This is an optimization exercise on Yosys and OpenROAD, whose aim is small area and a short achievable clock period, not a production implementation.
RTL that was checked went through simulation tests only; none was proved equivalent to the original.
The series may have gaps, and a smaller design here may also do less where the tests do not look.
The RTL of runs 11 to 13 was laid out without a check of its function.

==> flow/design.v, too long to show whole: its modules and the start of the top module <==
// module pid_controller: 1200 lines
// module pid_fa: 4 lines
// module pid_pg: 4 lines
// module pid_carry16: 24 lines
// module pid_bpp: 3 lines
// module pid_ha: 4 lines
// module top: 23 lines
module top (
  input  logic        clk,
  input  logic        rst_n,
  input  logic [15:0] setpoint,
  input  logic [15:0] feedback,
  input  logic [15:0] Kp,
  input  logic [15:0] Ki,
  input  logic [15:0] Kd,
  input  logic [15:0] clk_prescaler,
  output logic [15:0] control_signal
);
  // ...
==> flow/flow/run.sh <==
#!/bin/bash
# The standard layout, with the port buffers made of plain buf_1 cells
# instead of the delay buffers buffer_ports picks on its own, and a larger
# setup margin for timing repair.
set -euo pipefail
export BUFFER_PORTS_ARGS="-buffer_cell sky130_fd_sc_hd__buf_1"
bash standard.sh SETUP_SLACK_MARGIN=6.5 finish > standard.log 2>&1
==> flow/standard.sh <==
#!/bin/bash
# synth_recipe.tcl (not shown) runs the flow's synth.tcl, then flattens the netlist and writes it again
# the make line also repeats each setting of config.mk as NAME=value (left out here)
make -C /OpenROAD-flow-scripts/flow DESIGN_CONFIG=/design/flow/config.mk WORK_HOME=/design/flow/orfs CLKGATE_MAP_FILE= SYNTH_SCRIPT=/design/flow/synth_recipe.tcl "${@:-finish}"
==> flow/config.mk <==
export PLATFORM = sky130hd
export DESIGN_NAME = top
export DESIGN_NICKNAME = top
export VERILOG_FILES = /design/flow/design.v
export SDC_FILE = /design/flow/constraint.sdc
export NUM_CORES = 4
export LEC_CHECK = 0
export CAP_MARGIN = 20
export CORE_MARGIN = 2
export CORE_UTILIZATION = 30
export SETUP_SLACK_MARGIN = 5
export SLEW_MARGIN = 20
export SYNTH_HIERARCHICAL = 1
export SYNTH_MINIMUM_KEEP_SIZE = 0
==> flow/constraint.sdc <==
create_clock -name core_clock -period 12.5 [get_ports {clk}]
set_input_delay 2.5000 -clock core_clock [delete_from_list [all_inputs] [get_ports {clk}]]
set_output_delay 2.5000 -clock core_clock [all_outputs]
set_load 0.01 [all_outputs]
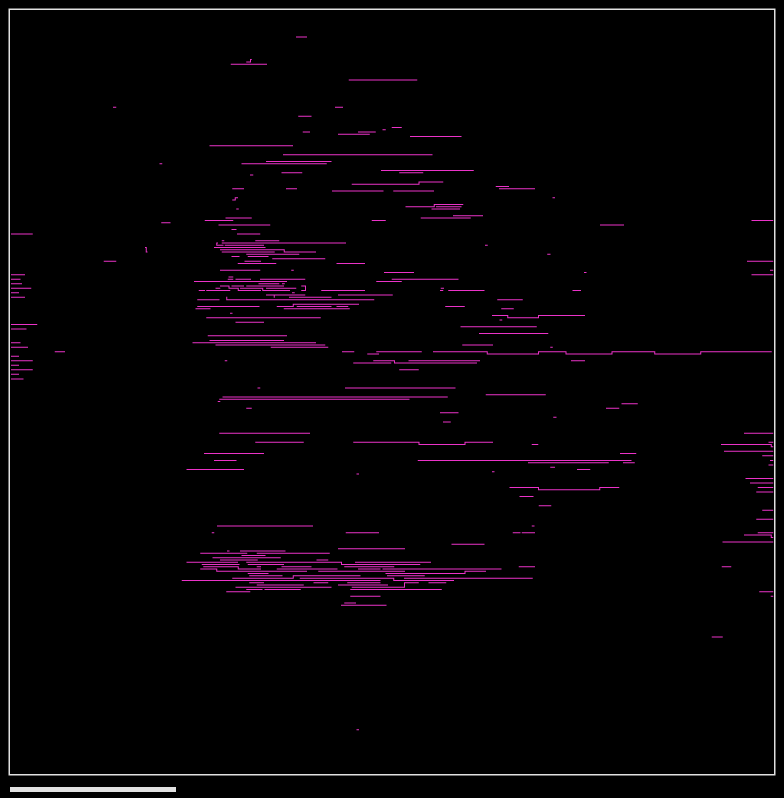
(run_1/m3.png)
Scale bar: 50 um.
171 nets have wire on it. The layer carries 2,970 um of wire. The longest straight run is 67.4 um.

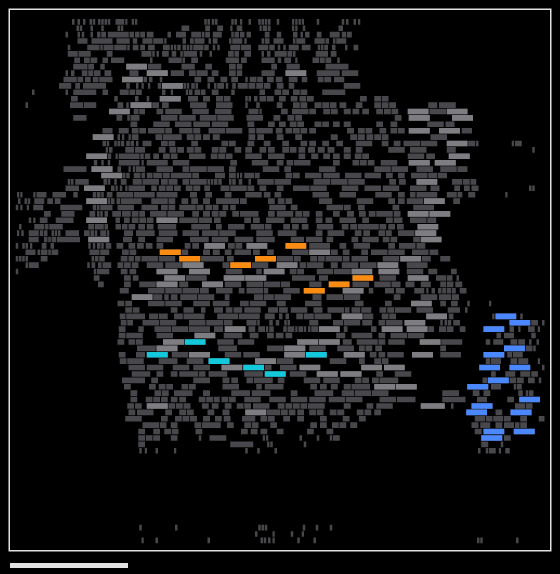
(run_1/ff_map.png)
Scale bar: 50 um. Other sequential cells in the stronger gray, the rest of the logic in the fainter gray.
Key: u_dut.clk_divider = blue [sequential cells 16]; u_dut.I2 = cyan [sequential cells 6]; u_dut.C2 = orange [sequential cells 8, where center]
Another 85 sequential cells are not colored.

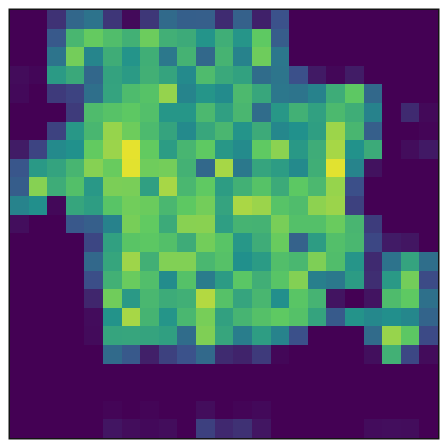
(run_1/util_map.png)
The die is cut into 23 by 23 equal tiles; dark purple is low, yellow is high, 0 to 100% covered.
35% of the tiles are nearly empty. 11% of the tiles are over 75% full. The fullest tile reaches 96%. The emptiest ninth of the die: lower left. The mean over all tiles is 34%. The densest ninth of the die: center.

==> impl_metrics.csv, run 1 <==
group,metric,value,unit
setup_path,end_kind,"flip-flop",
final_layout,fin_nets,1931,
sta,maxSlewHeadroom,25.66,%
placement,place_ws,5.161,ns
sta,fin_hold_ws,0.4811,ns
setup_path,startpoint_type,"input port",
clock_tree,clk_path_buf_depth,2,
clock_tree,root_buffer,"clkbuf_16",
floorplanning,die_x,229.4,um
drt,drtPass1Iterations,6,
placement,gp_congestion,0.8392,
final_layout,final_area,0.01854,mm2
synth,syn_avg_cell_area,11.34,um2
sta,slew_violations,0,
synth,synth-xor-area-share,16.24,%
synth,synth-seq-area-share,18.87,%
placement,dp_cells,2118,
synth,synthFlopType,"dfrtp_1",
min_path,hold_depth,1,
setup_path,cp_max_fo,5,
sta,grt_setup_unrepaired,"true",
placement,dpl_cell_area,0.01667,mm2
global_routing,grt_pass1_vias,11870,
final_layout,syn2layout_area_growth,21.59,%
synth,synth_compound_gate_area_share,16.95,%
global_routing,grt-ovfl-total,0,
outcome,outcome,"finished clean",
min_path,hold_path_class,"reg2reg",
floorplanning,rows,82,
final_layout,mostFrequentLayoutCell,"a22o_1",
drt,num_vias,11360,
synth,ys_seq_elements,115,
sta,fmax,0.1638,GHz
drt,wire_per_inst,20.70,um
final_layout,final_cell_mix,"a22o_1 (216), xnor2_1 (213), fa_1 (195)",
placement,port_buffers,113,
global_routing,antenna_found_initial,0,
synth,synthMuxAreaShare,2.880,%
clock_tree,cts_sinks,115,
clock_tree,hold_buffers,0,
sta,layout_setup_ws,6.394,ns
drt,routed_wl,45820,um
setup_path,criticalPathCategory,"in2reg",
drt,ant_nets,0,
synth,synth-adder-area-share,36.07,%
setup_path,crit_arrival,6.41,ns
sta,finalHoldViolations,0,
synth,async_flop_share,100.0,%
sta,finalSetupViolations,0,
drt,avgViaCountPerCell,5.130,
synth,synth_edf_count,0,
global_routing,grt_use_total,17.52,%
final_layout,antenna_cells,0,
clock_tree,cts.reportedPaths.clkPinSlew,0.06,ns
synth,ys_types,38,
global_routing,grt_pass1_wl,70550,um
floorplanning,die_h,229.4,um
synth,netlist_area,0.01525,mm2
floorplanning,dieArea,0.05264,mm2
synth,yosysWarnings,10,
synth,synthCells,1344,
clock_tree,clk_latency,0.44,ns
setup_path,r2r_slack,6.45,ns
global_routing,grt_max_degree,69,
setup_path,critPathRequiredTime,12.80,ns
floorplanning,io_pins,114,
final_layout,post-route-util,36.95,%
final_layout,final_cells,2214,
run,cap_violations,0,
floorplanning,core-area,0.05017,mm2
placement,hpwl,34460,um
sta,fin_tns_setup,0,ns
final_layout,drive_gt1_share,19.00,%
setup_path,r2r_cells,13,
sta,layout_min_cycle_time,6.106,ns
drt,first_iter_violations,807,
sta,finClkSkew,0.01616,ns
clock_tree,cts_htree_levels,4,
floorplanning,start_util,30.39,%
final_layout,fillers,4916,
synth,synth_top_family_by_area,"adder cells",
drt,drc,0,
sta,tightest_slew,1.110,ns
sta,finalCritPeriodShare,48.85,%
clock_tree,cts_tree,"built",
synth,yosys.area_share.simple,5.810,%
clock_tree,numCtsBuffers,17,
run 1: layer usage:
layer,GRT usage (%),wire length [um],vias up
met2,30.63,23420,450
met1,21.97,18140,5772
met4,5.256,1292,0
met3,3.125,2972,76
met5,0,0,-
li1,-,-,5059
run 1: cell usage after synthesis, types with 4 or more instances:
cell	instances	area, um2
a21o_1	27	202.7
a21oi_1	32	160.2
a22o_1	216	1892
and2_1	25	156.4
and2_4	8	70.07
buf_2	20	100.1
buf_4	8	60.06
clkbuf_1	5	18.77
dfrtp_1	115	2878
fa_1	226	4524
ha_1	78	975.9
inv_1	69	259.0
mux2_2	39	439.2
nand2_1	52	195.2
nand3_1	23	115.1
nand4_1	10	62.56
nor2_1	37	138.9
nor2b_1	8	50.05
nor4_1	4	25.02
o21ai_0	21	105.1
xnor2_1	242	2120
xor2_1	37	324.1
run 1: critical path, stage by stage:
cell and delay, ns:
buf_1 0.09, inv_2 0.05, ha_4 0.28, a21o_4 0.13, nand4_1 0.14, buf_4 0.19, a21oi_4 0.15, o2111ai_4 0.18
a32oi_2 0.31, xnor2_2 0.16, inv_1 0.09, ha_2 0.19, nor2_4 0.17, fa_1 0.48, fa_2 0.48, fa_2 0.36
fa_1 0.47
run 1: kinds of logic (layout without fill, tap and decap cells):
family	Yosys count	count (layout)
simple gates	177	179
xor+xnor	281	281
flops	115	115
other cells	2	6
compound gates	320	320
fa+ha+maj	304	304
mux	39	39
buf+inv	106	298
run 1: layout make-up:
type | count | area, um2 | area share [%]
sequential | 115 | 2882 | 15.54
multi-input combinational | 1129 | 12650 | 68.21
inverter | 70 | 265.3 | 1.431
tap | 672 | 840.8 | 4.535
timing repair buffer | 196 | 1340 | 7.228
clock buffer | 17 | 425.4 | 2.295
clock inverter | 15 | 140.1 | 0.7559
run 1: what timing repair did:
item | 4_1_cts | 5_1_grt
resized for setup | 76 | 54
pin swaps | 45 | 32
cloned | 4 | 1
endpoints found under the setup margin | 64 | 39
endpoints found under the hold margin | 0 | 0
setup buffers | 53 | 6
==> run 1 -> run 2 <==
--- a/flow/config.mk
+++ b/flow/config.mk
@@ -7,7 +7,9 @@
 export LEC_CHECK = 0
 export CAP_MARGIN = 20
 export CORE_MARGIN = 2
-export CORE_UTILIZATION = 30
+export CORE_UTILIZATION = 40
+export CTS_BUF_LIST = sky130_fd_sc_hd__clkbuf_4 sky130_fd_sc_hd__clkbuf_8
+export CTS_CLUSTER_SIZE = 40
 export SETUP_SLACK_MARGIN = 5
 export SLEW_MARGIN = 20
 export SYNTH_HIERARCHICAL = 1
==> impl_metrics.csv, run 2 <==
group,metric,value,unit
outcome,outcome,"finished clean",
synth,synthFlopType,"dfrtp_1",
setup_path,path_cells,"clkbuf_2 > ha_4 > a21o_4 > nand4_1 > nand2_2 > a21o_4 > a31o_1 > xnor2_2 > inv_2 > ha_4 > nor2_4 > buf_12 > fa_1 > fa_2 > fa_1 > fa_1",
synth,async_flop_share,100.0,%
clock_tree,cts_sinks,115,
floorplanning,die_x,199.2,um
drt,num_vias,11260,
setup_path,r2r_slack,6.63,ns
synth,synth_top_area_cell,"fa_1",
sta,finalSetupViolations,0,
clock_tree,clk_path_buf_depth,2,
sta,fin_hold_ws,0.4812,ns
final_layout,antenna_cells,0,
global_routing,grt_use_total,22.55,%
global_routing,antenna_found_initial,0,
synth,synthTopCellsByCount,"xnor2_1 (242), fa_1 (226), a22o_1 (216)",
placement,gp_congestion,0.8780,
setup_path,path_common_cell,"fa_1",
placement,dp_cells,1957,
placement,hpwl,32760,um
drt,drtPass1Iterations,7,
floorplanning,start_util,40.58,%
clock_tree,clk_latency,0.48,ns
sta,maxSlewHeadroom,24.94,%
final_layout,fin_nets,1924,
final_layout,final_cells,2046,
floorplanning,die_h,199.2,um
clock_tree,cts_tree,"built",
clock_tree,hold_buffers,0,
final_layout,mostFrequentLayoutCell,"a22o_1",
clock_tree,cts_htree_levels,4,
drt,routed_wl,43620,um
synth,yosysWarnings,10,
drt,avgViaCountPerCell,5.505,
setup_path,critPathSlowestCell,"fa_1",
setup_path,cp_slowest_stage_delay,0.53,ns
drt,drc,0,
setup_path,r2r_cells,13,
sta,grt_setup_unrepaired,"true",
floorplanning,rows,71,
floorplanning,core-area,0.03758,mm2
final_layout,final_cell_mix,"a22o_1 (216), xnor2_1 (210), fa_1 (198)",
clock_tree,root_buffer,"clkbuf_8",
synth,synth_edf_count,0,
drt,ant_nets,0,
placement,dpl_cell_area,0.01647,mm2
global_routing,grt_pass1_wl,67120,um
sta,slew_violations,0,
clock_tree,numCtsBuffers,17,
final_layout,syn2layout_area_growth,19.11,%
drt,top_layer,"met4",
drt,wire_per_inst,21.32,um
placement,port_buffers,113,
synth,syn_avg_cell_area,11.34,um2
drt,routed-wl-met3,2656,um
sta,layout_min_cycle_time,6.055,ns
synth,ys_seq_elements,115,
synth,synth.area.top_cells,"fa_1 (30%), dfrtp_1 (19%), xnor2_1 (14%), a22o_1 (12%), ha_1 (6.4%)",
drt,wl_met1,18210,um
-- run 2: cell types whose count changed in the layout (fill, tap and decap cells not counted), sizes merged, moves of 3 or more --
cell    before  now
clkbuf      20   23
buf        193  185
inv         79   74
clkinv       1    5
-- run 2: what timing repair did --
action                                  in CTS  in global routing
endpoints found under the hold margin        0                  0
cloned                                       3                  2
endpoints found under the setup margin      50                 38
setup buffers                               28                 24
resized for setup                           55                 76
pin swaps                                   23                 63
-- run 2: kinds of logic after synthesis --
logic type | Yosys count | share of synthesized area, %
DFF | 115 | 18.87
xor gates and xnor gates | 281 | 16.24
muxes | 39 | 2.880
buffers and inverters | 106 | 3.118
adders and majority gates | 304 | 36.07
AOI/OAI and AO/OA | 320 | 16.95
other | 2 | 0.04926
and+or+nand+nor | 177 | 5.810
-- run 2: critical path, delay by kind of cell --
kind	cells	cell delay, ns
AO/OA/AOI/OAI	3	0.66
XOR/XNOR	1	0.22
adder cells (fa/ha/maj)	6	2.17
buffers and inverters	3	0.37
AND/OR/NAND/NOR	3	0.47
-- run 2: routing by layer --
layer	up-vias	GRT usage, %
li1	5040	-
met1	5744	30.68
met2	405	37.68
met4	0	6.468
met3	74	2.987
met5	-	0
-- run 2: layout make-up --
| cell class | instances | area, um2 |
|---|---|---|
| fill | 3470 | 19420 |
| clock buffer | 18 | 247.7 |
| inverter | 70 | 265.3 |
| sequential | 115 | 2882 |
| clock inverter | 14 | 127.6 |
| multi-input combinational | 1128 | 12710 |
| tap | 511 | 639.4 |
| timing repair buffer | 190 | 1291 |
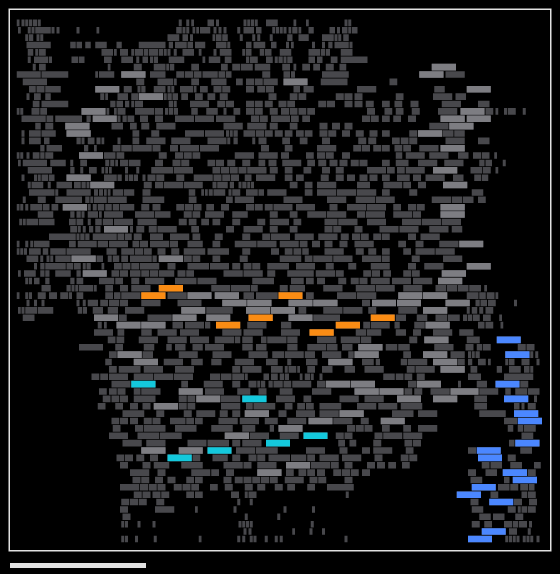
(run_2/ff_map.png)
Scale bar: 50 um. Other sequential cells in the stronger gray, the rest of the logic in the fainter gray.
Key: u_dut.clk_divider = blue [sequential cells 16, where lower right]; u_dut.I2 = cyan [sequential cells 6, where bottom center]; u_dut.C2 = orange [sequential cells 8, where center]
Another 85 sequential cells are not colored.

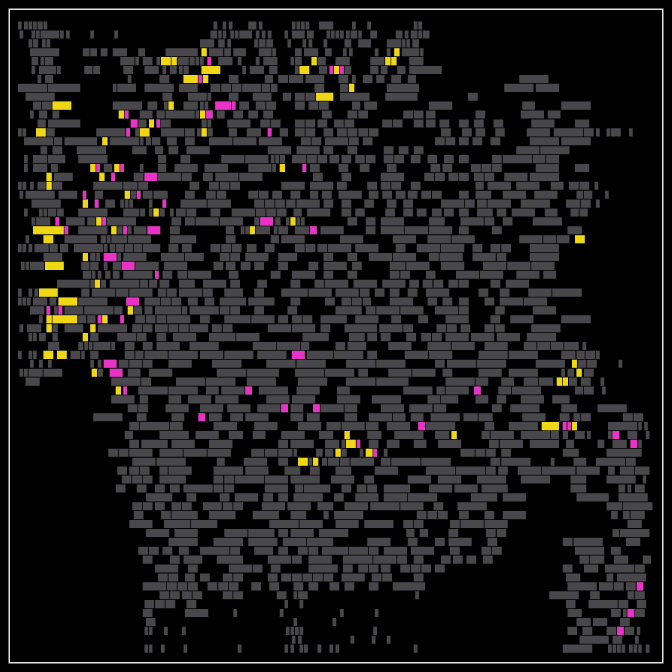
(run_2/gates.png)
Key: aoi and oai cells = yellow [cells 68, most used a21oi_1]; nor cells = magenta [cells 55, most used nor2_1]

==> run 3: too many edits to list; what changed since run 2 <==
flow/design.v: 1264 -> 1288 lines; modules unchanged: 6
  pid_controller: edited, 1200 -> 1224 lines
--- a/flow/config.mk
+++ b/flow/config.mk
@@ -9,6 +9,4 @@
 export CORE_MARGIN = 2
 export CORE_UTILIZATION = 40
-export CTS_BUF_LIST = sky130_fd_sc_hd__clkbuf_4 sky130_fd_sc_hd__clkbuf_8
-export CTS_CLUSTER_SIZE = 40
 export SETUP_SLACK_MARGIN = 5
 export SLEW_MARGIN = 20
==> impl_metrics.csv, run 3 <==
group,metric,value,unit
outcome,outcome,"finished clean",
clock_tree,hold_buffers,0,
global_routing,antenna_found_initial,0,
setup_path,path_buf_inv,3,
placement,dp_cells,1999,
drt,ant_nets,0,
synth,yosysWarnings,10,
placement,port_buffers,113,
clock_tree,cts_tree,"built",
synth,ys_seq_elements,115,
synth,yosys.area_share.simple,6.840,%
drt,wire_per_inst,20.78,um
floorplanning,rows,72,
clock_tree,cts_htree_levels,4,
drt,routed_wl,43240,um
synth,synth_top_area_cell,"fa_1",
sta,fin_hold_ws,0.5226,ns
synth,synthFlopType,"dfrtp_1",
final_layout,fillers,3635,
final_layout,mostFrequentLayoutCell,"a22o_1",
sta,maxSlewHeadroom,35.92,%
final_layout,final_cells,2081,
global_routing,grt_use_total,21.87,%
sta,slew_violations,0,
setup_path,crit_cells,16,
drt,num_vias,11330,
synth,synthMuxAreaShare,2.815,%
final_layout,fin_nets,1958,
setup_path,r2r_slack,6.67,ns
setup_path,cp_top_family,"adder cells",
clock_tree,numCtsBuffers,17,
global_routing,grt_max_degree,63,
synth,synth.area.top_cells,"fa_1 (29%), dfrtp_1 (18%), xnor2_1 (13%), a22o_1 (12%), ha_1 (6.8%)",
clock_tree,cts_sinks,115,
placement,place_ws,5.385,ns
final_layout,final_cell_mix,"a22o_1 (216), fa_1 (212), xnor2_1 (209)",
setup_path,path_common_cell,"fa_1",
floorplanning,core-area,0.03856,mm2
synth,syn_avg_cell_area,11.27,um2
drt,avgViaCountPerCell,5.444,
synth,synth_top_family_by_area,"adder cells",
drt,drtPass1Iterations,5,
sta,tightest_slew,0.9526,ns
sta,layout_min_cycle_time,5.946,ns
drt,drc,0,
synth,synth_compound_gate_area_share,16.98,%
synth,synth.top_cell.area_share,29.00,%
setup_path,critPathSlowestCell,"fa_1",
floorplanning,die_x,201.5,um
sta,finalSetupViolations,0,
synth,async_flop_share,100.0,%
clock_tree,clk_latency,0.42,ns
synth,netlist_area,0.01560,mm2
global_routing,grt_pass1_vias,11820,
synth,synth_edf_count,0,
final_layout,post-route-util,48.04,%
sta,grt_setup_unrepaired,"true",
global_routing,grt_pass1_wl,68080,um
min_path,hold_depth,1,
synth,ys_types,45,
setup_path,crit_arrival,6.24,ns
global_routing,grt-ovfl-total,0,
floorplanning,start_util,40.47,%
setup_path,r2r_cells,11,
setup_path,startpoint_type,"input port",
sta,finalHoldViolations,0,
setup_path,path_cells,"buf_1 > inv_1 > ha_2 > a21oi_1 > o21ai_2 > nor2_1 > a21oi_2 > xnor2_2 > inv_2 > ha_1 > nor2_4 > xnor2_1 > a22o_1 > fa_2 > fa_1 > fa_1",
synth,synth-xor-area-share,15.97,%
placement,dpl_cell_area,0.01690,mm2
clock_tree,clk_path_buf_depth,2,
final_layout,syn2layout_area_growth,18.71,%
setup_path,cp_slowest_stage_delay,0.53,ns
floorplanning,die_h,201.5,um
clock_tree,root_buffer,"clkbuf_16",
synth,synth-adder-area-share,35.81,%
synth,synthTopCellsByCount,"xnor2_1 (233), fa_1 (226), a22o_1 (216)",
placement,hpwl,34750,um
placement,gp_congestion,0.8721,
sta,fmax,0.1682,GHz
-- run 3: changes by cell type in the layout (fill, tap and decap cells not counted), moves of 6 or more --
cell,change
a21boi_0,+7
a21oi_1,-10
and2_1,+14
clkbuf_16,+15
clkbuf_8,-18
fa_1,+14
fa_2,-14
ha_1,+6
nand2_1,-6
nand3b_1,+7
or3b_2,+7
xnor2_2,-7
-- run 3: cell families (layout without fill, tap and decap cells) --
logic type	count (synthesis)	after routing
AO/OA/AOI/OAI	329	329
adder cells (fa/ha/maj)	311	311
XOR/XNOR	281	281
AND/OR/NAND/NOR	197	197
flip-flops	115	115
buffers and inverters	111	284
multiplexers	39	39
other	2	7
-- run 3: routing by layer --
metal / GRT usage (%) / part of all wire [%] / vias to the layer above
met4: 6.854 / 2.7 / 0
met5: 0 / 0 / -
met3: 3.401 / 5.3 / 53
met2: 34.94 / 47 / 366
met1: 30.63 / 45 / 5745
li1: - / - / 5166
-- run 3: timing repair --
action | 4_1_cts | 5_1_grt
buffers inserted | 38 | 11
gates resized for setup | 54 | 51
pin swaps | 23 | 27
setup endpoints to repair | 43 | 26
-- run 3: final cells by class --
class / count / area, um2 / area share [%]
repair buffers: 182 / 1076 / 5.809
clock buffers: 17 / 425.4 / 2.297
flip-flops and latches: 115 / 2883 / 15.56
diodes: 1 / 2.502 / 0.01351
inverters: 70 / 285.3 / 1.540
multi-input cells: 1163 / 13040 / 70.40
clock inverters: 15 / 162.7 / 0.8781
well taps: 518 / 648.1 / 3.499
-- run 3: worst reg2reg max path: cells and delay by family (launching register included) --
kind,cells,cell delay [ns]
mux,1,0.39
flops,1,0.56
fa+ha+maj,10,4.82
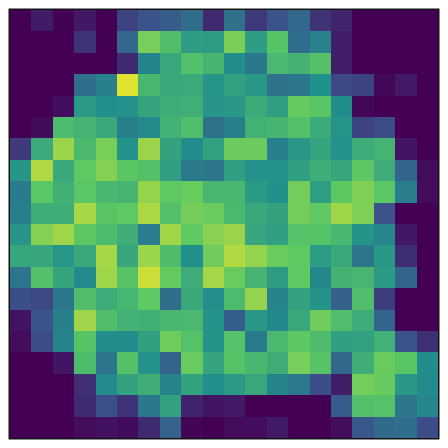
(run_3/util_map.png)
The die is cut into 20 by 20 equal tiles; dark purple is low, yellow is high, 0 to 100% covered.
The fullest tile reaches 96%. The emptiest ninth of the die: upper right. 13% of the tiles are over 75% full.

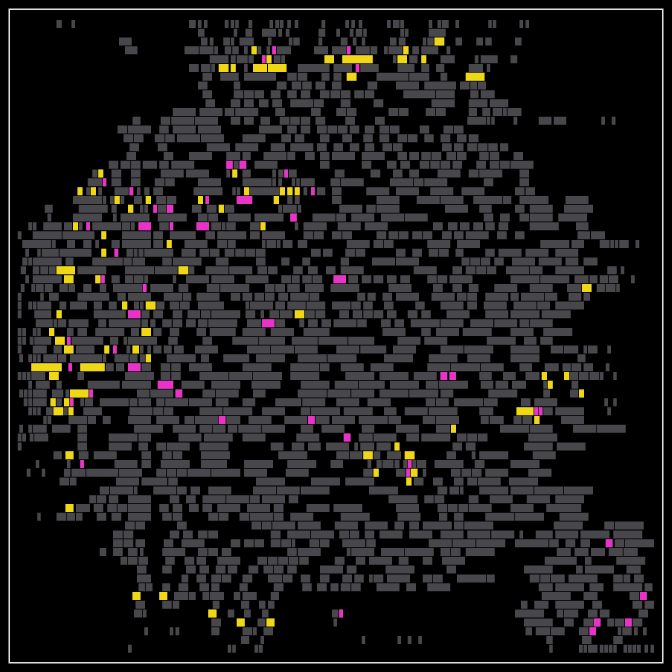
(run_3/gates.png)
Key: aoi and oai cells = yellow [cells 77, most used o21ai_0, where widely spread]; nor cells = magenta [cells 49, most used nor2_1]

==> run 3 -> run 4 <==
--- a/flow/flow/run.sh
+++ b/flow/flow/run.sh
@@ -4,4 +4,4 @@
 # setup margin for timing repair.
 set -euo pipefail
 export BUFFER_PORTS_ARGS="-buffer_cell sky130_fd_sc_hd__buf_1"
-bash standard.sh SETUP_SLACK_MARGIN=6.5 finish > standard.log 2>&1
+bash standard.sh SETUP_SLACK_MARGIN=6.8 finish > standard.log 2>&1
==> impl_metrics.csv, run 4 <==
group,metric,value,unit
synth,ys_seq_elements,115,
global_routing,grt_pass1_vias,12160,
synth,synth-seq-area-share,18.44,%
sta,fmax,0.1679,GHz
global_routing,grt_use_total,22.92,%
synth,synth.top_cell.area_share,29.00,%
clock_tree,clk_latency,0.44,ns
global_routing,grt_pass1_wl,70690,um
drt,drc,0,
floorplanning,rows,72,
clock_tree,cts_tree,"built",
setup_path,cp_max_fo,4,
setup_path,critPathSlowestCell,"fa_1",
global_routing,antenna_found_initial,0,
synth,syn_avg_cell_area,11.27,um2
final_layout,regArea,0.002883,mm2
synth,synth_edf_count,0,
final_layout,fin_nets,1980,
placement,hpwl,35670,um
sta,fin_hold_ws,0.4965,ns
global_routing,grt_max_degree,68,
synth,synthTopCellsByCount,"xnor2_1 (233), fa_1 (226), a22o_1 (216)",
min_path,hold_depth,1,
global_routing,grt-ovfl-total,0,
clock_tree,clk_path_buf_depth,2,
sta,tightest_slew,1.094,ns
setup_path,r2r_cells,14,
sta,grt_setup_unrepaired,"true",
clock_tree,cts_htree_levels,4,
setup_path,criticalPathCategory,"in2reg",
sta,layout_min_cycle_time,5.955,ns
floorplanning,die_x,201.5,um
drt,wire_per_inst,21.61,um
setup_path,r2r_slack,6.70,ns
final_layout,antenna_cells,0,
drt,routed_wl,45420,um
drt,drtPass1Iterations,5,
sta,finalHoldViolations,0,
final_layout,syn2layout_area_growth,22.53,%
setup_path,cp_top_family,"adder cells",
clock_tree,numCtsBuffers,17,
setup_path,startpoint_type,"input port",
synth,yosysMostFrequentCell,"xnor2_1",
setup_path,crit_cells,18,
sta,maxSlewHeadroom,26.39,%
floorplanning,core-area,0.03856,mm2
synth,synth_top_area_cell,"fa_1",
final_layout,fillers,3547,
synth,ys_types,45,
sta,slew_violations,0,
placement,gp_congestion,0.9065,
final_layout,mostFrequentLayoutCell,"a22o_1",
synth,netlist_area,0.01560,mm2
final_layout,final_cell_mix,"a22o_1 (216), xnor2_1 (199), fa_1 (185)",
drt,avgViaCountPerCell,5.486,
run,cap_violations,0,
synth,synthFlopType,"dfrtp_1",
synth,synth.area.top_cells,"fa_1 (29%), dfrtp_1 (18%), xnor2_1 (13%), a22o_1 (12%), ha_1 (6.8%)",
drt,ant_nets,0,
synth,yosysWarnings,10,
setup_path,path_cells,"buf_6 > ha_4 > a21o_1 > a21oi_4 > nand2_2 > a21o_4 > a31o_4 > xnor2_4 > inv_4 > ha_4 > nor2_4 > buf_12 > buf_8 > xnor2_2 > a22o_1 > fa_2 > fa_1 > fa_2",
floorplanning,start_util,40.47,%
placement,port_buffers,113,
clock_tree,hold_buffers,0,
sta,finalSetupViolations,0,
drt,num_vias,11530,
floorplanning,die_h,201.5,um
synth,async_flop_share,100.0,%
outcome,outcome,"finished clean",
clock_tree,cts_sinks,115,
setup_path,path_buf_inv,4,
clock_tree,root_buffer,"clkbuf_16",
final_layout,multiInputGateArea,0.01335,mm2
setup_path,crit_arrival,6.27,ns
## run 4: final cells by class
cell class | instances | area share [%]
clock buffer | 17 | 2.225
clock inverter | 15 | 0.7722
inverter | 70 | 1.538
multi-input combinational | 1163 | 69.83
sequential | 115 | 15.08
tap | 518 | 3.390
timing repair buffer | 204 | 7.172
## run 4: routing by layer
metal	global-route usage, %	share of wire [%]	vias to the layer above	wire length (um)
met4	8.430	3.4	0	1550
met1	30.16	43	5874	19340
met5	0	0	-	0
met3	4.438	5.4	78	2432
li1	-	-	5206	-
met2	37.64	49	374	22100
## run 4: timing repair
item | in CTS | in global routing
resized for setup | 116 | 70
pin swaps | 42 | 49
gates cloned | 0 | 0
setup buffers | 57 | 13
setup endpoints to repair | 64 | 46
## run 4: logic make-up after synthesis
family / count (synthesis) / share of synthesized area [%]
buffers and inverters: 111 / 3.103
AND/OR/NAND/NOR: 197 / 6.840
AO/OA/AOI/OAI: 329 / 16.98
adder cells (fa/ha/maj): 311 / 35.81
multiplexers: 39 / 2.815
flip-flops: 115 / 18.44
XOR/XNOR: 281 / 15.97
other: 2 / 0.04813
## run 4: metrics by stage
step | area (um2) | utilization [%] | worst slack (ns) | instances
6_report | 19120 | 49.59 | 6.545 | 2102
5_1_grt | 19120 | 49.59 | 6.452 | 2102
4_1_cts | 18720 | 48.55 | 6.601 | 2089
3_5_place_dp | 16950 | 43.95 | 5.473 | 2000
3_3_place_gp | 16930 | 43.92 | 5.569 | 2000
2_1_floorplan | 15910 | - | 6.296 | 1389
## run 4: worst reg2reg max path, cell delays in order, from the launching register on
cell	delay, ns
dfrtp_2	0.44
inv_1	0.08
ha_1	0.19
nor2_1	0.12
buf_6	0.19
fa_1	0.42
fa_1	0.39
fa_1	0.40
fa_1	0.40
fa_2	0.62
fa_1	0.44
fa_1	0.54
fa_1	0.48
fa_1	0.47
fa_1	0.49
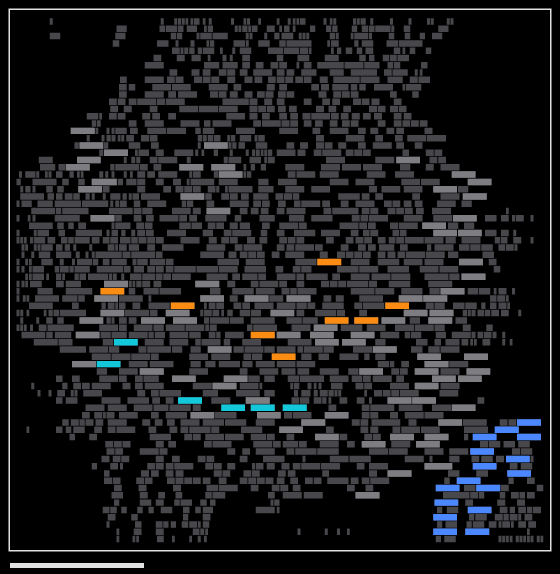
(run_4/ff_map.png)
Scale bar: 50 um. Other sequential cells in the stronger gray, the rest of the logic in the fainter gray.
Key: u_dut.clk_divider = blue [sequential cells 16, where lower right]; u_dut.I2 = cyan [sequential cells 6]; u_dut.C2 = orange [sequential cells 8]

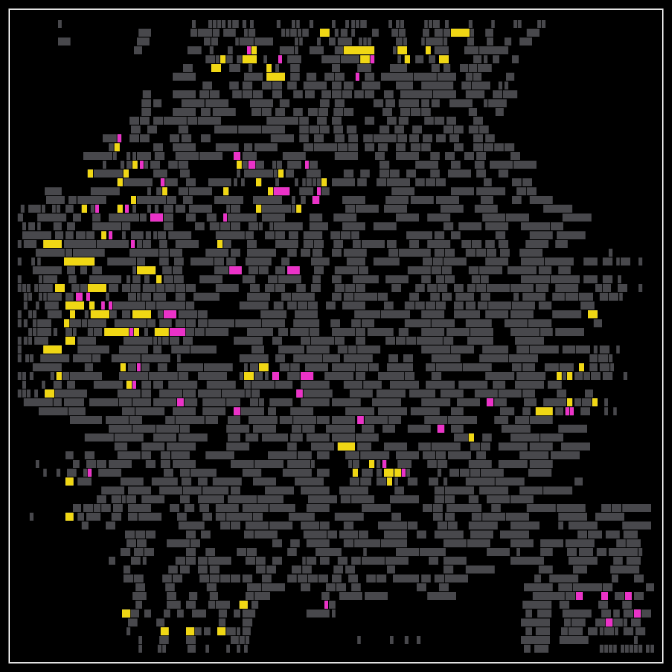
(run_4/gates.png)
Key: nor cells = magenta [cells 49, most used nor2_1, where widely spread]; aoi and oai cells = yellow [cells 77, most used o21ai_0, where widely spread]

==> run 4 -> run 5 <==
--- a/flow/flow/run.sh
+++ b/flow/flow/run.sh
@@ -4,4 +4,4 @@
 # setup margin for timing repair.
 set -euo pipefail
 export BUFFER_PORTS_ARGS="-buffer_cell sky130_fd_sc_hd__buf_1"
-bash standard.sh SETUP_SLACK_MARGIN=6.8 finish > standard.log 2>&1
+bash standard.sh SETUP_SLACK_MARGIN=6.5 finish > standard.log 2>&1
--- a/flow/config.mk
+++ b/flow/config.mk
@@ -8,6 +8,8 @@
 export CAP_MARGIN = 20
 export CORE_MARGIN = 2
 export CORE_UTILIZATION = 40
+export CTS_BUF_LIST = sky130_fd_sc_hd__clkbuf_4 sky130_fd_sc_hd__clkbuf_8
+export CTS_CLUSTER_SIZE = 40
 export SETUP_SLACK_MARGIN = 5
 export SLEW_MARGIN = 20
 export SYNTH_HIERARCHICAL = 1
==> impl_metrics.csv, run 5 <==
group,metric,value,unit
global_routing,grt-ovfl-total,0,
synth,ys_seq_elements,115,
final_layout,drive_gt1_share,17.47,%
synth,syn_avg_cell_area,11.27,um2
setup_path,r2r_slack,6.68,ns
global_routing,grt_use_total,21.64,%
min_path,hold_path_class,"reg2reg",
synth,yosysMostFrequentCell,"xnor2_1",
placement,hpwl,34750,um
sta,layout_min_cycle_time,5.936,ns
global_routing,grt_pass1_vias,11710,
floorplanning,die_h,201.5,um
synth,synthFlopType,"dfrtp_1",
min_path,hold_depth,1,
drt,first_iter_violations,884,
synth,async_flop_share,100.0,%
sta,finalCritPeriodShare,47.49,%
floorplanning,rows,72,
sta,finalSetupViolations,0,
synth,netlist_area,0.01560,mm2
drt,avgViaCountPerCell,5.443,
sta,slew_violations,0,
drt,num_vias,11300,
drt,wire_per_inst,20.71,um
synth,synth.area.top_cells,"fa_1 (29%), dfrtp_1 (18%), xnor2_1 (13%), a22o_1 (12%), ha_1 (6.8%)",
sta,tightest_slew,1.004,ns
floorplanning,core-area,0.03856,mm2
floorplanning,dieArea,0.04060,mm2
global_routing,grt_max_degree,63,
synth,synth.top_cell.area_share,29.00,%
sta,finalHoldViolations,0,
setup_path,startpoint_type,"input port",
setup_path,crit_arrival,6.26,ns
floorplanning,die_x,201.5,um
synth,yosysWarnings,10,
drt,ant_nets,0,
floorplanning,start_util,40.47,%
drt,routed_wl,42990,um
sta,grt_setup_unrepaired,"true",
clock_tree,cts_htree_levels,4,
synth,synth_top_area_cell,"fa_1",
final_layout,final_cell_mix,"a22o_1 (216), fa_1 (215), xnor2_1 (209)",
clock_tree,cts_sinks,115,
run,cap_violations,0,
clock_tree,cts_tree,"built",
floorplanning,io_pins,114,
final_layout,mostFrequentLayoutCell,"a22o_1",
setup_path,r2r_cells,11,
drt,drc,0,
synth,synth-seq-area-share,18.44,%
setup_path,critPathRequiredTime,12.82,ns
global_routing,grt_pass1_wl,67540,um
clock_tree,cts.reportedPaths.clkPinSlew,0.09,ns
final_layout,fillers,3660,
global_routing,antenna_found_initial,0,
sta,fmax,0.1685,GHz
synth,synthTopCellsByCount,"xnor2_1 (233), fa_1 (226), a22o_1 (216)",
drt,drtPass1Iterations,6,
clock_tree,clk_latency,0.46,ns
sta,fin_tns_setup,0,ns
synth,synth_edf_count,0,
placement,gp_congestion,0.8721,
setup_path,criticalPathCategory,"in2reg",
sta,maxSlewHeadroom,32.49,%
setup_path,end_kind,"flip-flop",
final_layout,fin_nets,1953,
final_layout,syn2layout_area_growth,16.93,%
clock_tree,root_buffer,"clkbuf_8",
clock_tree,clk_path_buf_depth,2,
synth,ys_types,45,
clock_tree,numCtsBuffers,17,
synth,synthCells,1385,
sta,finClkSkew,0.01735,ns
placement,port_buffers,113,
outcome,outcome,"finished clean",
setup_path,cp_max_fo,12,
run 5: cell families (layout without fill, tap and decap cells):
group | count (synthesis) | in the layout | share of synthesized area (%)
buffers and inverters | 111 | 279 | 3.103
muxes | 39 | 39 | 2.815
xor gates and xnor gates | 281 | 281 | 15.97
other | 2 | 7 | 0.04813
DFF | 115 | 115 | 18.44
and+or+nand+nor | 197 | 197 | 6.840
adders and majority gates | 311 | 311 | 35.81
AOI/OAI and AO/OA | 329 | 329 | 16.98
run 5: per-layer routing:
metal,GRT usage (%),routed length [um],share of wire [%]
met5,0,0,0
met2,35.39,20830,48
met1,30.64,19240,45
met3,2.915,2255,5.2
met4,4.963,659,1.5
run 5: cell type report:
cell class                      instances  area (um2)  share of cell area, %
Clock buffer                           17       234.0                  1.282
Clock inverter                         15       162.7                 0.8915
Multi-Input combinational cell       1163       12990                  71.21
Inverter                               70       282.8                  1.550
Timing Repair Buffer                  177        1041                  5.705
Tap cell                              518       648.1                  3.552
Sequential cell                       115        2883                  15.80
Antenna cell                            1       2.502                0.01371
run 5: critical path, stage by stage:
cell and delay [ns]:
buf_1 0.07, inv_1 0.08, ha_4 0.21, a21o_4 0.22
a21o_1 0.20, a21o_1 0.24, xnor2_4 0.33, inv_4 0.18
ha_4 0.21, nor2_4 0.12, buf_12 0.16, xnor2_1 0.09
a22o_1 0.25, fa_1 0.42, fa_1 0.56, fa_1 0.41
run 5: what timing repair did:
action                     in CTS  in global routing
pin swaps                      17                 21
setup endpoints to repair      36                 27
hold buffers                    0                  0
cloned                          0                  0
resized for setup              43                 50
buffers inserted               35                  9
run 5: metrics by stage:
step / instance area, um2 / hold WS (ns) / std cells / worst slack [ns] / utilization, %
after floorplan: 15880 / 0.4494 / 1389 / 6.296 / -
after global placement: 16890 / 0.5304 / 1998 / 5.267 / 43.80
after detailed placement: 16900 / 0.5316 / 1999 / 5.385 / 43.83
after CTS: 17920 / 0.5446 / 2066 / 6.481 / 46.47
after global routing: 18240 / 0.5641 / 2075 / 6.442 / 47.32
final: 18250 / 0.5261 / 2076 / 6.564 / 47.32
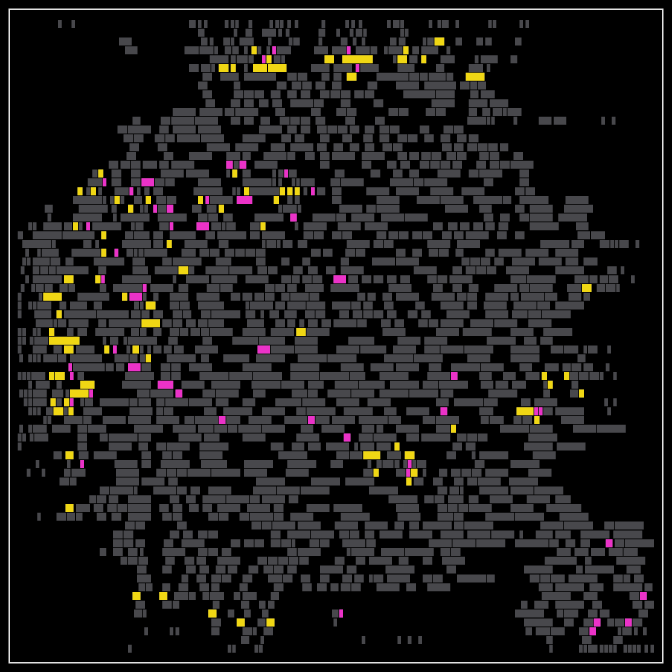
(run_5/gates.png)
Key: nor cells = magenta [cells 49, most used nor2_1]; aoi and oai cells = yellow [cells 77, most used o21ai_0, where widely spread]

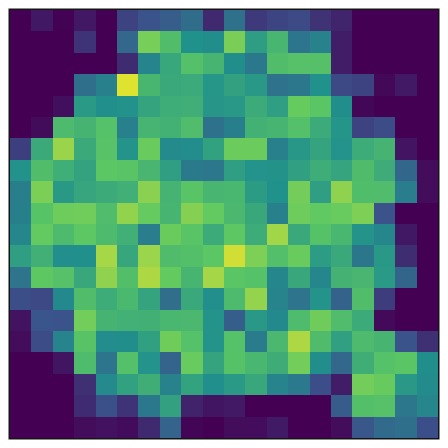
(run_5/util_map.png)
The die is cut into 20 by 20 equal tiles; dark purple is low, yellow is high, 0 to 100% covered.
The emptiest ninth of the die: upper right. The fullest tile reaches 96%. 17% of the tiles are nearly empty.

==> run 5 -> run 6 <==
--- a/flow/config.mk
+++ b/flow/config.mk
@@ -10,6 +10,8 @@
 export CORE_UTILIZATION = 40
 export CTS_BUF_LIST = sky130_fd_sc_hd__clkbuf_4 sky130_fd_sc_hd__clkbuf_8
 export CTS_CLUSTER_SIZE = 40
+export GPL_ROUTABILITY_DRIVEN = 0
+export PLACE_DENSITY = 0.7
 export SETUP_SLACK_MARGIN = 5
 export SLEW_MARGIN = 20
 export SYNTH_HIERARCHICAL = 1
==> impl_metrics.csv, run 6 <==
group,metric,value,unit
global_routing,grt_use_total,21.49,%
final_layout,post-route-util,47.86,%
global_routing,grt_pass1_vias,12160,
floorplanning,dieArea,0.04060,mm2
setup_path,crit_arrival,6.31,ns
clock_tree,clk_path_buf_depth,2,
synth,yosysWarnings,10,
clock_tree,cts_sinks,115,
sta,fmax,0.1679,GHz
synth,synth.area.top_cells,"fa_1 (29%), dfrtp_1 (18%), xnor2_1 (13%), a22o_1 (12%), ha_1 (6.8%)",
synth,syn_avg_cell_area,11.27,um2
final_layout,final_area,0.01846,mm2
placement,dpl_cell_area,0.01687,mm2
setup_path,end_kind,"flip-flop",
final_layout,regArea,0.002883,mm2
setup_path,path_cells,"buf_1 > inv_1 > ha_2 > a21oi_1 > o21ai_4 > nor2_1 > a21oi_4 > a21o_1 > xor2_4 > ha_2 > nor2_4 > xnor2_2 > a22o_1 > fa_2 > fa_1 > fa_1",
synth,synthCells,1385,
floorplanning,io_pins,114,
floorplanning,die_h,201.5,um
drt,drc,0,
clock_tree,root_buffer,"clkbuf_8",
placement,dp_cells,1997,
sta,finalCritPeriodShare,47.66,%
floorplanning,core-area,0.03856,mm2
final_layout,final_cell_mix,"fa_1 (219), a22o_1 (216), xnor2_1 (208)",
final_layout,fin_nets,1965,
placement,hpwl,33870,um
sta,slew_violations,0,
synth,synth-seq-area-share,18.44,%
setup_path,r2r_cells,11,
clock_tree,cts_htree_levels,4,
final_layout,fillers,3504,
sta,fin_tns_setup,0,ns
final_layout,mostFrequentLayoutCell,"fa_1",
drt,ant_nets,0,
synth,synth_top_area_cell,"fa_1",
global_routing,grt_pass1_wl,67710,um
sta,finalHoldViolations,0,
clock_tree,cts_tree,"built",
sta,maxSlewHeadroom,31.36,%
final_layout,drive_gt1_share,18.23,%
synth,ys_seq_elements,115,
setup_path,startpoint_type,"input port",
synth,async_flop_share,100.0,%
clock_tree,hold_buffers,0,
setup_path,r2r_slack,6.60,ns
synth,synthTopCellsByCount,"xnor2_1 (233), fa_1 (226), a22o_1 (216)",
global_routing,grt-ovfl-total,0,
clock_tree,clk_latency,0.48,ns
global_routing,antenna_found_initial,0,
final_layout,antenna_cells,0,
drt,routed_wl,43110,um
setup_path,criticalPathCategory,"in2reg",
synth,synthFlopType,"dfrtp_1",
drt,wire_per_inst,20.65,um
setup_path,cp_max_fo,7,
drt,first_iter_violations,1021,
drt,avgViaCountPerCell,5.594,
synth,ys_types,45,
final_layout,syn2layout_area_growth,18.27,%
clock_tree,numCtsBuffers,17,
floorplanning,die_x,201.5,um
sta,tightest_slew,1.025,ns
synth,synth.top_cell.area_share,29.00,%
synth,synth_edf_count,0,
synth,yosysMostFrequentCell,"xnor2_1",
sta,layout_min_cycle_time,5.958,ns
placement,port_buffers,113,
drt,drtPass1Iterations,5,
setup_path,cp_slowest_stage_delay,0.53,ns
sta,finClkSkew,0.02675,ns
floorplanning,start_util,40.47,%
drt,num_vias,11670,
synth,netlist_area,0.01560,mm2
sta,grt_setup_unrepaired,"true",
global_routing,grt_max_degree,83,
setup_path,critPathRequiredTime,12.85,ns
min_path,hold_depth,1,
clock_tree,cts.reportedPaths.clkPinSlew,0.09,ns
setup_path,critPathSlowestCell,"fa_1",
final_layout,multiInputGateArea,0.01305,mm2
outcome,outcome,"finished clean",
run,cap_violations,0,
final_layout,final_cells,2087,
min_path,hold_path_class,"reg2reg",
floorplanning,rows,72,
sta,finalSetupViolations,0,
[run 6: cell types whose count changed in the layout (fill, tap and decap cells not counted), sizes merged]
cell	before	now
clkinvlp	2	3
diode	1	0
inv	79	76
clkbuf	19	21
clkinv	3	4
buf	175	186
[run 6: cells by family after synthesis]
logic type | count (synthesis) | share of synthesized area [%]
buffers and inverters | 111 | 3.103
other | 2 | 0.04813
AO/OA/AOI/OAI | 329 | 16.98
adder cells (fa/ha/maj) | 311 | 35.81
AND/OR/NAND/NOR | 197 | 6.840
XOR/XNOR | 281 | 15.97
flip-flops | 115 | 18.44
multiplexers | 39 | 2.815
[run 6: through the flow]
step | setup WS (ns) | hold WS (ns)
floorplan | 6.296 | 0.4494
global placement | 5.298 | 0.4773
detailed placement | 5.124 | 0.4821
CTS | 6.493 | 0.4979
global route | 6.405 | 0.5256
finish | 6.542 | 0.4956
[run 6: layout make-up]
class,count,area share (%)
clock buffers,18,1.342
clock inverters,14,0.7729
inverters,70,1.573
multi-input cells,1163,70.68
flip-flops and latches,115,15.62
well taps,518,3.512
repair buffers,189,6.495
[run 6: worst max-delay path, delay by kind of cell]
kind	cells	cell delay [ns]
adders and majority gates	5	1.95
AOI/OAI and AO/OA	5	1.00
and+or+nand+nor	2	0.45
xor gates and xnor gates	2	0.29
buffers and inverters	2	0.12
[run 6: what timing repair did]
item,4_1_cts,5_1_grt
gates resized for setup,52,56
cloned,0,1
endpoints found under the setup margin,33,22
hold endpoints to repair,0,0
pin swaps,22,37
buffers inserted,34,22
[run 6: layer usage]
| metal | routed length (um) | global-route usage (%) |
|---|---|---|
| met5 | 0 | 0 |
| met2 | 20750 | 35.32 |
| met1 | 16980 | 27.65 |
| met3 | 3504 | 4.908 |
| met4 | 1868 | 8.220 |
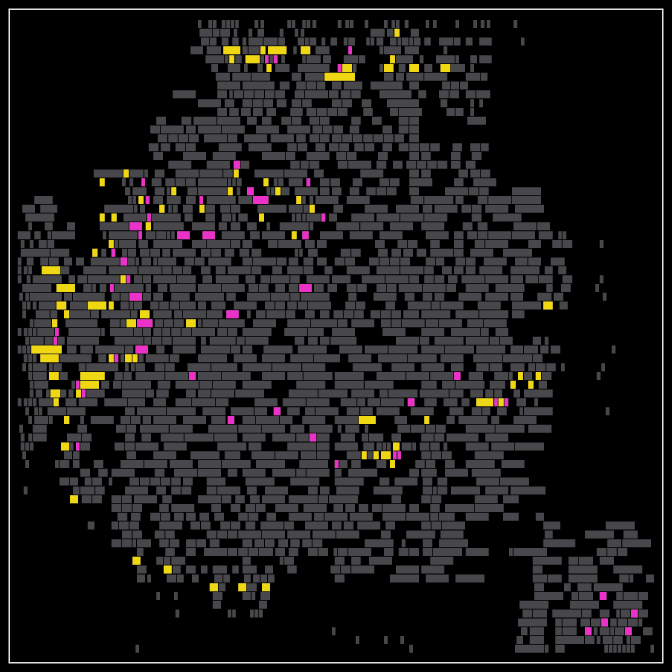
(run_6/gates.png)
Key: nor cells = magenta [cells 49, most used nor2_1]; aoi and oai cells = yellow [cells 77]

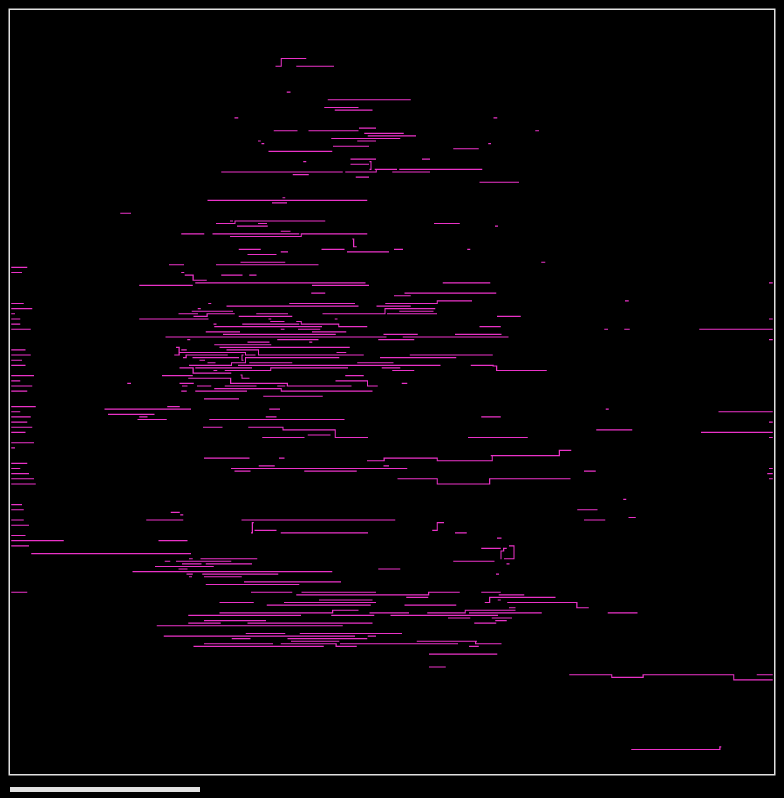
(run_6/m3.png)
Scale bar: 50 um.
The layer holds 8.1% of the routed length. The wires run mostly horizontal. The longest straight run is 58.0 um.

==> run 6 -> run 7 <==
--- a/flow/flow/run.sh
+++ b/flow/flow/run.sh
@@ -4,4 +4,4 @@
 # setup margin for timing repair.
 set -euo pipefail
 export BUFFER_PORTS_ARGS="-buffer_cell sky130_fd_sc_hd__buf_1"
-bash standard.sh SETUP_SLACK_MARGIN=6.5 finish > standard.log 2>&1
+bash standard.sh SETUP_SLACK_MARGIN=6.5 SKIP_GATE_CLONING=1 finish > standard.log 2>&1
--- a/flow/config.mk
+++ b/flow/config.mk
@@ -10,8 +10,6 @@
 export CORE_UTILIZATION = 40
 export CTS_BUF_LIST = sky130_fd_sc_hd__clkbuf_4 sky130_fd_sc_hd__clkbuf_8
 export CTS_CLUSTER_SIZE = 40
-export GPL_ROUTABILITY_DRIVEN = 0
-export PLACE_DENSITY = 0.7
 export SETUP_SLACK_MARGIN = 5
 export SLEW_MARGIN = 20
 export SYNTH_HIERARCHICAL = 1
==> impl_metrics.csv, run 7 <==
group,metric,value,unit
clock_tree,cts.reportedPaths.clkPinSlew,0.09,ns
floorplanning,dieArea,0.04060,mm2
floorplanning,rows,72,
synth,synth_top_area_cell,"fa_1",
setup_path,r2r_slack,6.68,ns
setup_path,startpoint_type,"input port",
clock_tree,cts_tree,"built",
placement,dpl_cell_area,0.01690,mm2
synth,ys_seq_elements,115,
setup_path,path_cells,"buf_1 > inv_1 > ha_4 > a21o_4 > a21o_1 > a21o_1 > xnor2_4 > inv_4 > ha_4 > nor2_4 > buf_12 > xnor2_1 > a22o_1 > fa_1 > fa_1 > fa_1",
synth,synth.area.top_cells,"fa_1 (29%), dfrtp_1 (18%), xnor2_1 (13%), a22o_1 (12%), ha_1 (6.8%)",
synth,synthFlopType,"dfrtp_1",
sta,fmax,0.1685,GHz
setup_path,cp_top_family,"adder cells",
sta,layout_setup_ws,6.564,ns
clock_tree,numCtsBuffers,17,
synth,async_flop_share,100.0,%
placement,port_buffers,113,
synth,synth_edf_count,0,
floorplanning,start_util,40.47,%
setup_path,cp_max_fo,12,
run,cap_violations,0,
drt,drc,0,
synth,synth-seq-area-share,18.44,%
synth,syn_avg_cell_area,11.27,um2
min_path,hold_path_class,"reg2reg",
min_path,hold_depth,1,
global_routing,grt_pass1_wl,67540,um
final_layout,final_area,0.01825,mm2
drt,num_vias,11300,
sta,finalCritPeriodShare,47.49,%
drt,wire_per_inst,20.71,um
synth,netlist_area,0.01560,mm2
clock_tree,cts_sinks,115,
setup_path,cp_slowest_stage_delay,0.56,ns
final_layout,syn2layout_area_growth,16.93,%
setup_path,critPathSlowestCell,"fa_1",
final_layout,final_cell_mix,"a22o_1 (216), fa_1 (215), xnor2_1 (209)",
global_routing,grt-ovfl-total,0,
setup_path,r2r_cells,11,
drt,ant_nets,0,
setup_path,crit_cells,16,
synth,synthCells,1385,
drt,routed_wl,42990,um
synth,synth.top_cell.area_share,29.00,%
sta,fin_tns_setup,0,ns
sta,slew_violations,0,
setup_path,critPathRequiredTime,12.82,ns
global_routing,grt_use_total,21.64,%
final_layout,mostFrequentLayoutCell,"a22o_1",
sta,grt_setup_unrepaired,"true",
floorplanning,io_pins,114,
drt,first_iter_violations,884,
drt,drtPass1Iterations,6,
setup_path,path_buf_inv,4,
synth,synthTopCellsByCount,"xnor2_1 (233), fa_1 (226), a22o_1 (216)",
sta,finClkSkew,0.01735,ns
clock_tree,cts_htree_levels,4,
global_routing,grt_max_degree,63,
floorplanning,die_x,201.5,um
final_layout,fin_nets,1953,
final_layout,post-route-util,47.32,%
global_routing,grt_use_met1,30.64,%
floorplanning,die_h,201.5,um
clock_tree,root_buffer,"clkbuf_8",
placement,gp_congestion,0.8721,
sta,layout_min_cycle_time,5.936,ns
final_layout,drive_gt1_share,17.47,%
clock_tree,clk_latency,0.46,ns
sta,tightest_slew,1.004,ns
synth,yosysMostFrequentCell,"xnor2_1",
outcome,outcome,"finished clean",
global_routing,grt_use_met2,35.39,%
global_routing,met3_usage,2.915,%
global_routing,antenna_found_initial,0,
global_routing,grt_pass1_vias,11710,
synth,ys_types,45,
sta,maxSlewHeadroom,32.49,%
synth,yosysWarnings,10,
placement,place_ws,5.385,ns
drt,avgViaCountPerCell,5.443,
floorplanning,core-area,0.03856,mm2
setup_path,criticalPathCategory,"in2reg",
sta,finalSetupViolations,0,
setup_path,crit_arrival,6.26,ns
final_layout,regArea,0.002883,mm2
final_layout,multiInputGateArea,0.01299,mm2
sta,finalHoldViolations,0,
setup_path,end_kind,"flip-flop",
setup_path,path_common_cell,"fa_1",
placement,hpwl,34750,um
final_layout,fillers,3660,
global_routing,top_usage_layer,"met2",
clock_tree,clk_path_buf_depth,2,
==> run 7: timing repair <==
item,4_1_cts,5_1_grt
endpoints found under the setup margin,36,27
pin swaps,17,21
setup buffers,35,9
hold buffers,0,0
resized for setup,43,50
==> run 7: cells by family (layout without fill, tap and decap cells) <==
kind of cell | Yosys count | count (layout) | synth area share [%]
AO/OA/AOI/OAI | 329 | 329 | 16.98
adder cells (fa/ha/maj) | 311 | 311 | 35.81
XOR/XNOR | 281 | 281 | 15.97
AND/OR/NAND/NOR | 197 | 197 | 6.840
flip-flops | 115 | 115 | 18.44
buffers and inverters | 111 | 279 | 3.103
multiplexers | 39 | 39 | 2.815
other | 2 | 7 | 0.04813
==> run 7: layout make-up <==
class	instances	area share, %
clock buffer	17	1.282
clock inverter	15	0.8915
inverter	70	1.550
timing repair buffer	177	5.705
tap	518	3.552
multi-input combinational	1163	71.21
sequential	115	15.80
antenna	1	0.01371
==> run 7: stage by stage <==
stage / instances / hold slack, ns
floorplan: 1389 / 0.4494
global placement: 1998 / 0.5304
detailed placement: 1999 / 0.5316
CTS: 2066 / 0.5446
global route: 2075 / 0.5641
finish: 2076 / 0.5261
==> run 7: routing by layer <==
| metal | vias up | part of all wire [%] |
|---|---|---|
| met5 | - | 0 |
| met4 | 0 | 1.5 |
| met3 | 33 | 5.2 |
| met2 | 360 | 48 |
| met1 | 5750 | 45 |
| li1 | 5156 | - |
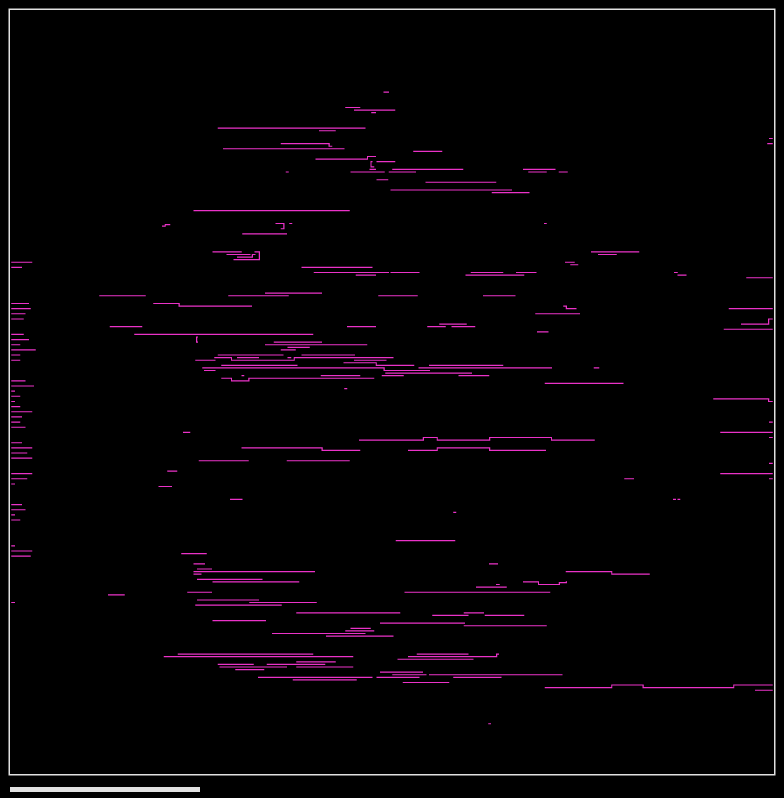
(run_7/m3.png)
Scale bar: 50 um.
The longest straight run is 49.7 um. The layer carries 2,260 um of wire. The layer holds 5.3% of the routed length. 162 nets have wire on it. The wires run mostly horizontal.

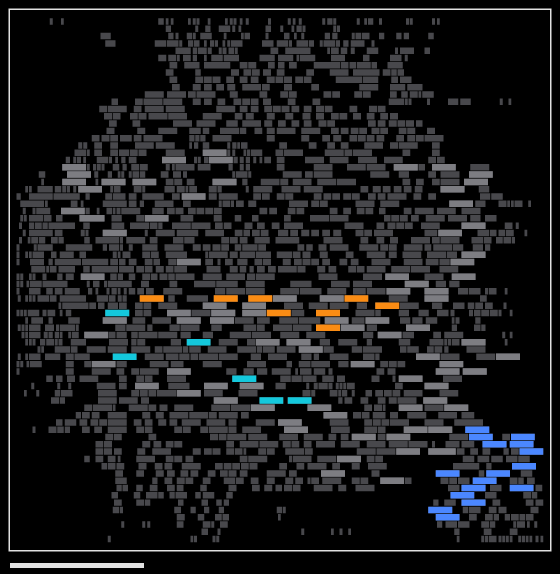
(run_7/ff_map.png)
Scale bar: 50 um. Other sequential cells in the stronger gray, the rest of the logic in the fainter gray.
Key: u_dut.C2 = orange [sequential cells 8, where center]; u_dut.I2 = cyan [sequential cells 6]; u_dut.clk_divider = blue [sequential cells 16, where lower right]
Another 85 sequential cells are not colored.

==> run 7 -> run 8 <==
--- a/flow/flow/run.sh
+++ b/flow/flow/run.sh
@@ -4,4 +4,4 @@
 # setup margin for timing repair.
 set -euo pipefail
 export BUFFER_PORTS_ARGS="-buffer_cell sky130_fd_sc_hd__buf_1"
-bash standard.sh SETUP_SLACK_MARGIN=6.5 SKIP_GATE_CLONING=1 finish > standard.log 2>&1
+bash standard.sh SETUP_SLACK_MARGIN=6.5 SETUP_MOVE_SEQUENCE=unbuffer,sizeup,swap,buffer finish > standard.log 2>&1
==> impl_metrics.csv, run 8 <==
group,metric,value,unit
synth,netlist_area,0.01560,mm2
synth,synth.area.top_cells,"fa_1 (29%), dfrtp_1 (18%), xnor2_1 (13%), a22o_1 (12%), ha_1 (6.8%)",
setup_path,cp_max_fo,78,
sta,tightest_slew,0.9833,ns
global_routing,grt-ovfl-total,0,
final_layout,final_cell_mix,"a22o_1 (216), xnor2_1 (210), fa_1 (197)",
setup_path,end_kind,"flip-flop",
synth,ys_seq_elements,115,
min_path,hold_path_class,"reg2reg",
setup_path,cp_slowest_stage_delay,1.01,ns
synth,synth_top_area_cell,"fa_1",
sta,fin_hold_ws,0.5262,ns
synth,synth-seq-area-share,18.44,%
placement,place_ws,5.385,ns
synth,synthFlopType,"dfrtp_1",
synth,synthTopCellsByCount,"xnor2_1 (233), fa_1 (226), a22o_1 (216)",
global_routing,grt_max_degree,79,
global_routing,antenna_found_initial,0,
synth,synth_edf_count,0,
sta,layout_setup_ws,6.527,ns
sta,finalSetupViolations,0,
synth,yosysWarnings,10,
global_routing,grt_pass1_vias,11670,
final_layout,final_cells,2074,
clock_tree,clk_path_buf_depth,2,
setup_path,path_common_cell,"fa_2",
sta,grt_setup_unrepaired,"true",
clock_tree,numCtsBuffers,17,
placement,gp_congestion,0.8721,
placement,port_buffers,113,
setup_path,path_buf_inv,0,
floorplanning,rows,72,
sta,finalCritPeriodShare,47.78,%
drt,avgViaCountPerCell,5.408,
run,cap_violations,0,
setup_path,criticalPathCategory,"reg2reg",
setup_path,r2r_slack,6.53,ns
global_routing,grt_pass1_wl,67070,um
floorplanning,die_x,201.5,um
outcome,outcome,"finished clean",
final_layout,mostFrequentLayoutCell,"a22o_1",
synth,syn_avg_cell_area,11.27,um2
final_layout,drive_gt1_share,17.99,%
drt,routed_wl,42270,um
synth,yosysMostFrequentCell,"xnor2_1",
setup_path,critPathRequiredTime,12.89,ns
global_routing,grt_use_total,21.47,%
sta,fin_tns_setup,0,ns
clock_tree,cts.reportedPaths.clkPinSlew,0.09,ns
setup_path,crit_arrival,6.37,ns
global_routing,grt_use_met1,30.27,%
final_layout,final_area,0.01825,mm2
setup_path,cp_top_family,"adder cells",
clock_tree,cts_sinks,115,
synth,synth.top_cell.area_share,29.00,%
sta,maxSlewHeadroom,33.86,%
placement,dpl_cell_area,0.01690,mm2
final_layout,fin_nets,1952,
drt,first_iter_violations,833,
final_layout,antenna_cells,0,
global_routing,grt_use_met2,35.50,%
synth,ys_types,45,
sta,fmax,0.1674,GHz
final_layout,syn2layout_area_growth,16.96,%
drt,num_vias,11220,
sta,slew_violations,0,
drt,ant_nets,0,
sta,finClkSkew,0.01838,ns
final_layout,post-route-util,47.33,%
synth,async_flop_share,100.0,%
sta,finalHoldViolations,0,
setup_path,startpoint_type,"flip-flop",
clock_tree,root_buffer,"clkbuf_8",
drt,drtPass1Iterations,5,
final_layout,fillers,3651,
floorplanning,dieArea,0.04060,mm2
min_path,hold_depth,1,
clock_tree,clk_latency,0.46,ns
setup_path,crit_cells,11,
floorplanning,core-area,0.03856,mm2
global_routing,top_usage_layer,"met2",
floorplanning,start_util,40.47,%
setup_path,path_cells,"mux2_4 > fa_1 > fa_2 > fa_2 > fa_2 > fa_2 > fa_1 > fa_2 > fa_1 > fa_2 > fa_2",
placement,dp_cells,1999,
drt,drc,0,
clock_tree,cts_htree_levels,4,
clock_tree,cts_tree,"built",
setup_path,r2r_cells,11,
floorplanning,io_pins,114,
placement,hpwl,34750,um
setup_path,critPathSlowestCell,"dfrtp_4",
drt,wire_per_inst,20.38,um
clock_tree,hold_buffers,0,
floorplanning,die_h,201.5,um
synth,synthCells,1385,
sta,layout_min_cycle_time,5.973,ns
global_routing,met3_usage,2.948,%
run 8: cell counts after synthesis:
No cell type changed its count.
run 8: per-layer routing:
| metal | routed length (um) | share of wire, % |
|---|---|---|
| met5 | 0 | 0 |
| met4 | 539 | 1.3 |
| met3 | 2321 | 5.5 |
| met2 | 20610 | 49 |
| met1 | 18800 | 44 |
run 8: what timing repair did:
| action | 4_1_cts | 5_1_grt |
|---|---|---|
| buffers inserted | 33 | 10 |
| pin swaps | 23 | 23 |
| gates cloned | 0 | 0 |
| setup endpoints to repair | 36 | 27 |
| resized for setup | 61 | 48 |
run 8: layout make-up:
| class | instances | area (um2) | area share, % |
|---|---|---|---|
| clock inverter | 15 | 162.7 | 0.8913 |
| multi-input combinational | 1163 | 13020 | 71.32 |
| clock buffer | 17 | 234.0 | 1.282 |
| inverter | 70 | 282.8 | 1.549 |
| sequential | 115 | 2882 | 15.79 |
| tap | 518 | 648.1 | 3.551 |
| timing repair buffer | 176 | 1025 | 5.615 |
run 8: cells by family after synthesis:
group | synth area share, %
compound gates | 16.98
fa+ha+maj | 35.81
xor+xnor | 15.97
simple gates | 6.840
flops | 18.44
buf+inv | 3.103
mux | 2.815
other cells | 0.04813
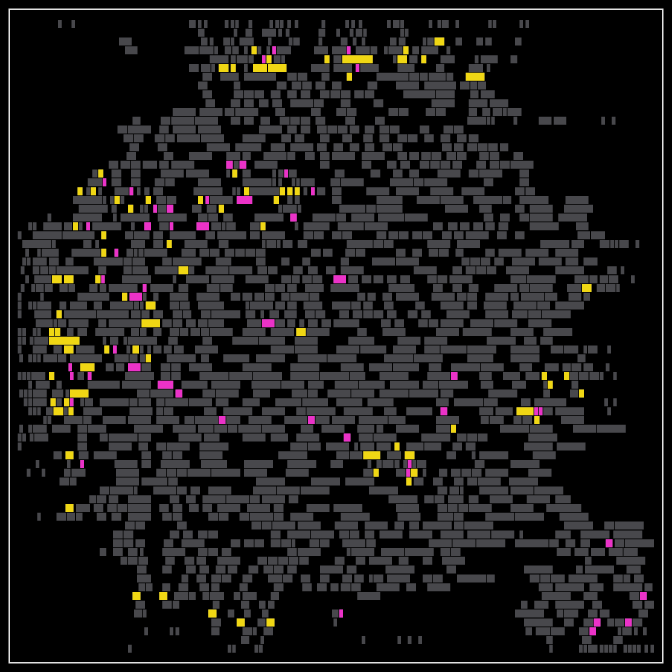
(run_8/gates.png)
Key: nor cells = magenta [cells 49, most used nor2_1]; aoi and oai cells = yellow [cells 77, most used a21oi_1, where widely spread]

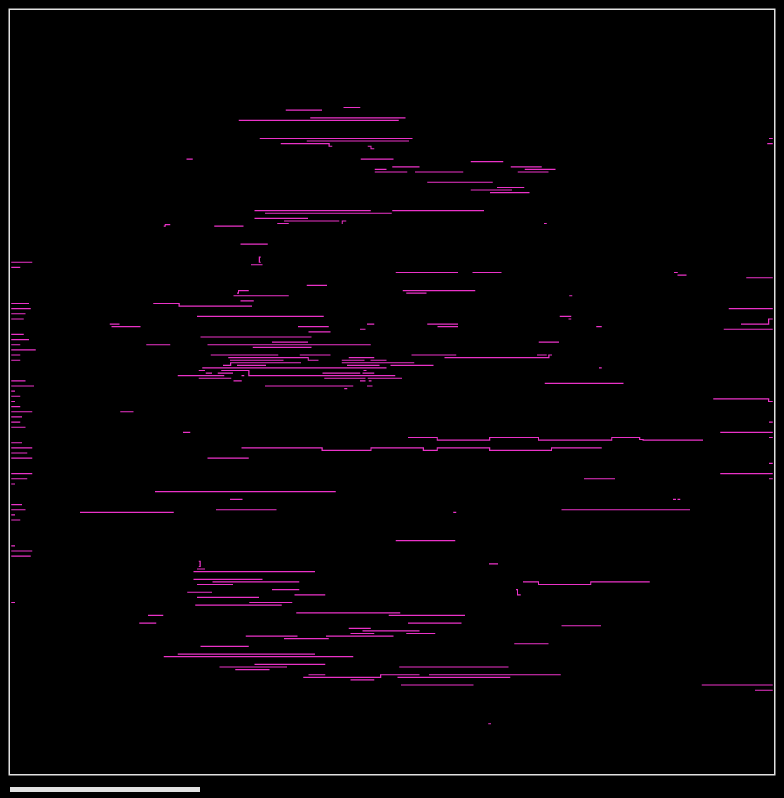
(run_8/m3.png)
Scale bar: 50 um.
173 nets have wire on it. The longest straight run is 49.7 um.

==> run 8 -> run 9 <==
==> flow/run.sh (new file) <==
#!/bin/bash
# synth_recipe.tcl (not shown) runs the flow's synth.tcl, then flattens the netlist and writes it again
# the make line also repeats each setting of config.mk as NAME=value (left out here)
make -C /OpenROAD-flow-scripts/flow DESIGN_CONFIG=/design/flow/config.mk WORK_HOME=/design/flow/orfs CLKGATE_MAP_FILE= SYNTH_SCRIPT=/design/flow/synth_recipe.tcl finish
removed: flow/flow/run.sh
removed: flow/standard.sh
==> impl_metrics.csv, run 9 <==
group,metric,value,unit
clock_tree,root_buffer,"clkbuf_8",
clock_tree,cts.reportedPaths.clkPinSlew,0.09,ns
final_layout,mostFrequentLayoutCell,"xnor2_1",
setup_path,end_kind,"flip-flop",
floorplanning,die_x,201.5,um
final_layout,fin_nets,1920,
clock_tree,hold_buffers,0,
min_path,hold_path_class,"reg2reg",
synth,ys_seq_elements,115,
sta,tightest_slew,1.128,ns
floorplanning,rows,72,
synth,synthTopCellsByCount,"xnor2_1 (233), fa_1 (226), a22o_1 (216)",
clock_tree,clk_latency,0.45,ns
drt,drtPass1Iterations,5,
sta,finalSetupViolations,0,
setup_path,path_cells,"clkdlybuf4s50_1 > inv_1 > ha_1 > a21o_1 > a21oi_2 > nand2_1 > a21o_1 > a31o_1 > xnor2_1 > inv_2 > ha_1 > nor2_4 > xnor2_1 > a22o_1 > fa_1 > fa_1 > fa_1",
synth,synthCells,1385,
drt,wire_per_inst,20.37,um
setup_path,r2r_cells,12,
floorplanning,core-area,0.03856,mm2
synth,ys_types,45,
global_routing,grt-ovfl-total,0,
setup_path,critPathSlowestCell,"xnor2_1",
global_routing,grt_pass1_vias,11540,
sta,finalHoldViolations,0,
floorplanning,io_pins,114,
placement,dp_cells,2010,
min_path,hold_depth,1,
synth,async_flop_share,100.0,%
setup_path,critPathRequiredTime,12.82,ns
synth,synthFlopType,"dfrtp_1",
setup_path,cp_max_fo,10,
placement,gp_congestion,0.8873,
synth,synth.top_cell.area_share,29.00,%
clock_tree,cts_sinks,115,
placement,dpl_cell_area,0.01742,mm2
final_layout,post-route-util,46.37,%
sta,grt_setup_unrepaired,"false",
setup_path,r2r_slack,6.13,ns
synth,syn_avg_cell_area,11.27,um2
setup_path,cp_slowest_stage_delay,0.54,ns
placement,place_ws,4.701,ns
drt,first_iter_violations,711,
final_layout,antenna_cells,0,
final_layout,drive_gt1_share,9.843,%
run,cap_violations,0,
setup_path,startpoint_type,"input port",
clock_tree,cts_tree,"built",
drt,drc,0,
final_layout,final_area,0.01788,mm2
clock_tree,clk_path_buf_depth,2,
global_routing,grt_max_degree,80,
sta,finClkSkew,0.01793,ns
global_routing,grt_use_total,21.33,%
clock_tree,numCtsBuffers,17,
drt,avgViaCountPerCell,5.405,
synth,yosysWarnings,10,
clock_tree,cts_setup_buffers,0,
setup_path,criticalPathCategory,"in2reg",
synth,yosysMostFrequentCell,"xnor2_1",
final_layout,final_cells,2042,
synth,netlist_area,0.01560,mm2
floorplanning,die_h,201.5,um
sta,finalCritPeriodShare,58.27,%
floorplanning,start_util,40.47,%
final_layout,syn2layout_area_growth,14.57,%
setup_path,crit_arrival,7.60,ns
sta,maxSlewHeadroom,24.74,%
sta,layout_setup_ws,5.217,ns
sta,fmax,0.1373,GHz
setup_path,path_common_cell,"fa_1",
sta,slew_violations,0,
drt,routed_wl,41600,um
synth,synth_edf_count,0,
global_routing,grt_pass1_wl,66990,um
outcome,outcome,"finished clean",
sta,fin_tns_setup,0,ns
synth,synth.area.top_cells,"fa_1 (29%), dfrtp_1 (18%), xnor2_1 (13%), a22o_1 (12%), ha_1 (6.8%)",
## run 9: what timing repair did
| item | CTS | global route |
|---|---|---|
| endpoints found under the setup margin | 0 | 1 |
| endpoints found under the hold margin | 0 | 0 |
| resized for setup | 0 | 2 |
## run 9: area by class of cell
class / count / area, um2
tap: 518 / 648.1
inverter: 70 / 262.8
multi-input combinational: 1163 / 12290
clock buffer: 18 / 247.7
sequential: 115 / 2882
clock inverter: 14 / 188.9
timing repair buffer: 144 / 1361
fill: 3649 / 20680
## run 9: worst max-delay path, delay by kind of cell
| family | cells | cell delay (ns) |
|---|---|---|
| and+or+nand+nor | 2 | 0.46 |
| adders and majority gates | 5 | 2.05 |
| AOI/OAI and AO/OA | 5 | 1.12 |
| xor gates and xnor gates | 2 | 0.72 |
| buffers and inverters | 3 | 0.76 |
## run 9: kinds of logic (layout without fill, tap and decap cells)
family | after synthesis | after routing | synth area share [%]
and+or+nand+nor | 197 | 197 | 6.840
buffers and inverters | 111 | 246 | 3.103
adders and majority gates | 311 | 311 | 35.81
xor gates and xnor gates | 281 | 281 | 15.97
AOI/OAI and AO/OA | 329 | 329 | 16.98
muxes | 39 | 39 | 2.815
DFF | 115 | 115 | 18.44
other | 2 | 6 | 0.04813
## run 9: metal layers
layer	track usage, %	part of all wire [%]
met5	0	0
met4	3.992	1.3
met3	2.737	4.9
met2	35.36	48
met1	30.22	45
## run 9: stage by stage
| step | hold slack (ns) |
|---|---|
| 6_report | 0.4833 |
| 5_1_grt | 0.5140 |
| 4_1_cts | 0.4894 |
| 3_5_place_dp | 0.4774 |
| 3_3_place_gp | 0.4778 |
| 2_1_floorplan | 0.4494 |
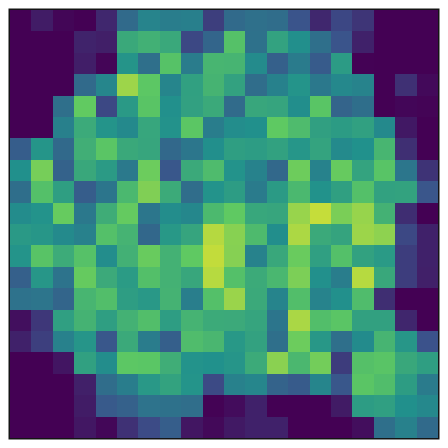
(run_9/util_map.png)
The die is cut into 20 by 20 equal tiles; dark purple is low, yellow is high, 0 to 100% covered.
14% of the tiles are nearly empty. The mean over all tiles is 42%. The fullest tile reaches 91%.

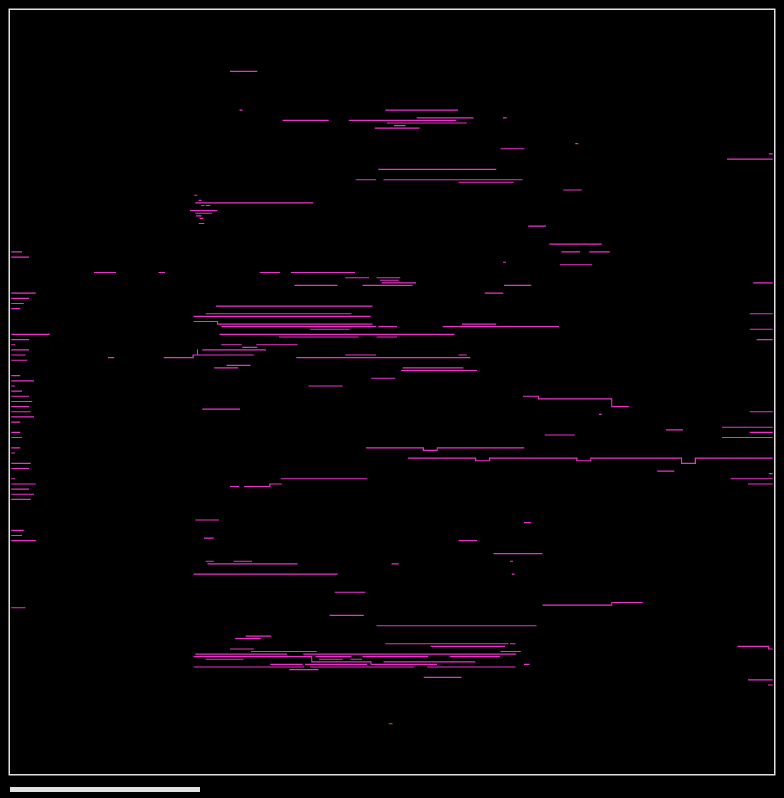
(run_9/m3.png)
Scale bar: 50 um.
The layer holds 4.9% of the routed length. 145 nets have wire on it.

==> run 9 -> run 10 <==
==> flow/flow/run.sh (new file) <==
#!/bin/bash
# The standard layout, with the port buffers made of plain buf_1 cells
# instead of the delay buffers buffer_ports picks on its own, and a larger
# setup margin for timing repair.
set -euo pipefail
export BUFFER_PORTS_ARGS="-buffer_cell sky130_fd_sc_hd__buf_1"
bash standard.sh SETUP_SLACK_MARGIN=6.5 finish > standard.log 2>&1
==> flow/standard.sh (new file) <==
#!/bin/bash
# synth_recipe.tcl (not shown) runs the flow's synth.tcl, then flattens the netlist and writes it again
# the make line also repeats each setting of config.mk as NAME=value (left out here)
make -C /OpenROAD-flow-scripts/flow DESIGN_CONFIG=/design/flow/config.mk WORK_HOME=/design/flow/orfs CLKGATE_MAP_FILE= SYNTH_SCRIPT=/design/flow/synth_recipe.tcl "${@:-finish}"
--- a/flow/config.mk
+++ b/flow/config.mk
@@ -8,8 +8,9 @@
 export CAP_MARGIN = 20
 export CORE_MARGIN = 2
 export CORE_UTILIZATION = 40
-export CTS_BUF_LIST = sky130_fd_sc_hd__clkbuf_4 sky130_fd_sc_hd__clkbuf_8
-export CTS_CLUSTER_SIZE = 40
+export CTS_BUF_LIST = sky130_fd_sc_hd__clkbuf_2 sky130_fd_sc_hd__clkbuf_4 sky130_fd_sc_hd__clkbuf_8
+export CTS_CLUSTER_DIAMETER = 100
+export CTS_CLUSTER_SIZE = 60
 export SETUP_SLACK_MARGIN = 5
 export SLEW_MARGIN = 20
 export SYNTH_HIERARCHICAL = 1
removed: flow/run.sh
==> impl_metrics.csv, run 10 <==
group,metric,value,unit
outcome,outcome,"finished clean",
synth,yosysWarnings,10,
sta,layout_min_cycle_time,5.936,ns
sta,layout_setup_ws,6.564,ns
synth,synth.top_cell.area_share,29.00,%
drt,ant_nets,0,
setup_path,criticalPathCategory,"in2reg",
setup_path,r2r_cells,11,
synth,async_flop_share,100.0,%
sta,finalHoldViolations,0,
synth,ys_seq_elements,115,
drt,avgViaCountPerCell,5.443,
placement,port_buffers,113,
final_layout,drive_gt1_share,17.47,%
sta,slew_violations,0,
placement,gp_congestion,0.8721,
sta,fin_tns_setup,0,ns
drt,drc,0,
drt,num_vias,11300,
drt,drtPass1Iterations,6,
clock_tree,numCtsBuffers,17,
final_layout,mostFrequentLayoutCell,"a22o_1",
synth,synth_top_area_cell,"fa_1",
synth,yosysMostFrequentCell,"xnor2_1",
global_routing,grt_use_total,21.64,%
final_layout,final_area,0.01825,mm2
setup_path,crit_arrival,6.26,ns
global_routing,antenna_found_initial,0,
synth,ys_types,45,
placement,hpwl,34750,um
synth,synthFlopType,"dfrtp_1",
sta,finalCritPeriodShare,47.49,%
synth,synth.area.top_cells,"fa_1 (29%), dfrtp_1 (18%), xnor2_1 (13%), a22o_1 (12%), ha_1 (6.8%)",
setup_path,critPathRequiredTime,12.82,ns
clock_tree,cts_htree_levels,4,
placement,place_ws,5.385,ns
floorplanning,start_util,40.47,%
floorplanning,dieArea,0.04060,mm2
setup_path,cp_max_fo,12,
clock_tree,hold_buffers,0,
clock_tree,cts_sinks,115,
sta,grt_setup_unrepaired,"true",
synth,netlist_area,0.01560,mm2
floorplanning,die_h,201.5,um
synth,synthCells,1385,
sta,tightest_slew,1.004,ns
min_path,hold_path_class,"reg2reg",
setup_path,startpoint_type,"input port",
clock_tree,clk_latency,0.46,ns
synth,synth-seq-area-share,18.44,%
setup_path,end_kind,"flip-flop",
clock_tree,cts_tree,"built",
clock_tree,clk_path_buf_depth,2,
drt,wire_per_inst,20.71,um
synth,syn_avg_cell_area,11.27,um2
global_routing,grt_max_degree,63,
floorplanning,io_pins,114,
floorplanning,die_x,201.5,um
synth,synthTopCellsByCount,"xnor2_1 (233), fa_1 (226), a22o_1 (216)",
sta,finalSetupViolations,0,
floorplanning,rows,72,
min_path,hold_depth,1,
placement,dpl_cell_area,0.01690,mm2
global_routing,grt-ovfl-total,0,
clock_tree,cts.reportedPaths.clkPinSlew,0.09,ns
clock_tree,root_buffer,"clkbuf_8",
setup_path,r2r_slack,6.68,ns
global_routing,grt_pass1_vias,11710,
final_layout,syn2layout_area_growth,16.93,%
sta,maxSlewHeadroom,32.49,%
synth,synth_edf_count,0,
sta,fmax,0.1685,GHz
drt,routed_wl,42990,um
sta,finClkSkew,0.01735,ns
global_routing,grt_pass1_wl,67540,um
run,cap_violations,0,
final_layout,final_cell_mix,"a22o_1 (216), fa_1 (215), xnor2_1 (209)",
floorplanning,core-area,0.03856,mm2
drt,first_iter_violations,884,
final_layout,fin_nets,1953,
run 10: final cells by class:
class | count | area [um2]
fill | 3660 | 20310
multi-input combinational | 1163 | 12990
sequential | 115 | 2883
timing repair buffer | 177 | 1041
tap | 518 | 648.1
inverter | 70 | 282.8
clock buffer | 17 | 234.0
clock inverter | 15 | 162.7
antenna | 1 | 2.502
run 10: what timing repair did:
action                                  in CTS  in global routing
buffers inserted                            35                  9
pin swaps                                   17                 21
resized for setup                           43                 50
endpoints found under the setup margin      36                 27
run 10: logic make-up after synthesis:
logic type               synth area share, %
AO/OA/AOI/OAI                          16.98
XOR/XNOR                               15.97
adder cells (fa/ha/maj)                35.81
buffers and inverters                  3.103
flip-flops                             18.44
multiplexers                           2.815
other                                0.04813
AND/OR/NAND/NOR                        6.840
run 10: layer usage:
layer / part of all wire [%] / wire, um / up-vias / global-route usage, %
met5: 0 / 0 / - / 0
met2: 48 / 20830 / 360 / 35.39
met4: 1.5 / 659 / 0 / 4.963
met3: 5.2 / 2255 / 33 / 2.915
li1: - / - / 5156 / -
met1: 45 / 19240 / 5750 / 30.64
run 10: critical path, cell delays in order:
cell     delay, ns
buf_1         0.07
inv_1         0.08
ha_4          0.21
a21o_4        0.22
a21o_1        0.20
a21o_1        0.24
xnor2_4       0.33
inv_4         0.18
ha_4          0.21
nor2_4        0.12
buf_12        0.16
xnor2_1       0.09
a22o_1        0.25
fa_1          0.42
fa_1          0.56
fa_1          0.41
run 10: through the flow:
stage / hold WS (ns) / instances / util [%]
6_report: 0.5261 / 2076 / 47.32
5_1_grt: 0.5641 / 2075 / 47.32
3_5_place_dp: 0.5316 / 1999 / 43.83
3_3_place_gp: 0.5304 / 1998 / 43.80
2_1_floorplan: 0.4494 / 1389 / -
4_1_cts: 0.5446 / 2066 / 46.47
==> run 10 -> run 11 <==
--- a/flow/design.v
+++ b/flow/design.v
@@ -143,9 +143,10 @@
   pid_pg u_e_pg14 (.a(setpoint[14]), .b(~feedback[14]), .g(e_g14), .p(e_p14));
   wire e_p15, e_g15;
   pid_pg u_e_pg15 (.a(setpoint[15]), .b(~feedback[15]), .g(e_g15), .p(e_p15));
+  wire e_g0c = setpoint[0] | ~feedback[0];
   wire [15:0] e_c;
-  pid_carry16 u_e_cy (.g({e_g15, e_g14, e_g13, e_g12, e_g11, e_g10, e_g9, e_g8, e_g7, e_g6, e_g5, e_g4, e_g3, e_g2, e_g1, e_g0}), .p({e_p15, e_p14, e_p13, e_p12, e_p11, e_p10, e_p9, e_p8, e_p7, e_p6, e_p5, e_p4, e_p3, e_p2, e_p1, e_p0}), .ci(1'b1), .c(e_c));
-  wire [15:0] e = {e_p15, e_p14, e_p13, e_p12, e_p11, e_p10, e_p9, e_p8, e_p7, e_p6, e_p5, e_p4, e_p3, e_p2, e_p1, e_p0} ^ e_c;
+  pid_carry16 u_e_cy (.g({e_g15, e_g14, e_g13, e_g12, e_g11, e_g10, e_g9, e_g8, e_g7, e_g6, e_g5, e_g4, e_g3, e_g2, e_g1, e_g0c}), .p({e_p15, e_p14, e_p13, e_p12, e_p11, e_p10, e_p9, e_p8, e_p7, e_p6, e_p5, e_p4, e_p3, e_p2, e_p1, e_p0}), .ci(1'b0), .c(e_c));
+  wire [15:0] e = {e_p15, e_p14, e_p13, e_p12, e_p11, e_p10, e_p9, e_p8, e_p7, e_p6, e_p5, e_p4, e_p3, e_p2, e_p1, e_p0} ^ {e_c[15:1], 1'b1};
   wire ksum_p0, ksum_g0;
   pid_pg u_ksum_pg0 (.a(kpg[0]), .b(kdg[0]), .g(ksum_g0), .p(ksum_p0));
   wire ksum_p1, ksum_g1;
--- a/flow/config.mk
+++ b/flow/config.mk
@@ -8,9 +8,8 @@
 export CAP_MARGIN = 20
 export CORE_MARGIN = 2
 export CORE_UTILIZATION = 40
-export CTS_BUF_LIST = sky130_fd_sc_hd__clkbuf_2 sky130_fd_sc_hd__clkbuf_4 sky130_fd_sc_hd__clkbuf_8
-export CTS_CLUSTER_DIAMETER = 100
-export CTS_CLUSTER_SIZE = 60
+export CTS_BUF_LIST = sky130_fd_sc_hd__clkbuf_4 sky130_fd_sc_hd__clkbuf_8
+export CTS_CLUSTER_SIZE = 40
 export SETUP_SLACK_MARGIN = 5
 export SLEW_MARGIN = 20
 export SYNTH_HIERARCHICAL = 1
==> impl_metrics.csv, run 11 <==
group,metric,value,unit
synth,netlist_area,0.01558,mm2
floorplanning,die_x,201.4,um
setup_path,r2r_slack,6.65,ns
floorplanning,dieArea,0.04055,mm2
global_routing,grt_use_total,22.70,%
drt,num_vias,11520,
sta,grt_setup_unrepaired,"true",
outcome,outcome,"finished clean",
global_routing,grt-ovfl-total,0,
min_path,hold_path_class,"reg2reg",
clock_tree,cts_sinks,115,
drt,drtPass1Iterations,5,
sta,fin_tns_setup,0,ns
sta,finalHoldViolations,0,
sta,layout_setup_ws,6.575,ns
setup_path,r2r_cells,12,
sta,layout_min_cycle_time,5.925,ns
clock_tree,clk_latency,0.46,ns
floorplanning,io_pins,114,
placement,gp_congestion,0.9088,
placement,hpwl,35570,um
floorplanning,die_h,201.4,um
floorplanning,rows,72,
setup_path,startpoint_type,"input port",
sta,finClkSkew,0.01085,ns
sta,maxSlewHeadroom,30.42,%
final_layout,antenna_cells,0,
drt,routed_wl,44910,um
final_layout,mostFrequentLayoutCell,"a22o_1",
clock_tree,clk_path_buf_depth,2,
placement,port_buffers,113,
setup_path,crit_arrival,6.26,ns
sta,tightest_slew,1.039,ns
drt,ant_nets,0,
global_routing,grt_pass1_vias,11970,
synth,yosysWarnings,10,
sta,finalSetupViolations,0,
final_layout,syn2layout_area_growth,17.85,%
setup_path,criticalPathCategory,"in2reg",
sta,finalCritPeriodShare,47.40,%
drt,wire_per_inst,21.46,um
placement,place_ws,5.454,ns
final_layout,final_cell_mix,"a22o_1 (216), fa_1 (215), xnor2_1 (208)",
final_layout,fillers,3594,
clock_tree,hold_buffers,0,
synth,synthCells,1384,
setup_path,critPathRequiredTime,12.84,ns
floorplanning,start_util,40.42,%
final_layout,fin_nets,1971,
clock_tree,root_buffer,"clkbuf_8",
setup_path,end_kind,"flip-flop",
clock_tree,cts.reportedPaths.clkPinSlew,0.08,ns
global_routing,antenna_found_initial,0,
sta,fmax,0.1688,GHz
clock_tree,cts_tree,"built",
setup_path,cp_max_fo,7,
clock_tree,cts_htree_levels,4,
floorplanning,core-area,0.03856,mm2
drt,avgViaCountPerCell,5.504,
final_layout,regArea,0.002883,mm2
global_routing,grt_pass1_wl,70190,um
global_routing,grt_max_degree,61,
run,cap_violations,0,
sta,slew_violations,0,
final_layout,drive_gt1_share,18.03,%
final_layout,multiInputGateArea,0.01291,mm2
drt,first_iter_violations,761,
drt,drc,0,
clock_tree,numCtsBuffers,17,
synth,syn_avg_cell_area,11.26,um2
min_path,hold_depth,1,
-- run 11: cell count changes in the layout (fill, tap and decap cells not counted), moves of 3 or more --
cell    delta
buf_4     +14
ha_1       +4
ha_4       -4
buf_12     -3
nor2_1     +3
-- run 11: final cells by class --
cell class | count | area share [%]
clock buffer | 17 | 1.274
clock inverter | 15 | 1.070
inverter | 71 | 1.560
multi-input combinational | 1164 | 70.28
sequential | 115 | 15.70
tap | 518 | 3.529
timing repair buffer | 193 | 6.588
-- run 11: critical path: stages --
cell and delay [ns]:
clkbuf_2 0.10, inv_4 0.03, ha_4 0.22, a21o_1 0.19, a21oi_4 0.19, nand2_2 0.08
a21o_4 0.23, a31o_4 0.25, xnor2_4 0.24, buf_6 0.15, buf_4 0.10, nor2_1 0.04
buf_6 0.14, buf_4 0.13, xnor2_1 0.13, a22o_1 0.24, fa_1 0.37, fa_1 0.50
fa_1 0.40
-- run 11: metal layers --
| metal | up-vias | wire, um | GRT usage (%) |
|---|---|---|---|
| met1 | 5864 | 19470 | 30.89 |
| met5 | - | 0 | 0 |
| li1 | 5188 | - | - |
| met4 | 0 | 1836 | 9.480 |
| met3 | 77 | 2366 | 3.596 |
| met2 | 390 | 21240 | 36.18 |
-- run 11: through the flow --
stage               hold WS, ns  cells  instance area [um2]  util, %
floorplan                0.4494   1388                15840        -
global placement         0.5280   2001                16870    43.74
detailed placement       0.5232   2001                16870    43.75
CTS                      0.5370   2058                17770    46.08
global route             0.5685   2093                18370    47.63
finish                   0.5189   2093                18370    47.63
-- run 11: timing repair --
item,4_1_cts,5_1_grt
pin swaps,12,25
setup buffers,23,33
resized for setup,34,58
cloned,2,2
setup endpoints to repair,32,32
endpoints found under the hold margin,0,0
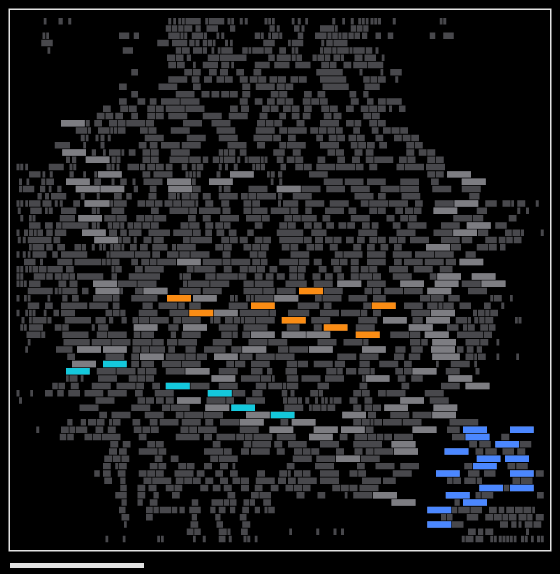
(run_11/ff_map.png)
Scale bar: 50 um. Other sequential cells in the stronger gray, the rest of the logic in the fainter gray.
Key: u_dut.I2 = cyan [sequential cells 6]; u_dut.clk_divider = blue [sequential cells 16, where lower right]; u_dut.C2 = orange [sequential cells 8, where center]

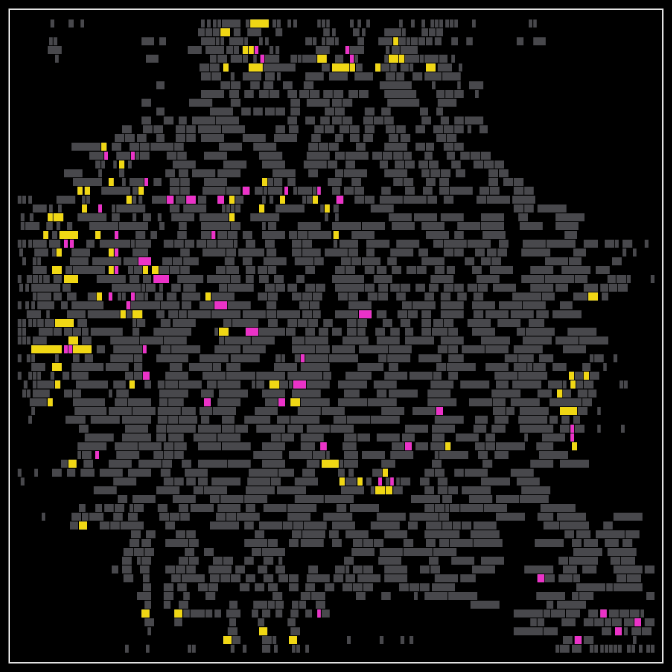
(run_11/gates.png)
Key: nor cells = magenta [cells 51, most used nor2_1, where widely spread]; aoi and oai cells = yellow [cells 78, most used a21oi_1]

==> run 11 -> run 12 <==
--- a/flow/design.v
+++ b/flow/design.v
@@ -145,7 +145,7 @@
   pid_pg u_e_pg15 (.a(setpoint[15]), .b(~feedback[15]), .g(e_g15), .p(e_p15));
   wire e_g0c = setpoint[0] | ~feedback[0];
   wire [15:0] e_c;
-  pid_carry16 u_e_cy (.g({e_g15, e_g14, e_g13, e_g12, e_g11, e_g10, e_g9, e_g8, e_g7, e_g6, e_g5, e_g4, e_g3, e_g2, e_g1, e_g0c}), .p({e_p15, e_p14, e_p13, e_p12, e_p11, e_p10, e_p9, e_p8, e_p7, e_p6, e_p5, e_p4, e_p3, e_p2, e_p1, e_p0}), .ci(1'b0), .c(e_c));
+  pid_carry16ks u_e_cy (.g({e_g15, e_g14, e_g13, e_g12, e_g11, e_g10, e_g9, e_g8, e_g7, e_g6, e_g5, e_g4, e_g3, e_g2, e_g1, e_g0c}), .p({e_p15, e_p14, e_p13, e_p12, e_p11, e_p10, e_p9, e_p8, e_p7, e_p6, e_p5, e_p4, e_p3, e_p2, e_p1, e_p0}), .ci(1'b0), .c(e_c));
   wire [15:0] e = {e_p15, e_p14, e_p13, e_p12, e_p11, e_p10, e_p9, e_p8, e_p7, e_p6, e_p5, e_p4, e_p3, e_p2, e_p1, e_p0} ^ {e_c[15:1], 1'b1};
   wire ksum_p0, ksum_g0;
   pid_pg u_ksum_pg0 (.a(kpg[0]), .b(kdg[0]), .g(ksum_g0), .p(ksum_p0));
@@ -180,7 +180,7 @@
   wire ksum_p15, ksum_g15;
   pid_pg u_ksum_pg15 (.a(kpg[15]), .b(kdg[15]), .g(ksum_g15), .p(ksum_p15));
   wire [15:0] ksum_c;
-  pid_carry16 u_ksum_cy (.g({ksum_g15, ksum_g14, ksum_g13, ksum_g12, ksum_g11, ksum_g10, ksum_g9, ksum_g8, ksum_g7, ksum_g6, ksum_g5, ksum_g4, ksum_g3, ksum_g2, ksum_g1, ksum_g0}), .p({ksum_p15, ksum_p14, ksum_p13, ksum_p12, ksum_p11, ksum_p10, ksum_p9, ksum_p8, ksum_p7, ksum_p6, ksum_p5, ksum_p4, ksum_p3, ksum_p2, ksum_p1, ksum_p0}), .ci(1'b0), .c(ksum_c));
+  pid_carry16ks u_ksum_cy (.g({ksum_g15, ksum_g14, ksum_g13, ksum_g12, ksum_g11, ksum_g10, ksum_g9, ksum_g8, ksum_g7, ksum_g6, ksum_g5, ksum_g4, ksum_g3, ksum_g2, ksum_g1, ksum_g0}), .p({ksum_p15, ksum_p14, ksum_p13, ksum_p12, ksum_p11, ksum_p10, ksum_p9, ksum_p8, ksum_p7, ksum_p6, ksum_p5, ksum_p4, ksum_p3, ksum_p2, ksum_p1, ksum_p0}), .ci(1'b0), .c(ksum_c));
   wire [15:0] ksum = {ksum_p15, ksum_p14, ksum_p13, ksum_p12, ksum_p11, ksum_p10, ksum_p9, ksum_p8, ksum_p7, ksum_p6, ksum_p5, ksum_p4, ksum_p3, ksum_p2, ksum_p1, ksum_p0} ^ ksum_c;
   wire ed_one0 = e[0] ^ 1'b0;
   wire ed_two0 = (e[1] & ~e[0] & ~1'b0) | (~e[1] & e[0] & 1'b0);
@@ -1249,6 +1249,30 @@
         end else begin
           G[l+1][i] = G[l][i];
           P[l+1][i] = P[l][i];
+        end
+      end
+    end
+    c[0] = ci;
+    for (i = 1; i < 16; i = i + 1) c[i] = G[4][i-1];
+  end
+endmodule
+module pid_carry16ks(input logic [15:0] g, input logic [15:0] p, input logic ci,
+                     output logic [15:0] c);
+  logic [15:0] G [0:4];
+  logic [15:0] P [0:4];
+  integer i, l;
+  always_comb begin
+    G[0] = g;
+    P[0] = p;
+    G[0][0] = g[0] | (p[0] & ci);
+    for (l = 0; l < 4; l = l + 1) begin
+      for (i = 0; i < 16; i = i + 1) begin
+        if (i >= (1 << l)) begin
+          G[l+1][i] = G[l][i] | (P[l][i] & G[l][i - (1 << l)]);
+          P[l+1][i] = P[l][i] & P[l][i - (1 << l)];
+        end else begin
+          G[l+1][i] = G[l][i];
+          P[l+1][i] = P[l][i];
         end
       end
     end
==> impl_metrics.csv, run 12 <==
group,metric,value,unit
outcome,outcome,"finished clean",
sta,maxSlewHeadroom,33.55,%
floorplanning,start_util,40.66,%
clock_tree,cts.reportedPaths.clkPinSlew,0.08,ns
drt,drtPass1Iterations,5,
final_layout,drive_gt1_share,17.10,%
clock_tree,root_buffer,"clkbuf_8",
drt,drc,0,
floorplanning,io_pins,114,
setup_path,crit_arrival,6.32,ns
setup_path,path_cells,"buf_1 > nand2_4 > inv_1 > ha_2 > and3_2 > nand3_1 > nand3_1 > a41o_4 > o41a_1 > xnor2_2 > xnor2_1 > a22o_1 > fa_2 > fa_2 > fa_1",
placement,place_ws,5.415,ns
setup_path,criticalPathCategory,"in2reg",
synth,synthCells,1400,
sta,finalSetupViolations,0,
sta,layout_min_cycle_time,6.005,ns
sta,finClkSkew,0.01736,ns
placement,port_buffers,113,
floorplanning,core-area,0.03874,mm2
setup_path,cp_top_family,"adder cells",
clock_tree,cts_tree,"built",
drt,wire_per_inst,20.94,um
placement,hpwl,35660,um
setup_path,r2r_slack,6.63,ns
sta,finalHoldViolations,0,
drt,ant_nets,0,
global_routing,grt_max_degree,77,
synth,yosysWarnings,13,
global_routing,grt_pass1_wl,69500,um
setup_path,r2r_cells,12,
setup_path,cp_slowest_stage_delay,0.49,ns
sta,tightest_slew,0.9919,ns
setup_path,critPathSlowestCell,"fa_2",
floorplanning,die_x,202.4,um
drt,top_layer,"met4",
final_layout,fin_nets,1969,
setup_path,startpoint_type,"input port",
sta,layout_setup_ws,6.495,ns
synth,netlist_area,0.01575,mm2
drt,routed_wl,43790,um
final_layout,final_cell_mix,"fa_1 (220), a22o_1 (218), xnor2_1 (210)",
clock_tree,numCtsBuffers,17,
sta,fmax,0.1665,GHz
clock_tree,clk_path_buf_depth,2,
synth,syn_avg_cell_area,11.25,um2
clock_tree,hold_buffers,0,
floorplanning,die_h,202.4,um
sta,finalCritPeriodShare,48.04,%
floorplanning,dieArea,0.04098,mm2
global_routing,grt_pass1_vias,12030,
setup_path,critPathRequiredTime,12.82,ns
drt,wl_met1,19000,um
final_layout,syn2layout_area_growth,17.21,%
min_path,hold_path_class,"reg2reg",
sta,fin_tns_setup,0,ns
floorplanning,rows,72,
sta,slew_violations,0,
clock_tree,clk_latency,0.45,ns
global_routing,grt_use_total,22.06,%
final_layout,fillers,3607,
setup_path,path_buf_inv,2,
setup_path,end_kind,"flip-flop",
drt,num_vias,11510,
final_layout,mostFrequentLayoutCell,"fa_1",
global_routing,grt-ovfl-total,0,
final_layout,final_area,0.01846,mm2
placement,gp_congestion,0.8708,
setup_path,crit_cells,15,
final_layout,antenna_cells,0,
drt,wl_met2,21250,um
clock_tree,cts_sinks,115,
drt,avgViaCountPerCell,5.506,
setup_path,cp_max_fo,7,
run,cap_violations,0,
placement,dpl_cell_area,0.01717,mm2
global_routing,antenna_found_initial,0,
drt,routed-wl-met3,2277,um
clock_tree,cts_htree_levels,4,
drt,first_iter_violations,717,
sta,grt_setup_unrepaired,"true",
min_path,hold_depth,1,
run 12: worst reg2reg max path, stage by stage (launching register included):
cell,delay (ns)
dfrtp_4,0.50
buf_12,0.16
mux2_2,0.35
fa_1,0.46
fa_1,0.41
fa_1,0.41
fa_1,0.40
fa_1,0.54
fa_1,0.54
fa_1,0.45
fa_1,0.54
fa_1,0.49
fa_1,0.50
run 12: per-stage QoR:
step                hold WS [ns]  utilization [%]  std cells
floorplan                 0.4494                -       1404
global placement          0.5165            44.31       2014
detailed placement        0.5255            44.31       2014
CTS                       0.5386            46.46       2064
global route              0.5522            47.66       2091
finish                    0.5268            47.66       2091
run 12: area by class of cell:
class	instances	area, um2	share of cell area [%]
clock buffer	18	247.7	1.342
timing repair buffer	176	1055	5.713
multi-input combinational	1185	13210	71.57
sequential	115	2883	15.61
tap	518	648.1	3.510
clock inverter	14	145.1	0.7861
inverter	65	270.3	1.464
run 12: repair_timing:
item,in CTS,in global routing
pin swaps,9,26
gates resized for setup,35,50
endpoints found under the setup margin,34,24
setup buffers,18,27
run 12: metal layers:
layer,GRT usage (%),vias to the layer above
met5,0,-
met4,6.178,0
met2,36.48,334
met1,30.36,5867
li1,-,5258
met3,3.031,55
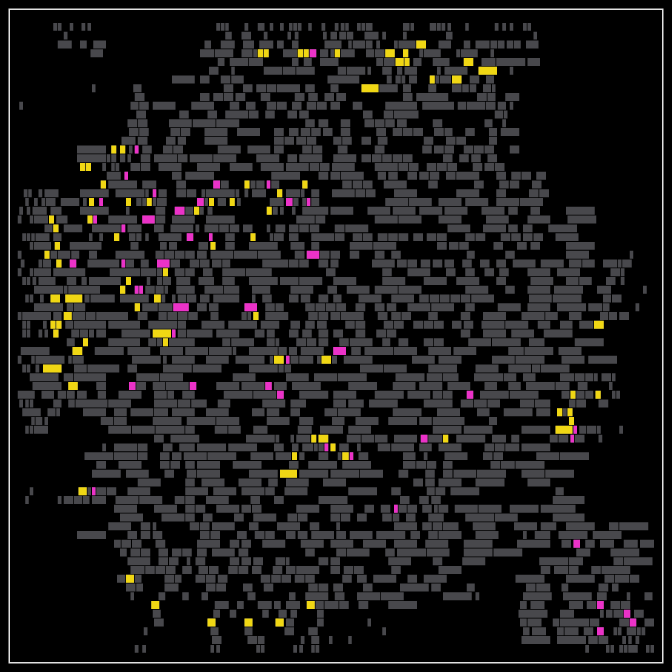
(run_12/gates.png)
Key: nor cells = magenta [cells 44, most used nor2_1]; aoi and oai cells = yellow [cells 80, most used a21oi_1, where widely spread]

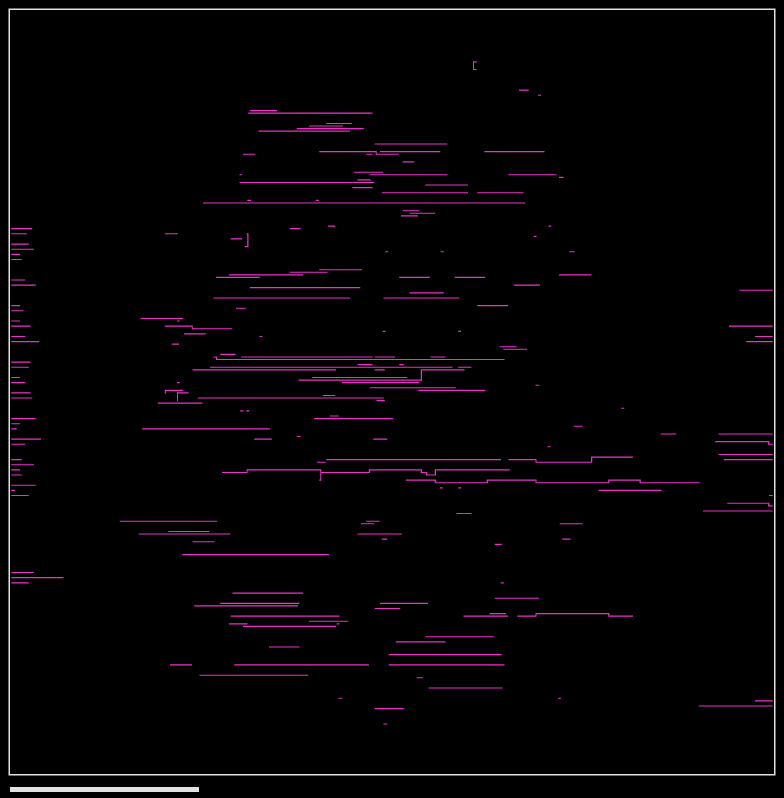
(run_12/m3.png)
Scale bar: 50 um.
The layer carries 2,280 um of wire. The layer holds 5.2% of the routed length. 149 nets have wire on it. The wires run mostly horizontal. The longest straight run is 85.1 um.

==> run 12 -> run 13 <==
--- a/flow/design.v
+++ b/flow/design.v
@@ -143,10 +143,9 @@
   pid_pg u_e_pg14 (.a(setpoint[14]), .b(~feedback[14]), .g(e_g14), .p(e_p14));
   wire e_p15, e_g15;
   pid_pg u_e_pg15 (.a(setpoint[15]), .b(~feedback[15]), .g(e_g15), .p(e_p15));
-  wire e_g0c = setpoint[0] | ~feedback[0];
   wire [15:0] e_c;
-  pid_carry16ks u_e_cy (.g({e_g15, e_g14, e_g13, e_g12, e_g11, e_g10, e_g9, e_g8, e_g7, e_g6, e_g5, e_g4, e_g3, e_g2, e_g1, e_g0c}), .p({e_p15, e_p14, e_p13, e_p12, e_p11, e_p10, e_p9, e_p8, e_p7, e_p6, e_p5, e_p4, e_p3, e_p2, e_p1, e_p0}), .ci(1'b0), .c(e_c));
-  wire [15:0] e = {e_p15, e_p14, e_p13, e_p12, e_p11, e_p10, e_p9, e_p8, e_p7, e_p6, e_p5, e_p4, e_p3, e_p2, e_p1, e_p0} ^ {e_c[15:1], 1'b1};
+  pid_carry16 u_e_cy (.g({e_g15, e_g14, e_g13, e_g12, e_g11, e_g10, e_g9, e_g8, e_g7, e_g6, e_g5, e_g4, e_g3, e_g2, e_g1, e_g0}), .p({e_p15, e_p14, e_p13, e_p12, e_p11, e_p10, e_p9, e_p8, e_p7, e_p6, e_p5, e_p4, e_p3, e_p2, e_p1, e_p0}), .ci(1'b1), .c(e_c));
+  wire [15:0] e = {e_p15, e_p14, e_p13, e_p12, e_p11, e_p10, e_p9, e_p8, e_p7, e_p6, e_p5, e_p4, e_p3, e_p2, e_p1, e_p0} ^ e_c;
   wire ksum_p0, ksum_g0;
   pid_pg u_ksum_pg0 (.a(kpg[0]), .b(kdg[0]), .g(ksum_g0), .p(ksum_p0));
   wire ksum_p1, ksum_g1;
@@ -180,32 +179,144 @@
   wire ksum_p15, ksum_g15;
   pid_pg u_ksum_pg15 (.a(kpg[15]), .b(kdg[15]), .g(ksum_g15), .p(ksum_p15));
   wire [15:0] ksum_c;
-  pid_carry16ks u_ksum_cy (.g({ksum_g15, ksum_g14, ksum_g13, ksum_g12, ksum_g11, ksum_g10, ksum_g9, ksum_g8, ksum_g7, ksum_g6, ksum_g5, ksum_g4, ksum_g3, ksum_g2, ksum_g1, ksum_g0}), .p({ksum_p15, ksum_p14, ksum_p13, ksum_p12, ksum_p11, ksum_p10, ksum_p9, ksum_p8, ksum_p7, ksum_p6, ksum_p5, ksum_p4, ksum_p3, ksum_p2, ksum_p1, ksum_p0}), .ci(1'b0), .c(ksum_c));
+  pid_carry16 u_ksum_cy (.g({ksum_g15, ksum_g14, ksum_g13, ksum_g12, ksum_g11, ksum_g10, ksum_g9, ksum_g8, ksum_g7, ksum_g6, ksum_g5, ksum_g4, ksum_g3, ksum_g2, ksum_g1, ksum_g0}), .p({ksum_p15, ksum_p14, ksum_p13, ksum_p12, ksum_p11, ksum_p10, ksum_p9, ksum_p8, ksum_p7, ksum_p6, ksum_p5, ksum_p4, ksum_p3, ksum_p2, ksum_p1, ksum_p0}), .ci(1'b0), .c(ksum_c));
   wire [15:0] ksum = {ksum_p15, ksum_p14, ksum_p13, ksum_p12, ksum_p11, ksum_p10, ksum_p9, ksum_p8, ksum_p7, ksum_p6, ksum_p5, ksum_p4, ksum_p3, ksum_p2, ksum_p1, ksum_p0} ^ ksum_c;
   wire ed_one0 = e[0] ^ 1'b0;
   wire ed_two0 = (e[1] & ~e[0] & ~1'b0) | (~e[1] & e[0] & 1'b0);
   wire ed_neg0 = e[1] & ~(e[0] & 1'b0);
-  wire ed_one1 = e[2] ^ e[1];
-  wire ed_two1 = (e[3] & ~e[2] & ~e[1]) | (~e[3] & e[2] & e[1]);
-  wire ed_neg1 = e[3] & ~(e[2] & e[1]);
-  wire ed_one2 = e[4] ^ e[3];
-  wire ed_two2 = (e[5] & ~e[4] & ~e[3]) | (~e[5] & e[4] & e[3]);
-  wire ed_neg2 = e[5] & ~(e[4] & e[3]);
-  wire ed_one3 = e[6] ^ e[5];
-  wire ed_two3 = (e[7] & ~e[6] & ~e[5]) | (~e[7] & e[6] & e[5]);
-  wire ed_neg3 = e[7] & ~(e[6] & e[5]);
-  wire ed_one4 = e[8] ^ e[7];
-  wire ed_two4 = (e[9] & ~e[8] & ~e[7]) | (~e[9] & e[8] & e[7]);
-  wire ed_neg4 = e[9] & ~(e[8] & e[7]);
-  wire ed_one5 = e[10] ^ e[9];
-  wire ed_two5 = (e[11] & ~e[10] & ~e[9]) | (~e[11] & e[10] & e[9]);
-  wire ed_neg5 = e[11] & ~(e[10] & e[9]);
-  wire ed_one6 = e[12] ^ e[11];
-  wire ed_two6 = (e[13] & ~e[12] & ~e[11]) | (~e[13] & e[12] & e[11]);
-  wire ed_neg6 = e[13] & ~(e[12] & e[11]);
-  wire ed_one7 = e[14] ^ e[13];
-  wire ed_two7 = (e[15] & ~e[14] & ~e[13]) | (~e[15] & e[14] & e[13]);
-  wire ed_neg7 = e[15] & ~(e[14] & e[13]);
+  wire ed_d1c0_l = e_p1;
+  wire ed_d1c0_cm = e_g1;
+  wire ed_d1c0_m = e_p2 ^ ed_d1c0_cm;
+  wire ed_d1c0_ch = e_g2 | (e_p2 & ed_d1c0_cm);
+  wire ed_d1c0_h = e_p3 ^ ed_d1c0_ch;
+  wire ed_d1c0_one = ed_d1c0_m ^ ed_d1c0_l;
+  wire ed_d1c0_two = (ed_d1c0_h & ~ed_d1c0_m & ~ed_d1c0_l) | (~ed_d1c0_h & ed_d1c0_m & ed_d1c0_l);
+  wire ed_d1c0_neg = ed_d1c0_h & ~(ed_d1c0_m & ed_d1c0_l);
+  wire ed_d1c1_l = ~e_p1;
+  wire ed_d1c1_cm = (e_g1 | e_p1);
+  wire ed_d1c1_m = e_p2 ^ ed_d1c1_cm;
+  wire ed_d1c1_ch = e_g2 | (e_p2 & ed_d1c1_cm);
+  wire ed_d1c1_h = e_p3 ^ ed_d1c1_ch;
+  wire ed_d1c1_one = ed_d1c1_m ^ ed_d1c1_l;
+  wire ed_d1c1_two = (ed_d1c1_h & ~ed_d1c1_m & ~ed_d1c1_l) | (~ed_d1c1_h & ed_d1c1_m & ed_d1c1_l);
+  wire ed_d1c1_neg = ed_d1c1_h & ~(ed_d1c1_m & ed_d1c1_l);
+  wire ed_one1 = e_c[1] ? ed_d1c1_one : ed_d1c0_one;
+  wire ed_two1 = e_c[1] ? ed_d1c1_two : ed_d1c0_two;
+  wire ed_neg1 = e_c[1] ? ed_d1c1_neg : ed_d1c0_neg;
+  wire ed_d2c0_l = e_p3;
+  wire ed_d2c0_cm = e_g3;
+  wire ed_d2c0_m = e_p4 ^ ed_d2c0_cm;
+  wire ed_d2c0_ch = e_g4 | (e_p4 & ed_d2c0_cm);
+  wire ed_d2c0_h = e_p5 ^ ed_d2c0_ch;
+  wire ed_d2c0_one = ed_d2c0_m ^ ed_d2c0_l;
+  wire ed_d2c0_two = (ed_d2c0_h & ~ed_d2c0_m & ~ed_d2c0_l) | (~ed_d2c0_h & ed_d2c0_m & ed_d2c0_l);
+  wire ed_d2c0_neg = ed_d2c0_h & ~(ed_d2c0_m & ed_d2c0_l);
+  wire ed_d2c1_l = ~e_p3;
+  wire ed_d2c1_cm = (e_g3 | e_p3);
+  wire ed_d2c1_m = e_p4 ^ ed_d2c1_cm;
+  wire ed_d2c1_ch = e_g4 | (e_p4 & ed_d2c1_cm);
+  wire ed_d2c1_h = e_p5 ^ ed_d2c1_ch;
+  wire ed_d2c1_one = ed_d2c1_m ^ ed_d2c1_l;
+  wire ed_d2c1_two = (ed_d2c1_h & ~ed_d2c1_m & ~ed_d2c1_l) | (~ed_d2c1_h & ed_d2c1_m & ed_d2c1_l);
+  wire ed_d2c1_neg = ed_d2c1_h & ~(ed_d2c1_m & ed_d2c1_l);
+  wire ed_one2 = e_c[3] ? ed_d2c1_one : ed_d2c0_one;
+  wire ed_two2 = e_c[3] ? ed_d2c1_two : ed_d2c0_two;
+  wire ed_neg2 = e_c[3] ? ed_d2c1_neg : ed_d2c0_neg;
+  wire ed_d3c0_l = e_p5;
+  wire ed_d3c0_cm = e_g5;
+  wire ed_d3c0_m = e_p6 ^ ed_d3c0_cm;
+  wire ed_d3c0_ch = e_g6 | (e_p6 & ed_d3c0_cm);
+  wire ed_d3c0_h = e_p7 ^ ed_d3c0_ch;
+  wire ed_d3c0_one = ed_d3c0_m ^ ed_d3c0_l;
+  wire ed_d3c0_two = (ed_d3c0_h & ~ed_d3c0_m & ~ed_d3c0_l) | (~ed_d3c0_h & ed_d3c0_m & ed_d3c0_l);
+  wire ed_d3c0_neg = ed_d3c0_h & ~(ed_d3c0_m & ed_d3c0_l);
+  wire ed_d3c1_l = ~e_p5;
+  wire ed_d3c1_cm = (e_g5 | e_p5);
+  wire ed_d3c1_m = e_p6 ^ ed_d3c1_cm;
+  wire ed_d3c1_ch = e_g6 | (e_p6 & ed_d3c1_cm);
+  wire ed_d3c1_h = e_p7 ^ ed_d3c1_ch;
+  wire ed_d3c1_one = ed_d3c1_m ^ ed_d3c1_l;
+  wire ed_d3c1_two = (ed_d3c1_h & ~ed_d3c1_m & ~ed_d3c1_l) | (~ed_d3c1_h & ed_d3c1_m & ed_d3c1_l);
+  wire ed_d3c1_neg = ed_d3c1_h & ~(ed_d3c1_m & ed_d3c1_l);
+  wire ed_one3 = e_c[5] ? ed_d3c1_one : ed_d3c0_one;
+  wire ed_two3 = e_c[5] ? ed_d3c1_two : ed_d3c0_two;
+  wire ed_neg3 = e_c[5] ? ed_d3c1_neg : ed_d3c0_neg;
+  wire ed_d4c0_l = e_p7;
+  wire ed_d4c0_cm = e_g7;
+  wire ed_d4c0_m = e_p8 ^ ed_d4c0_cm;
+  wire ed_d4c0_ch = e_g8 | (e_p8 & ed_d4c0_cm);
+  wire ed_d4c0_h = e_p9 ^ ed_d4c0_ch;
+  wire ed_d4c0_one = ed_d4c0_m ^ ed_d4c0_l;
+  wire ed_d4c0_two = (ed_d4c0_h & ~ed_d4c0_m & ~ed_d4c0_l) | (~ed_d4c0_h & ed_d4c0_m & ed_d4c0_l);
+  wire ed_d4c0_neg = ed_d4c0_h & ~(ed_d4c0_m & ed_d4c0_l);
+  wire ed_d4c1_l = ~e_p7;
+  wire ed_d4c1_cm = (e_g7 | e_p7);
+  wire ed_d4c1_m = e_p8 ^ ed_d4c1_cm;
+  wire ed_d4c1_ch = e_g8 | (e_p8 & ed_d4c1_cm);
+  wire ed_d4c1_h = e_p9 ^ ed_d4c1_ch;
+  wire ed_d4c1_one = ed_d4c1_m ^ ed_d4c1_l;
+  wire ed_d4c1_two = (ed_d4c1_h & ~ed_d4c1_m & ~ed_d4c1_l) | (~ed_d4c1_h & ed_d4c1_m & ed_d4c1_l);
+  wire ed_d4c1_neg = ed_d4c1_h & ~(ed_d4c1_m & ed_d4c1_l);
+  wire ed_one4 = e_c[7] ? ed_d4c1_one : ed_d4c0_one;
+  wire ed_two4 = e_c[7] ? ed_d4c1_two : ed_d4c0_two;
+  wire ed_neg4 = e_c[7] ? ed_d4c1_neg : ed_d4c0_neg;
+  wire ed_d5c0_l = e_p9;
+  wire ed_d5c0_cm = e_g9;
+  wire ed_d5c0_m = e_p10 ^ ed_d5c0_cm;
+  wire ed_d5c0_ch = e_g10 | (e_p10 & ed_d5c0_cm);
+  wire ed_d5c0_h = e_p11 ^ ed_d5c0_ch;
+  wire ed_d5c0_one = ed_d5c0_m ^ ed_d5c0_l;
+  wire ed_d5c0_two = (ed_d5c0_h & ~ed_d5c0_m & ~ed_d5c0_l) | (~ed_d5c0_h & ed_d5c0_m & ed_d5c0_l);
+  wire ed_d5c0_neg = ed_d5c0_h & ~(ed_d5c0_m & ed_d5c0_l);
+  wire ed_d5c1_l = ~e_p9;
+  wire ed_d5c1_cm = (e_g9 | e_p9);
+  wire ed_d5c1_m = e_p10 ^ ed_d5c1_cm;
+  wire ed_d5c1_ch = e_g10 | (e_p10 & ed_d5c1_cm);
+  wire ed_d5c1_h = e_p11 ^ ed_d5c1_ch;
+  wire ed_d5c1_one = ed_d5c1_m ^ ed_d5c1_l;
+  wire ed_d5c1_two = (ed_d5c1_h & ~ed_d5c1_m & ~ed_d5c1_l) | (~ed_d5c1_h & ed_d5c1_m & ed_d5c1_l);
+  wire ed_d5c1_neg = ed_d5c1_h & ~(ed_d5c1_m & ed_d5c1_l);
+  wire ed_one5 = e_c[9] ? ed_d5c1_one : ed_d5c0_one;
+  wire ed_two5 = e_c[9] ? ed_d5c1_two : ed_d5c0_two;
+  wire ed_neg5 = e_c[9] ? ed_d5c1_neg : ed_d5c0_neg;
+  wire ed_d6c0_l = e_p11;
+  wire ed_d6c0_cm = e_g11;
+  wire ed_d6c0_m = e_p12 ^ ed_d6c0_cm;
+  wire ed_d6c0_ch = e_g12 | (e_p12 & ed_d6c0_cm);
+  wire ed_d6c0_h = e_p13 ^ ed_d6c0_ch;
+  wire ed_d6c0_one = ed_d6c0_m ^ ed_d6c0_l;
+  wire ed_d6c0_two = (ed_d6c0_h & ~ed_d6c0_m & ~ed_d6c0_l) | (~ed_d6c0_h & ed_d6c0_m & ed_d6c0_l);
+  wire ed_d6c0_neg = ed_d6c0_h & ~(ed_d6c0_m & ed_d6c0_l);
+  wire ed_d6c1_l = ~e_p11;
+  wire ed_d6c1_cm = (e_g11 | e_p11);
+  wire ed_d6c1_m = e_p12 ^ ed_d6c1_cm;
+  wire ed_d6c1_ch = e_g12 | (e_p12 & ed_d6c1_cm);
+  wire ed_d6c1_h = e_p13 ^ ed_d6c1_ch;
+  wire ed_d6c1_one = ed_d6c1_m ^ ed_d6c1_l;
+  wire ed_d6c1_two = (ed_d6c1_h & ~ed_d6c1_m & ~ed_d6c1_l) | (~ed_d6c1_h & ed_d6c1_m & ed_d6c1_l);
+  wire ed_d6c1_neg = ed_d6c1_h & ~(ed_d6c1_m & ed_d6c1_l);
+  wire ed_one6 = e_c[11] ? ed_d6c1_one : ed_d6c0_one;
+  wire ed_two6 = e_c[11] ? ed_d6c1_two : ed_d6c0_two;
+  wire ed_neg6 = e_c[11] ? ed_d6c1_neg : ed_d6c0_neg;
+  wire ed_d7c0_l = e_p13;
+  wire ed_d7c0_cm = e_g13;
+  wire ed_d7c0_m = e_p14 ^ ed_d7c0_cm;
+  wire ed_d7c0_ch = e_g14 | (e_p14 & ed_d7c0_cm);
+  wire ed_d7c0_h = e_p15 ^ ed_d7c0_ch;
+  wire ed_d7c0_one = ed_d7c0_m ^ ed_d7c0_l;
+  wire ed_d7c0_two = (ed_d7c0_h & ~ed_d7c0_m & ~ed_d7c0_l) | (~ed_d7c0_h & ed_d7c0_m & ed_d7c0_l);
+  wire ed_d7c0_neg = ed_d7c0_h & ~(ed_d7c0_m & ed_d7c0_l);
+  wire ed_d7c1_l = ~e_p13;
+  wire ed_d7c1_cm = (e_g13 | e_p13);
+  wire ed_d7c1_m = e_p14 ^ ed_d7c1_cm;
+  wire ed_d7c1_ch = e_g14 | (e_p14 & ed_d7c1_cm);
+  wire ed_d7c1_h = e_p15 ^ ed_d7c1_ch;
+  wire ed_d7c1_one = ed_d7c1_m ^ ed_d7c1_l;
+  wire ed_d7c1_two = (ed_d7c1_h & ~ed_d7c1_m & ~ed_d7c1_l) | (~ed_d7c1_h & ed_d7c1_m & ed_d7c1_l);
+  wire ed_d7c1_neg = ed_d7c1_h & ~(ed_d7c1_m & ed_d7c1_l);
+  wire ed_one7 = e_c[13] ? ed_d7c1_one : ed_d7c0_one;
+  wire ed_two7 = e_c[13] ? ed_d7c1_two : ed_d7c0_two;
+  wire ed_neg7 = e_c[13] ? ed_d7c1_neg : ed_d7c0_neg;
   wire pd_one0 = prev[0] ^ 1'b0;
   wire pd_two0 = (prev[1] & ~prev[0] & ~1'b0) | (~prev[1] & prev[0] & 1'b0);
   wire pd_neg0 = ~prev[1] & (prev[0] | 1'b0);
@@ -1249,30 +1360,6 @@
         end else begin
           G[l+1][i] = G[l][i];
           P[l+1][i] = P[l][i];
-        end
-      end
-    end
-    c[0] = ci;
-    for (i = 1; i < 16; i = i + 1) c[i] = G[4][i-1];
-  end
-endmodule
-module pid_carry16ks(input logic [15:0] g, input logic [15:0] p, input logic ci,
-                     output logic [15:0] c);
-  logic [15:0] G [0:4];
-  logic [15:0] P [0:4];
-  integer i, l;
-  always_comb begin
-    G[0] = g;
-    P[0] = p;
-    G[0][0] = g[0] | (p[0] & ci);
-    for (l = 0; l < 4; l = l + 1) begin
-      for (i = 0; i < 16; i = i + 1) begin
-        if (i >= (1 << l)) begin
-          G[l+1][i] = G[l][i] | (P[l][i] & G[l][i - (1 << l)]);
-          P[l+1][i] = P[l][i] & P[l][i - (1 << l)];
-        end else begin
-          G[l+1][i] = G[l][i];
-          P[l+1][i] = P[l][i];
         end
       end
     end
==> impl_metrics.csv, run 13 <==
group,metric,value,unit
final_layout,mostFrequentLayoutCell,"fa_1",
placement,dpl_cell_area,0.01773,mm2
sta,maxSlewHeadroom,35.26,%
setup_path,end_kind,"flip-flop",
floorplanning,core-area,0.04074,mm2
sta,fin_tns_setup,0,ns
clock_tree,cts.reportedPaths.clkPinSlew,0.08,ns
placement,hpwl,37400,um
drt,routed_wl,45280,um
drt,ant_nets,0,
final_layout,final_area,0.01895,mm2
setup_path,crit_arrival,6.29,ns
sta,tightest_slew,0.9664,ns
setup_path,r2r_cells,13,
final_layout,final_cell_mix,"fa_1 (222), a22o_1 (216), xnor2_1 (213)",
sta,finalHoldViolations,0,
sta,layout_min_cycle_time,5.964,ns
sta,fin_hold_ws,0.5212,ns
final_layout,drive_gt1_share,15.01,%
clock_tree,cts_tree,"built",
setup_path,r2r_slack,6.60,ns
setup_path,crit_cells,14,
placement,gp_congestion,0.9046,
outcome,outcome,"finished clean",
setup_path,cp_max_fo,7,
global_routing,antenna_found_initial,0,
sta,slew_violations,0,
final_layout,post-route-util,46.51,%
sta,finalCritPeriodShare,47.71,%
## run 13: repair_timing
| action | in CTS | in global routing |
|---|---|---|
| endpoints found under the hold margin | 0 | 0 |
| cloned | 0 | 0 |
| gates resized for setup | 33 | 31 |
| endpoints found under the setup margin | 40 | 34 |
| buffers inserted | 15 | 19 |
| pin swaps | 8 | 17 |
## run 13: area by class of cell
class | instances | area (um2) | area share [%]
Inverter | 72 | 270.3 | 1.426
Multi-Input combinational cell | 1250 | 13690 | 72.22
Clock buffer | 19 | 261.5 | 1.380
Sequential cell | 115 | 2882 | 15.21
Tap cell | 532 | 665.6 | 3.513
Clock inverter | 13 | 205.2 | 1.083
Timing Repair Buffer | 170 | 979.7 | 5.170
## run 13: routing by layer
metal  share of wire (%)  global-route usage, %
met1                  43                  29.37
met2                  49                  36.75
met5                   0                      0
met3                 5.2                  3.501
met4                 2.6                  6.332
## run 13: cells by family (layout without fill, tap and decap cells)
| kind of cell | Yosys count | after routing | synth area share (%) |
|---|---|---|---|
| buffers and inverters | 113 | 274 | 2.943 |
| multiplexers | 52 | 52 | 3.947 |
| other | 2 | 6 | 0.04564 |
| flip-flops | 115 | 115 | 17.49 |
| adder cells (fa/ha/maj) | 332 | 332 | 35.56 |
| XOR/XNOR | 297 | 297 | 15.81 |
| AND/OR/NAND/NOR | 230 | 230 | 7.452 |
| AO/OA/AOI/OAI | 333 | 333 | 16.75 |
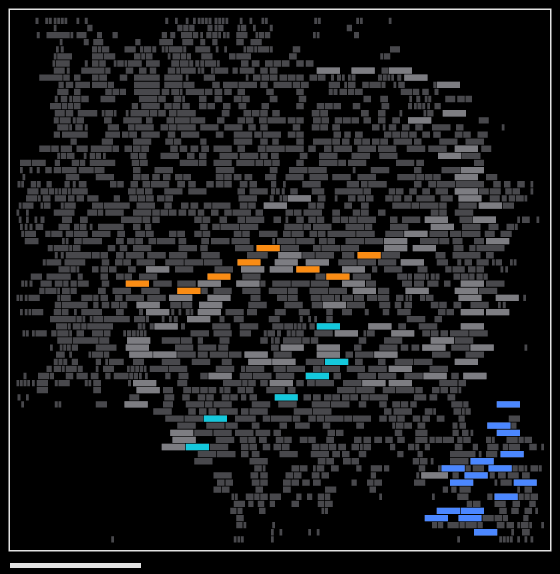
(run_13/ff_map.png)
Scale bar: 50 um. Other sequential cells in the stronger gray, the rest of the logic in the fainter gray.
Key: u_dut.clk_divider = blue [sequential cells 16, where lower right]; u_dut.I2 = cyan [sequential cells 6]; u_dut.C2 = orange [sequential cells 8, where center]

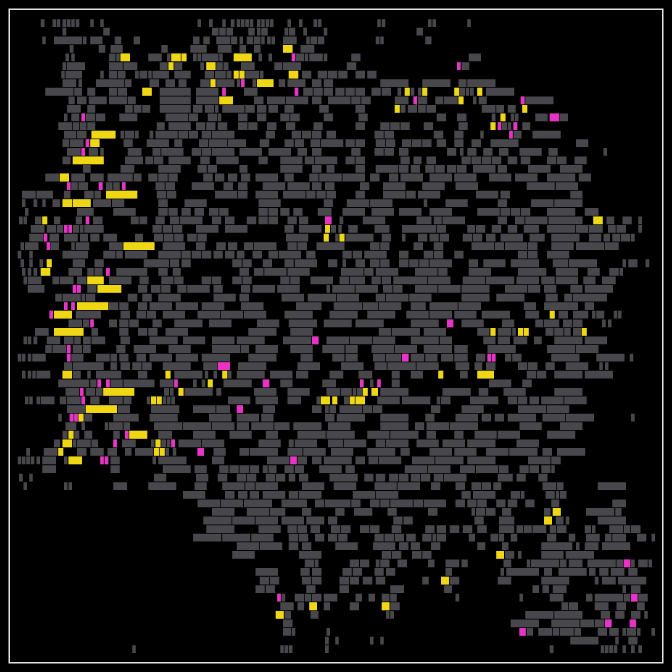
(run_13/gates.png)
Key: aoi and oai cells = yellow [cells 81, most used o21ai_0]; nor cells = magenta [cells 62, most used nor2_1]

-- static timing again, ports no longer ideal --
How much do the figures lean on ideal ports? The routed layouts below were timed once more, with nothing changed but the port constraints.
Step 1 (the two cells are an assumption about what drives the block):
set clk [get_ports {clk}]
set_driving_cell -lib_cell sky130_fd_sc_hd__clkbuf_16 $clk
set_driving_cell -lib_cell sky130_fd_sc_hd__buf_2 [delete_from_list [all_inputs] $clk]
Step 2, shift: input delay + t, output delay - t, t = (earliest + latest rising clock arrival at the registers) / 2. This alone moves slack from input paths to output paths.
a / b / c = no drivers / after step 1 / after step 2; a / b = the first two.
run	t (ns)	setup slack, ns	clock arrival spread, ns	worst register clock-pin slew, ns	pins driven straight from the clock port
run 1	0.478	6.394 / 6.421 / 5.943	0.016 / 0.016	0.07 / 0.07	1
run 2	0.514	6.445 / 6.469 / 5.955	0.024 / 0.025	0.10 / 0.10	1
run 3	0.470	6.554 / 6.568 / 6.114	0.010 / 0.009	0.06 / 0.06	1
run 4	0.479	6.545 / 6.557 / 6.077	0.011 / 0.011	0.07 / 0.07	1
run 5	0.493	6.564 / 6.590 / 6.097	0.017 / 0.018	0.09 / 0.09	1
run 6	0.508	6.542 / 6.568 / 6.060	0.030 / 0.030	0.10 / 0.10	1
run 7	0.493	6.564 / 6.590 / 6.097	0.017 / 0.018	0.09 / 0.09	1
run 8	0.494	6.527 / 6.527 / 6.076	0.018 / 0.019	0.09 / 0.09	1
run 9	0.481	5.217 / 5.235 / 4.754	0.018 / 0.019	0.09 / 0.09	1
run 10	0.493	6.564 / 6.590 / 6.097	0.017 / 0.018	0.09 / 0.09	1
run 11	0.500	6.575 / 6.595 / 6.094	0.011 / 0.011	0.08 / 0.08	1
run 12	0.486	6.495 / 6.516 / 6.030	0.018 / 0.019	0.09 / 0.09	1
run 13	0.493	6.536 / 6.561 / 6.068	0.022 / 0.022	0.09 / 0.09	1
After both steps setup and hold are still met in every run listed. For run 2, which loses most, drivers alone change the setup slack by +0.024 ns; drivers and shift together by -0.490 ns.
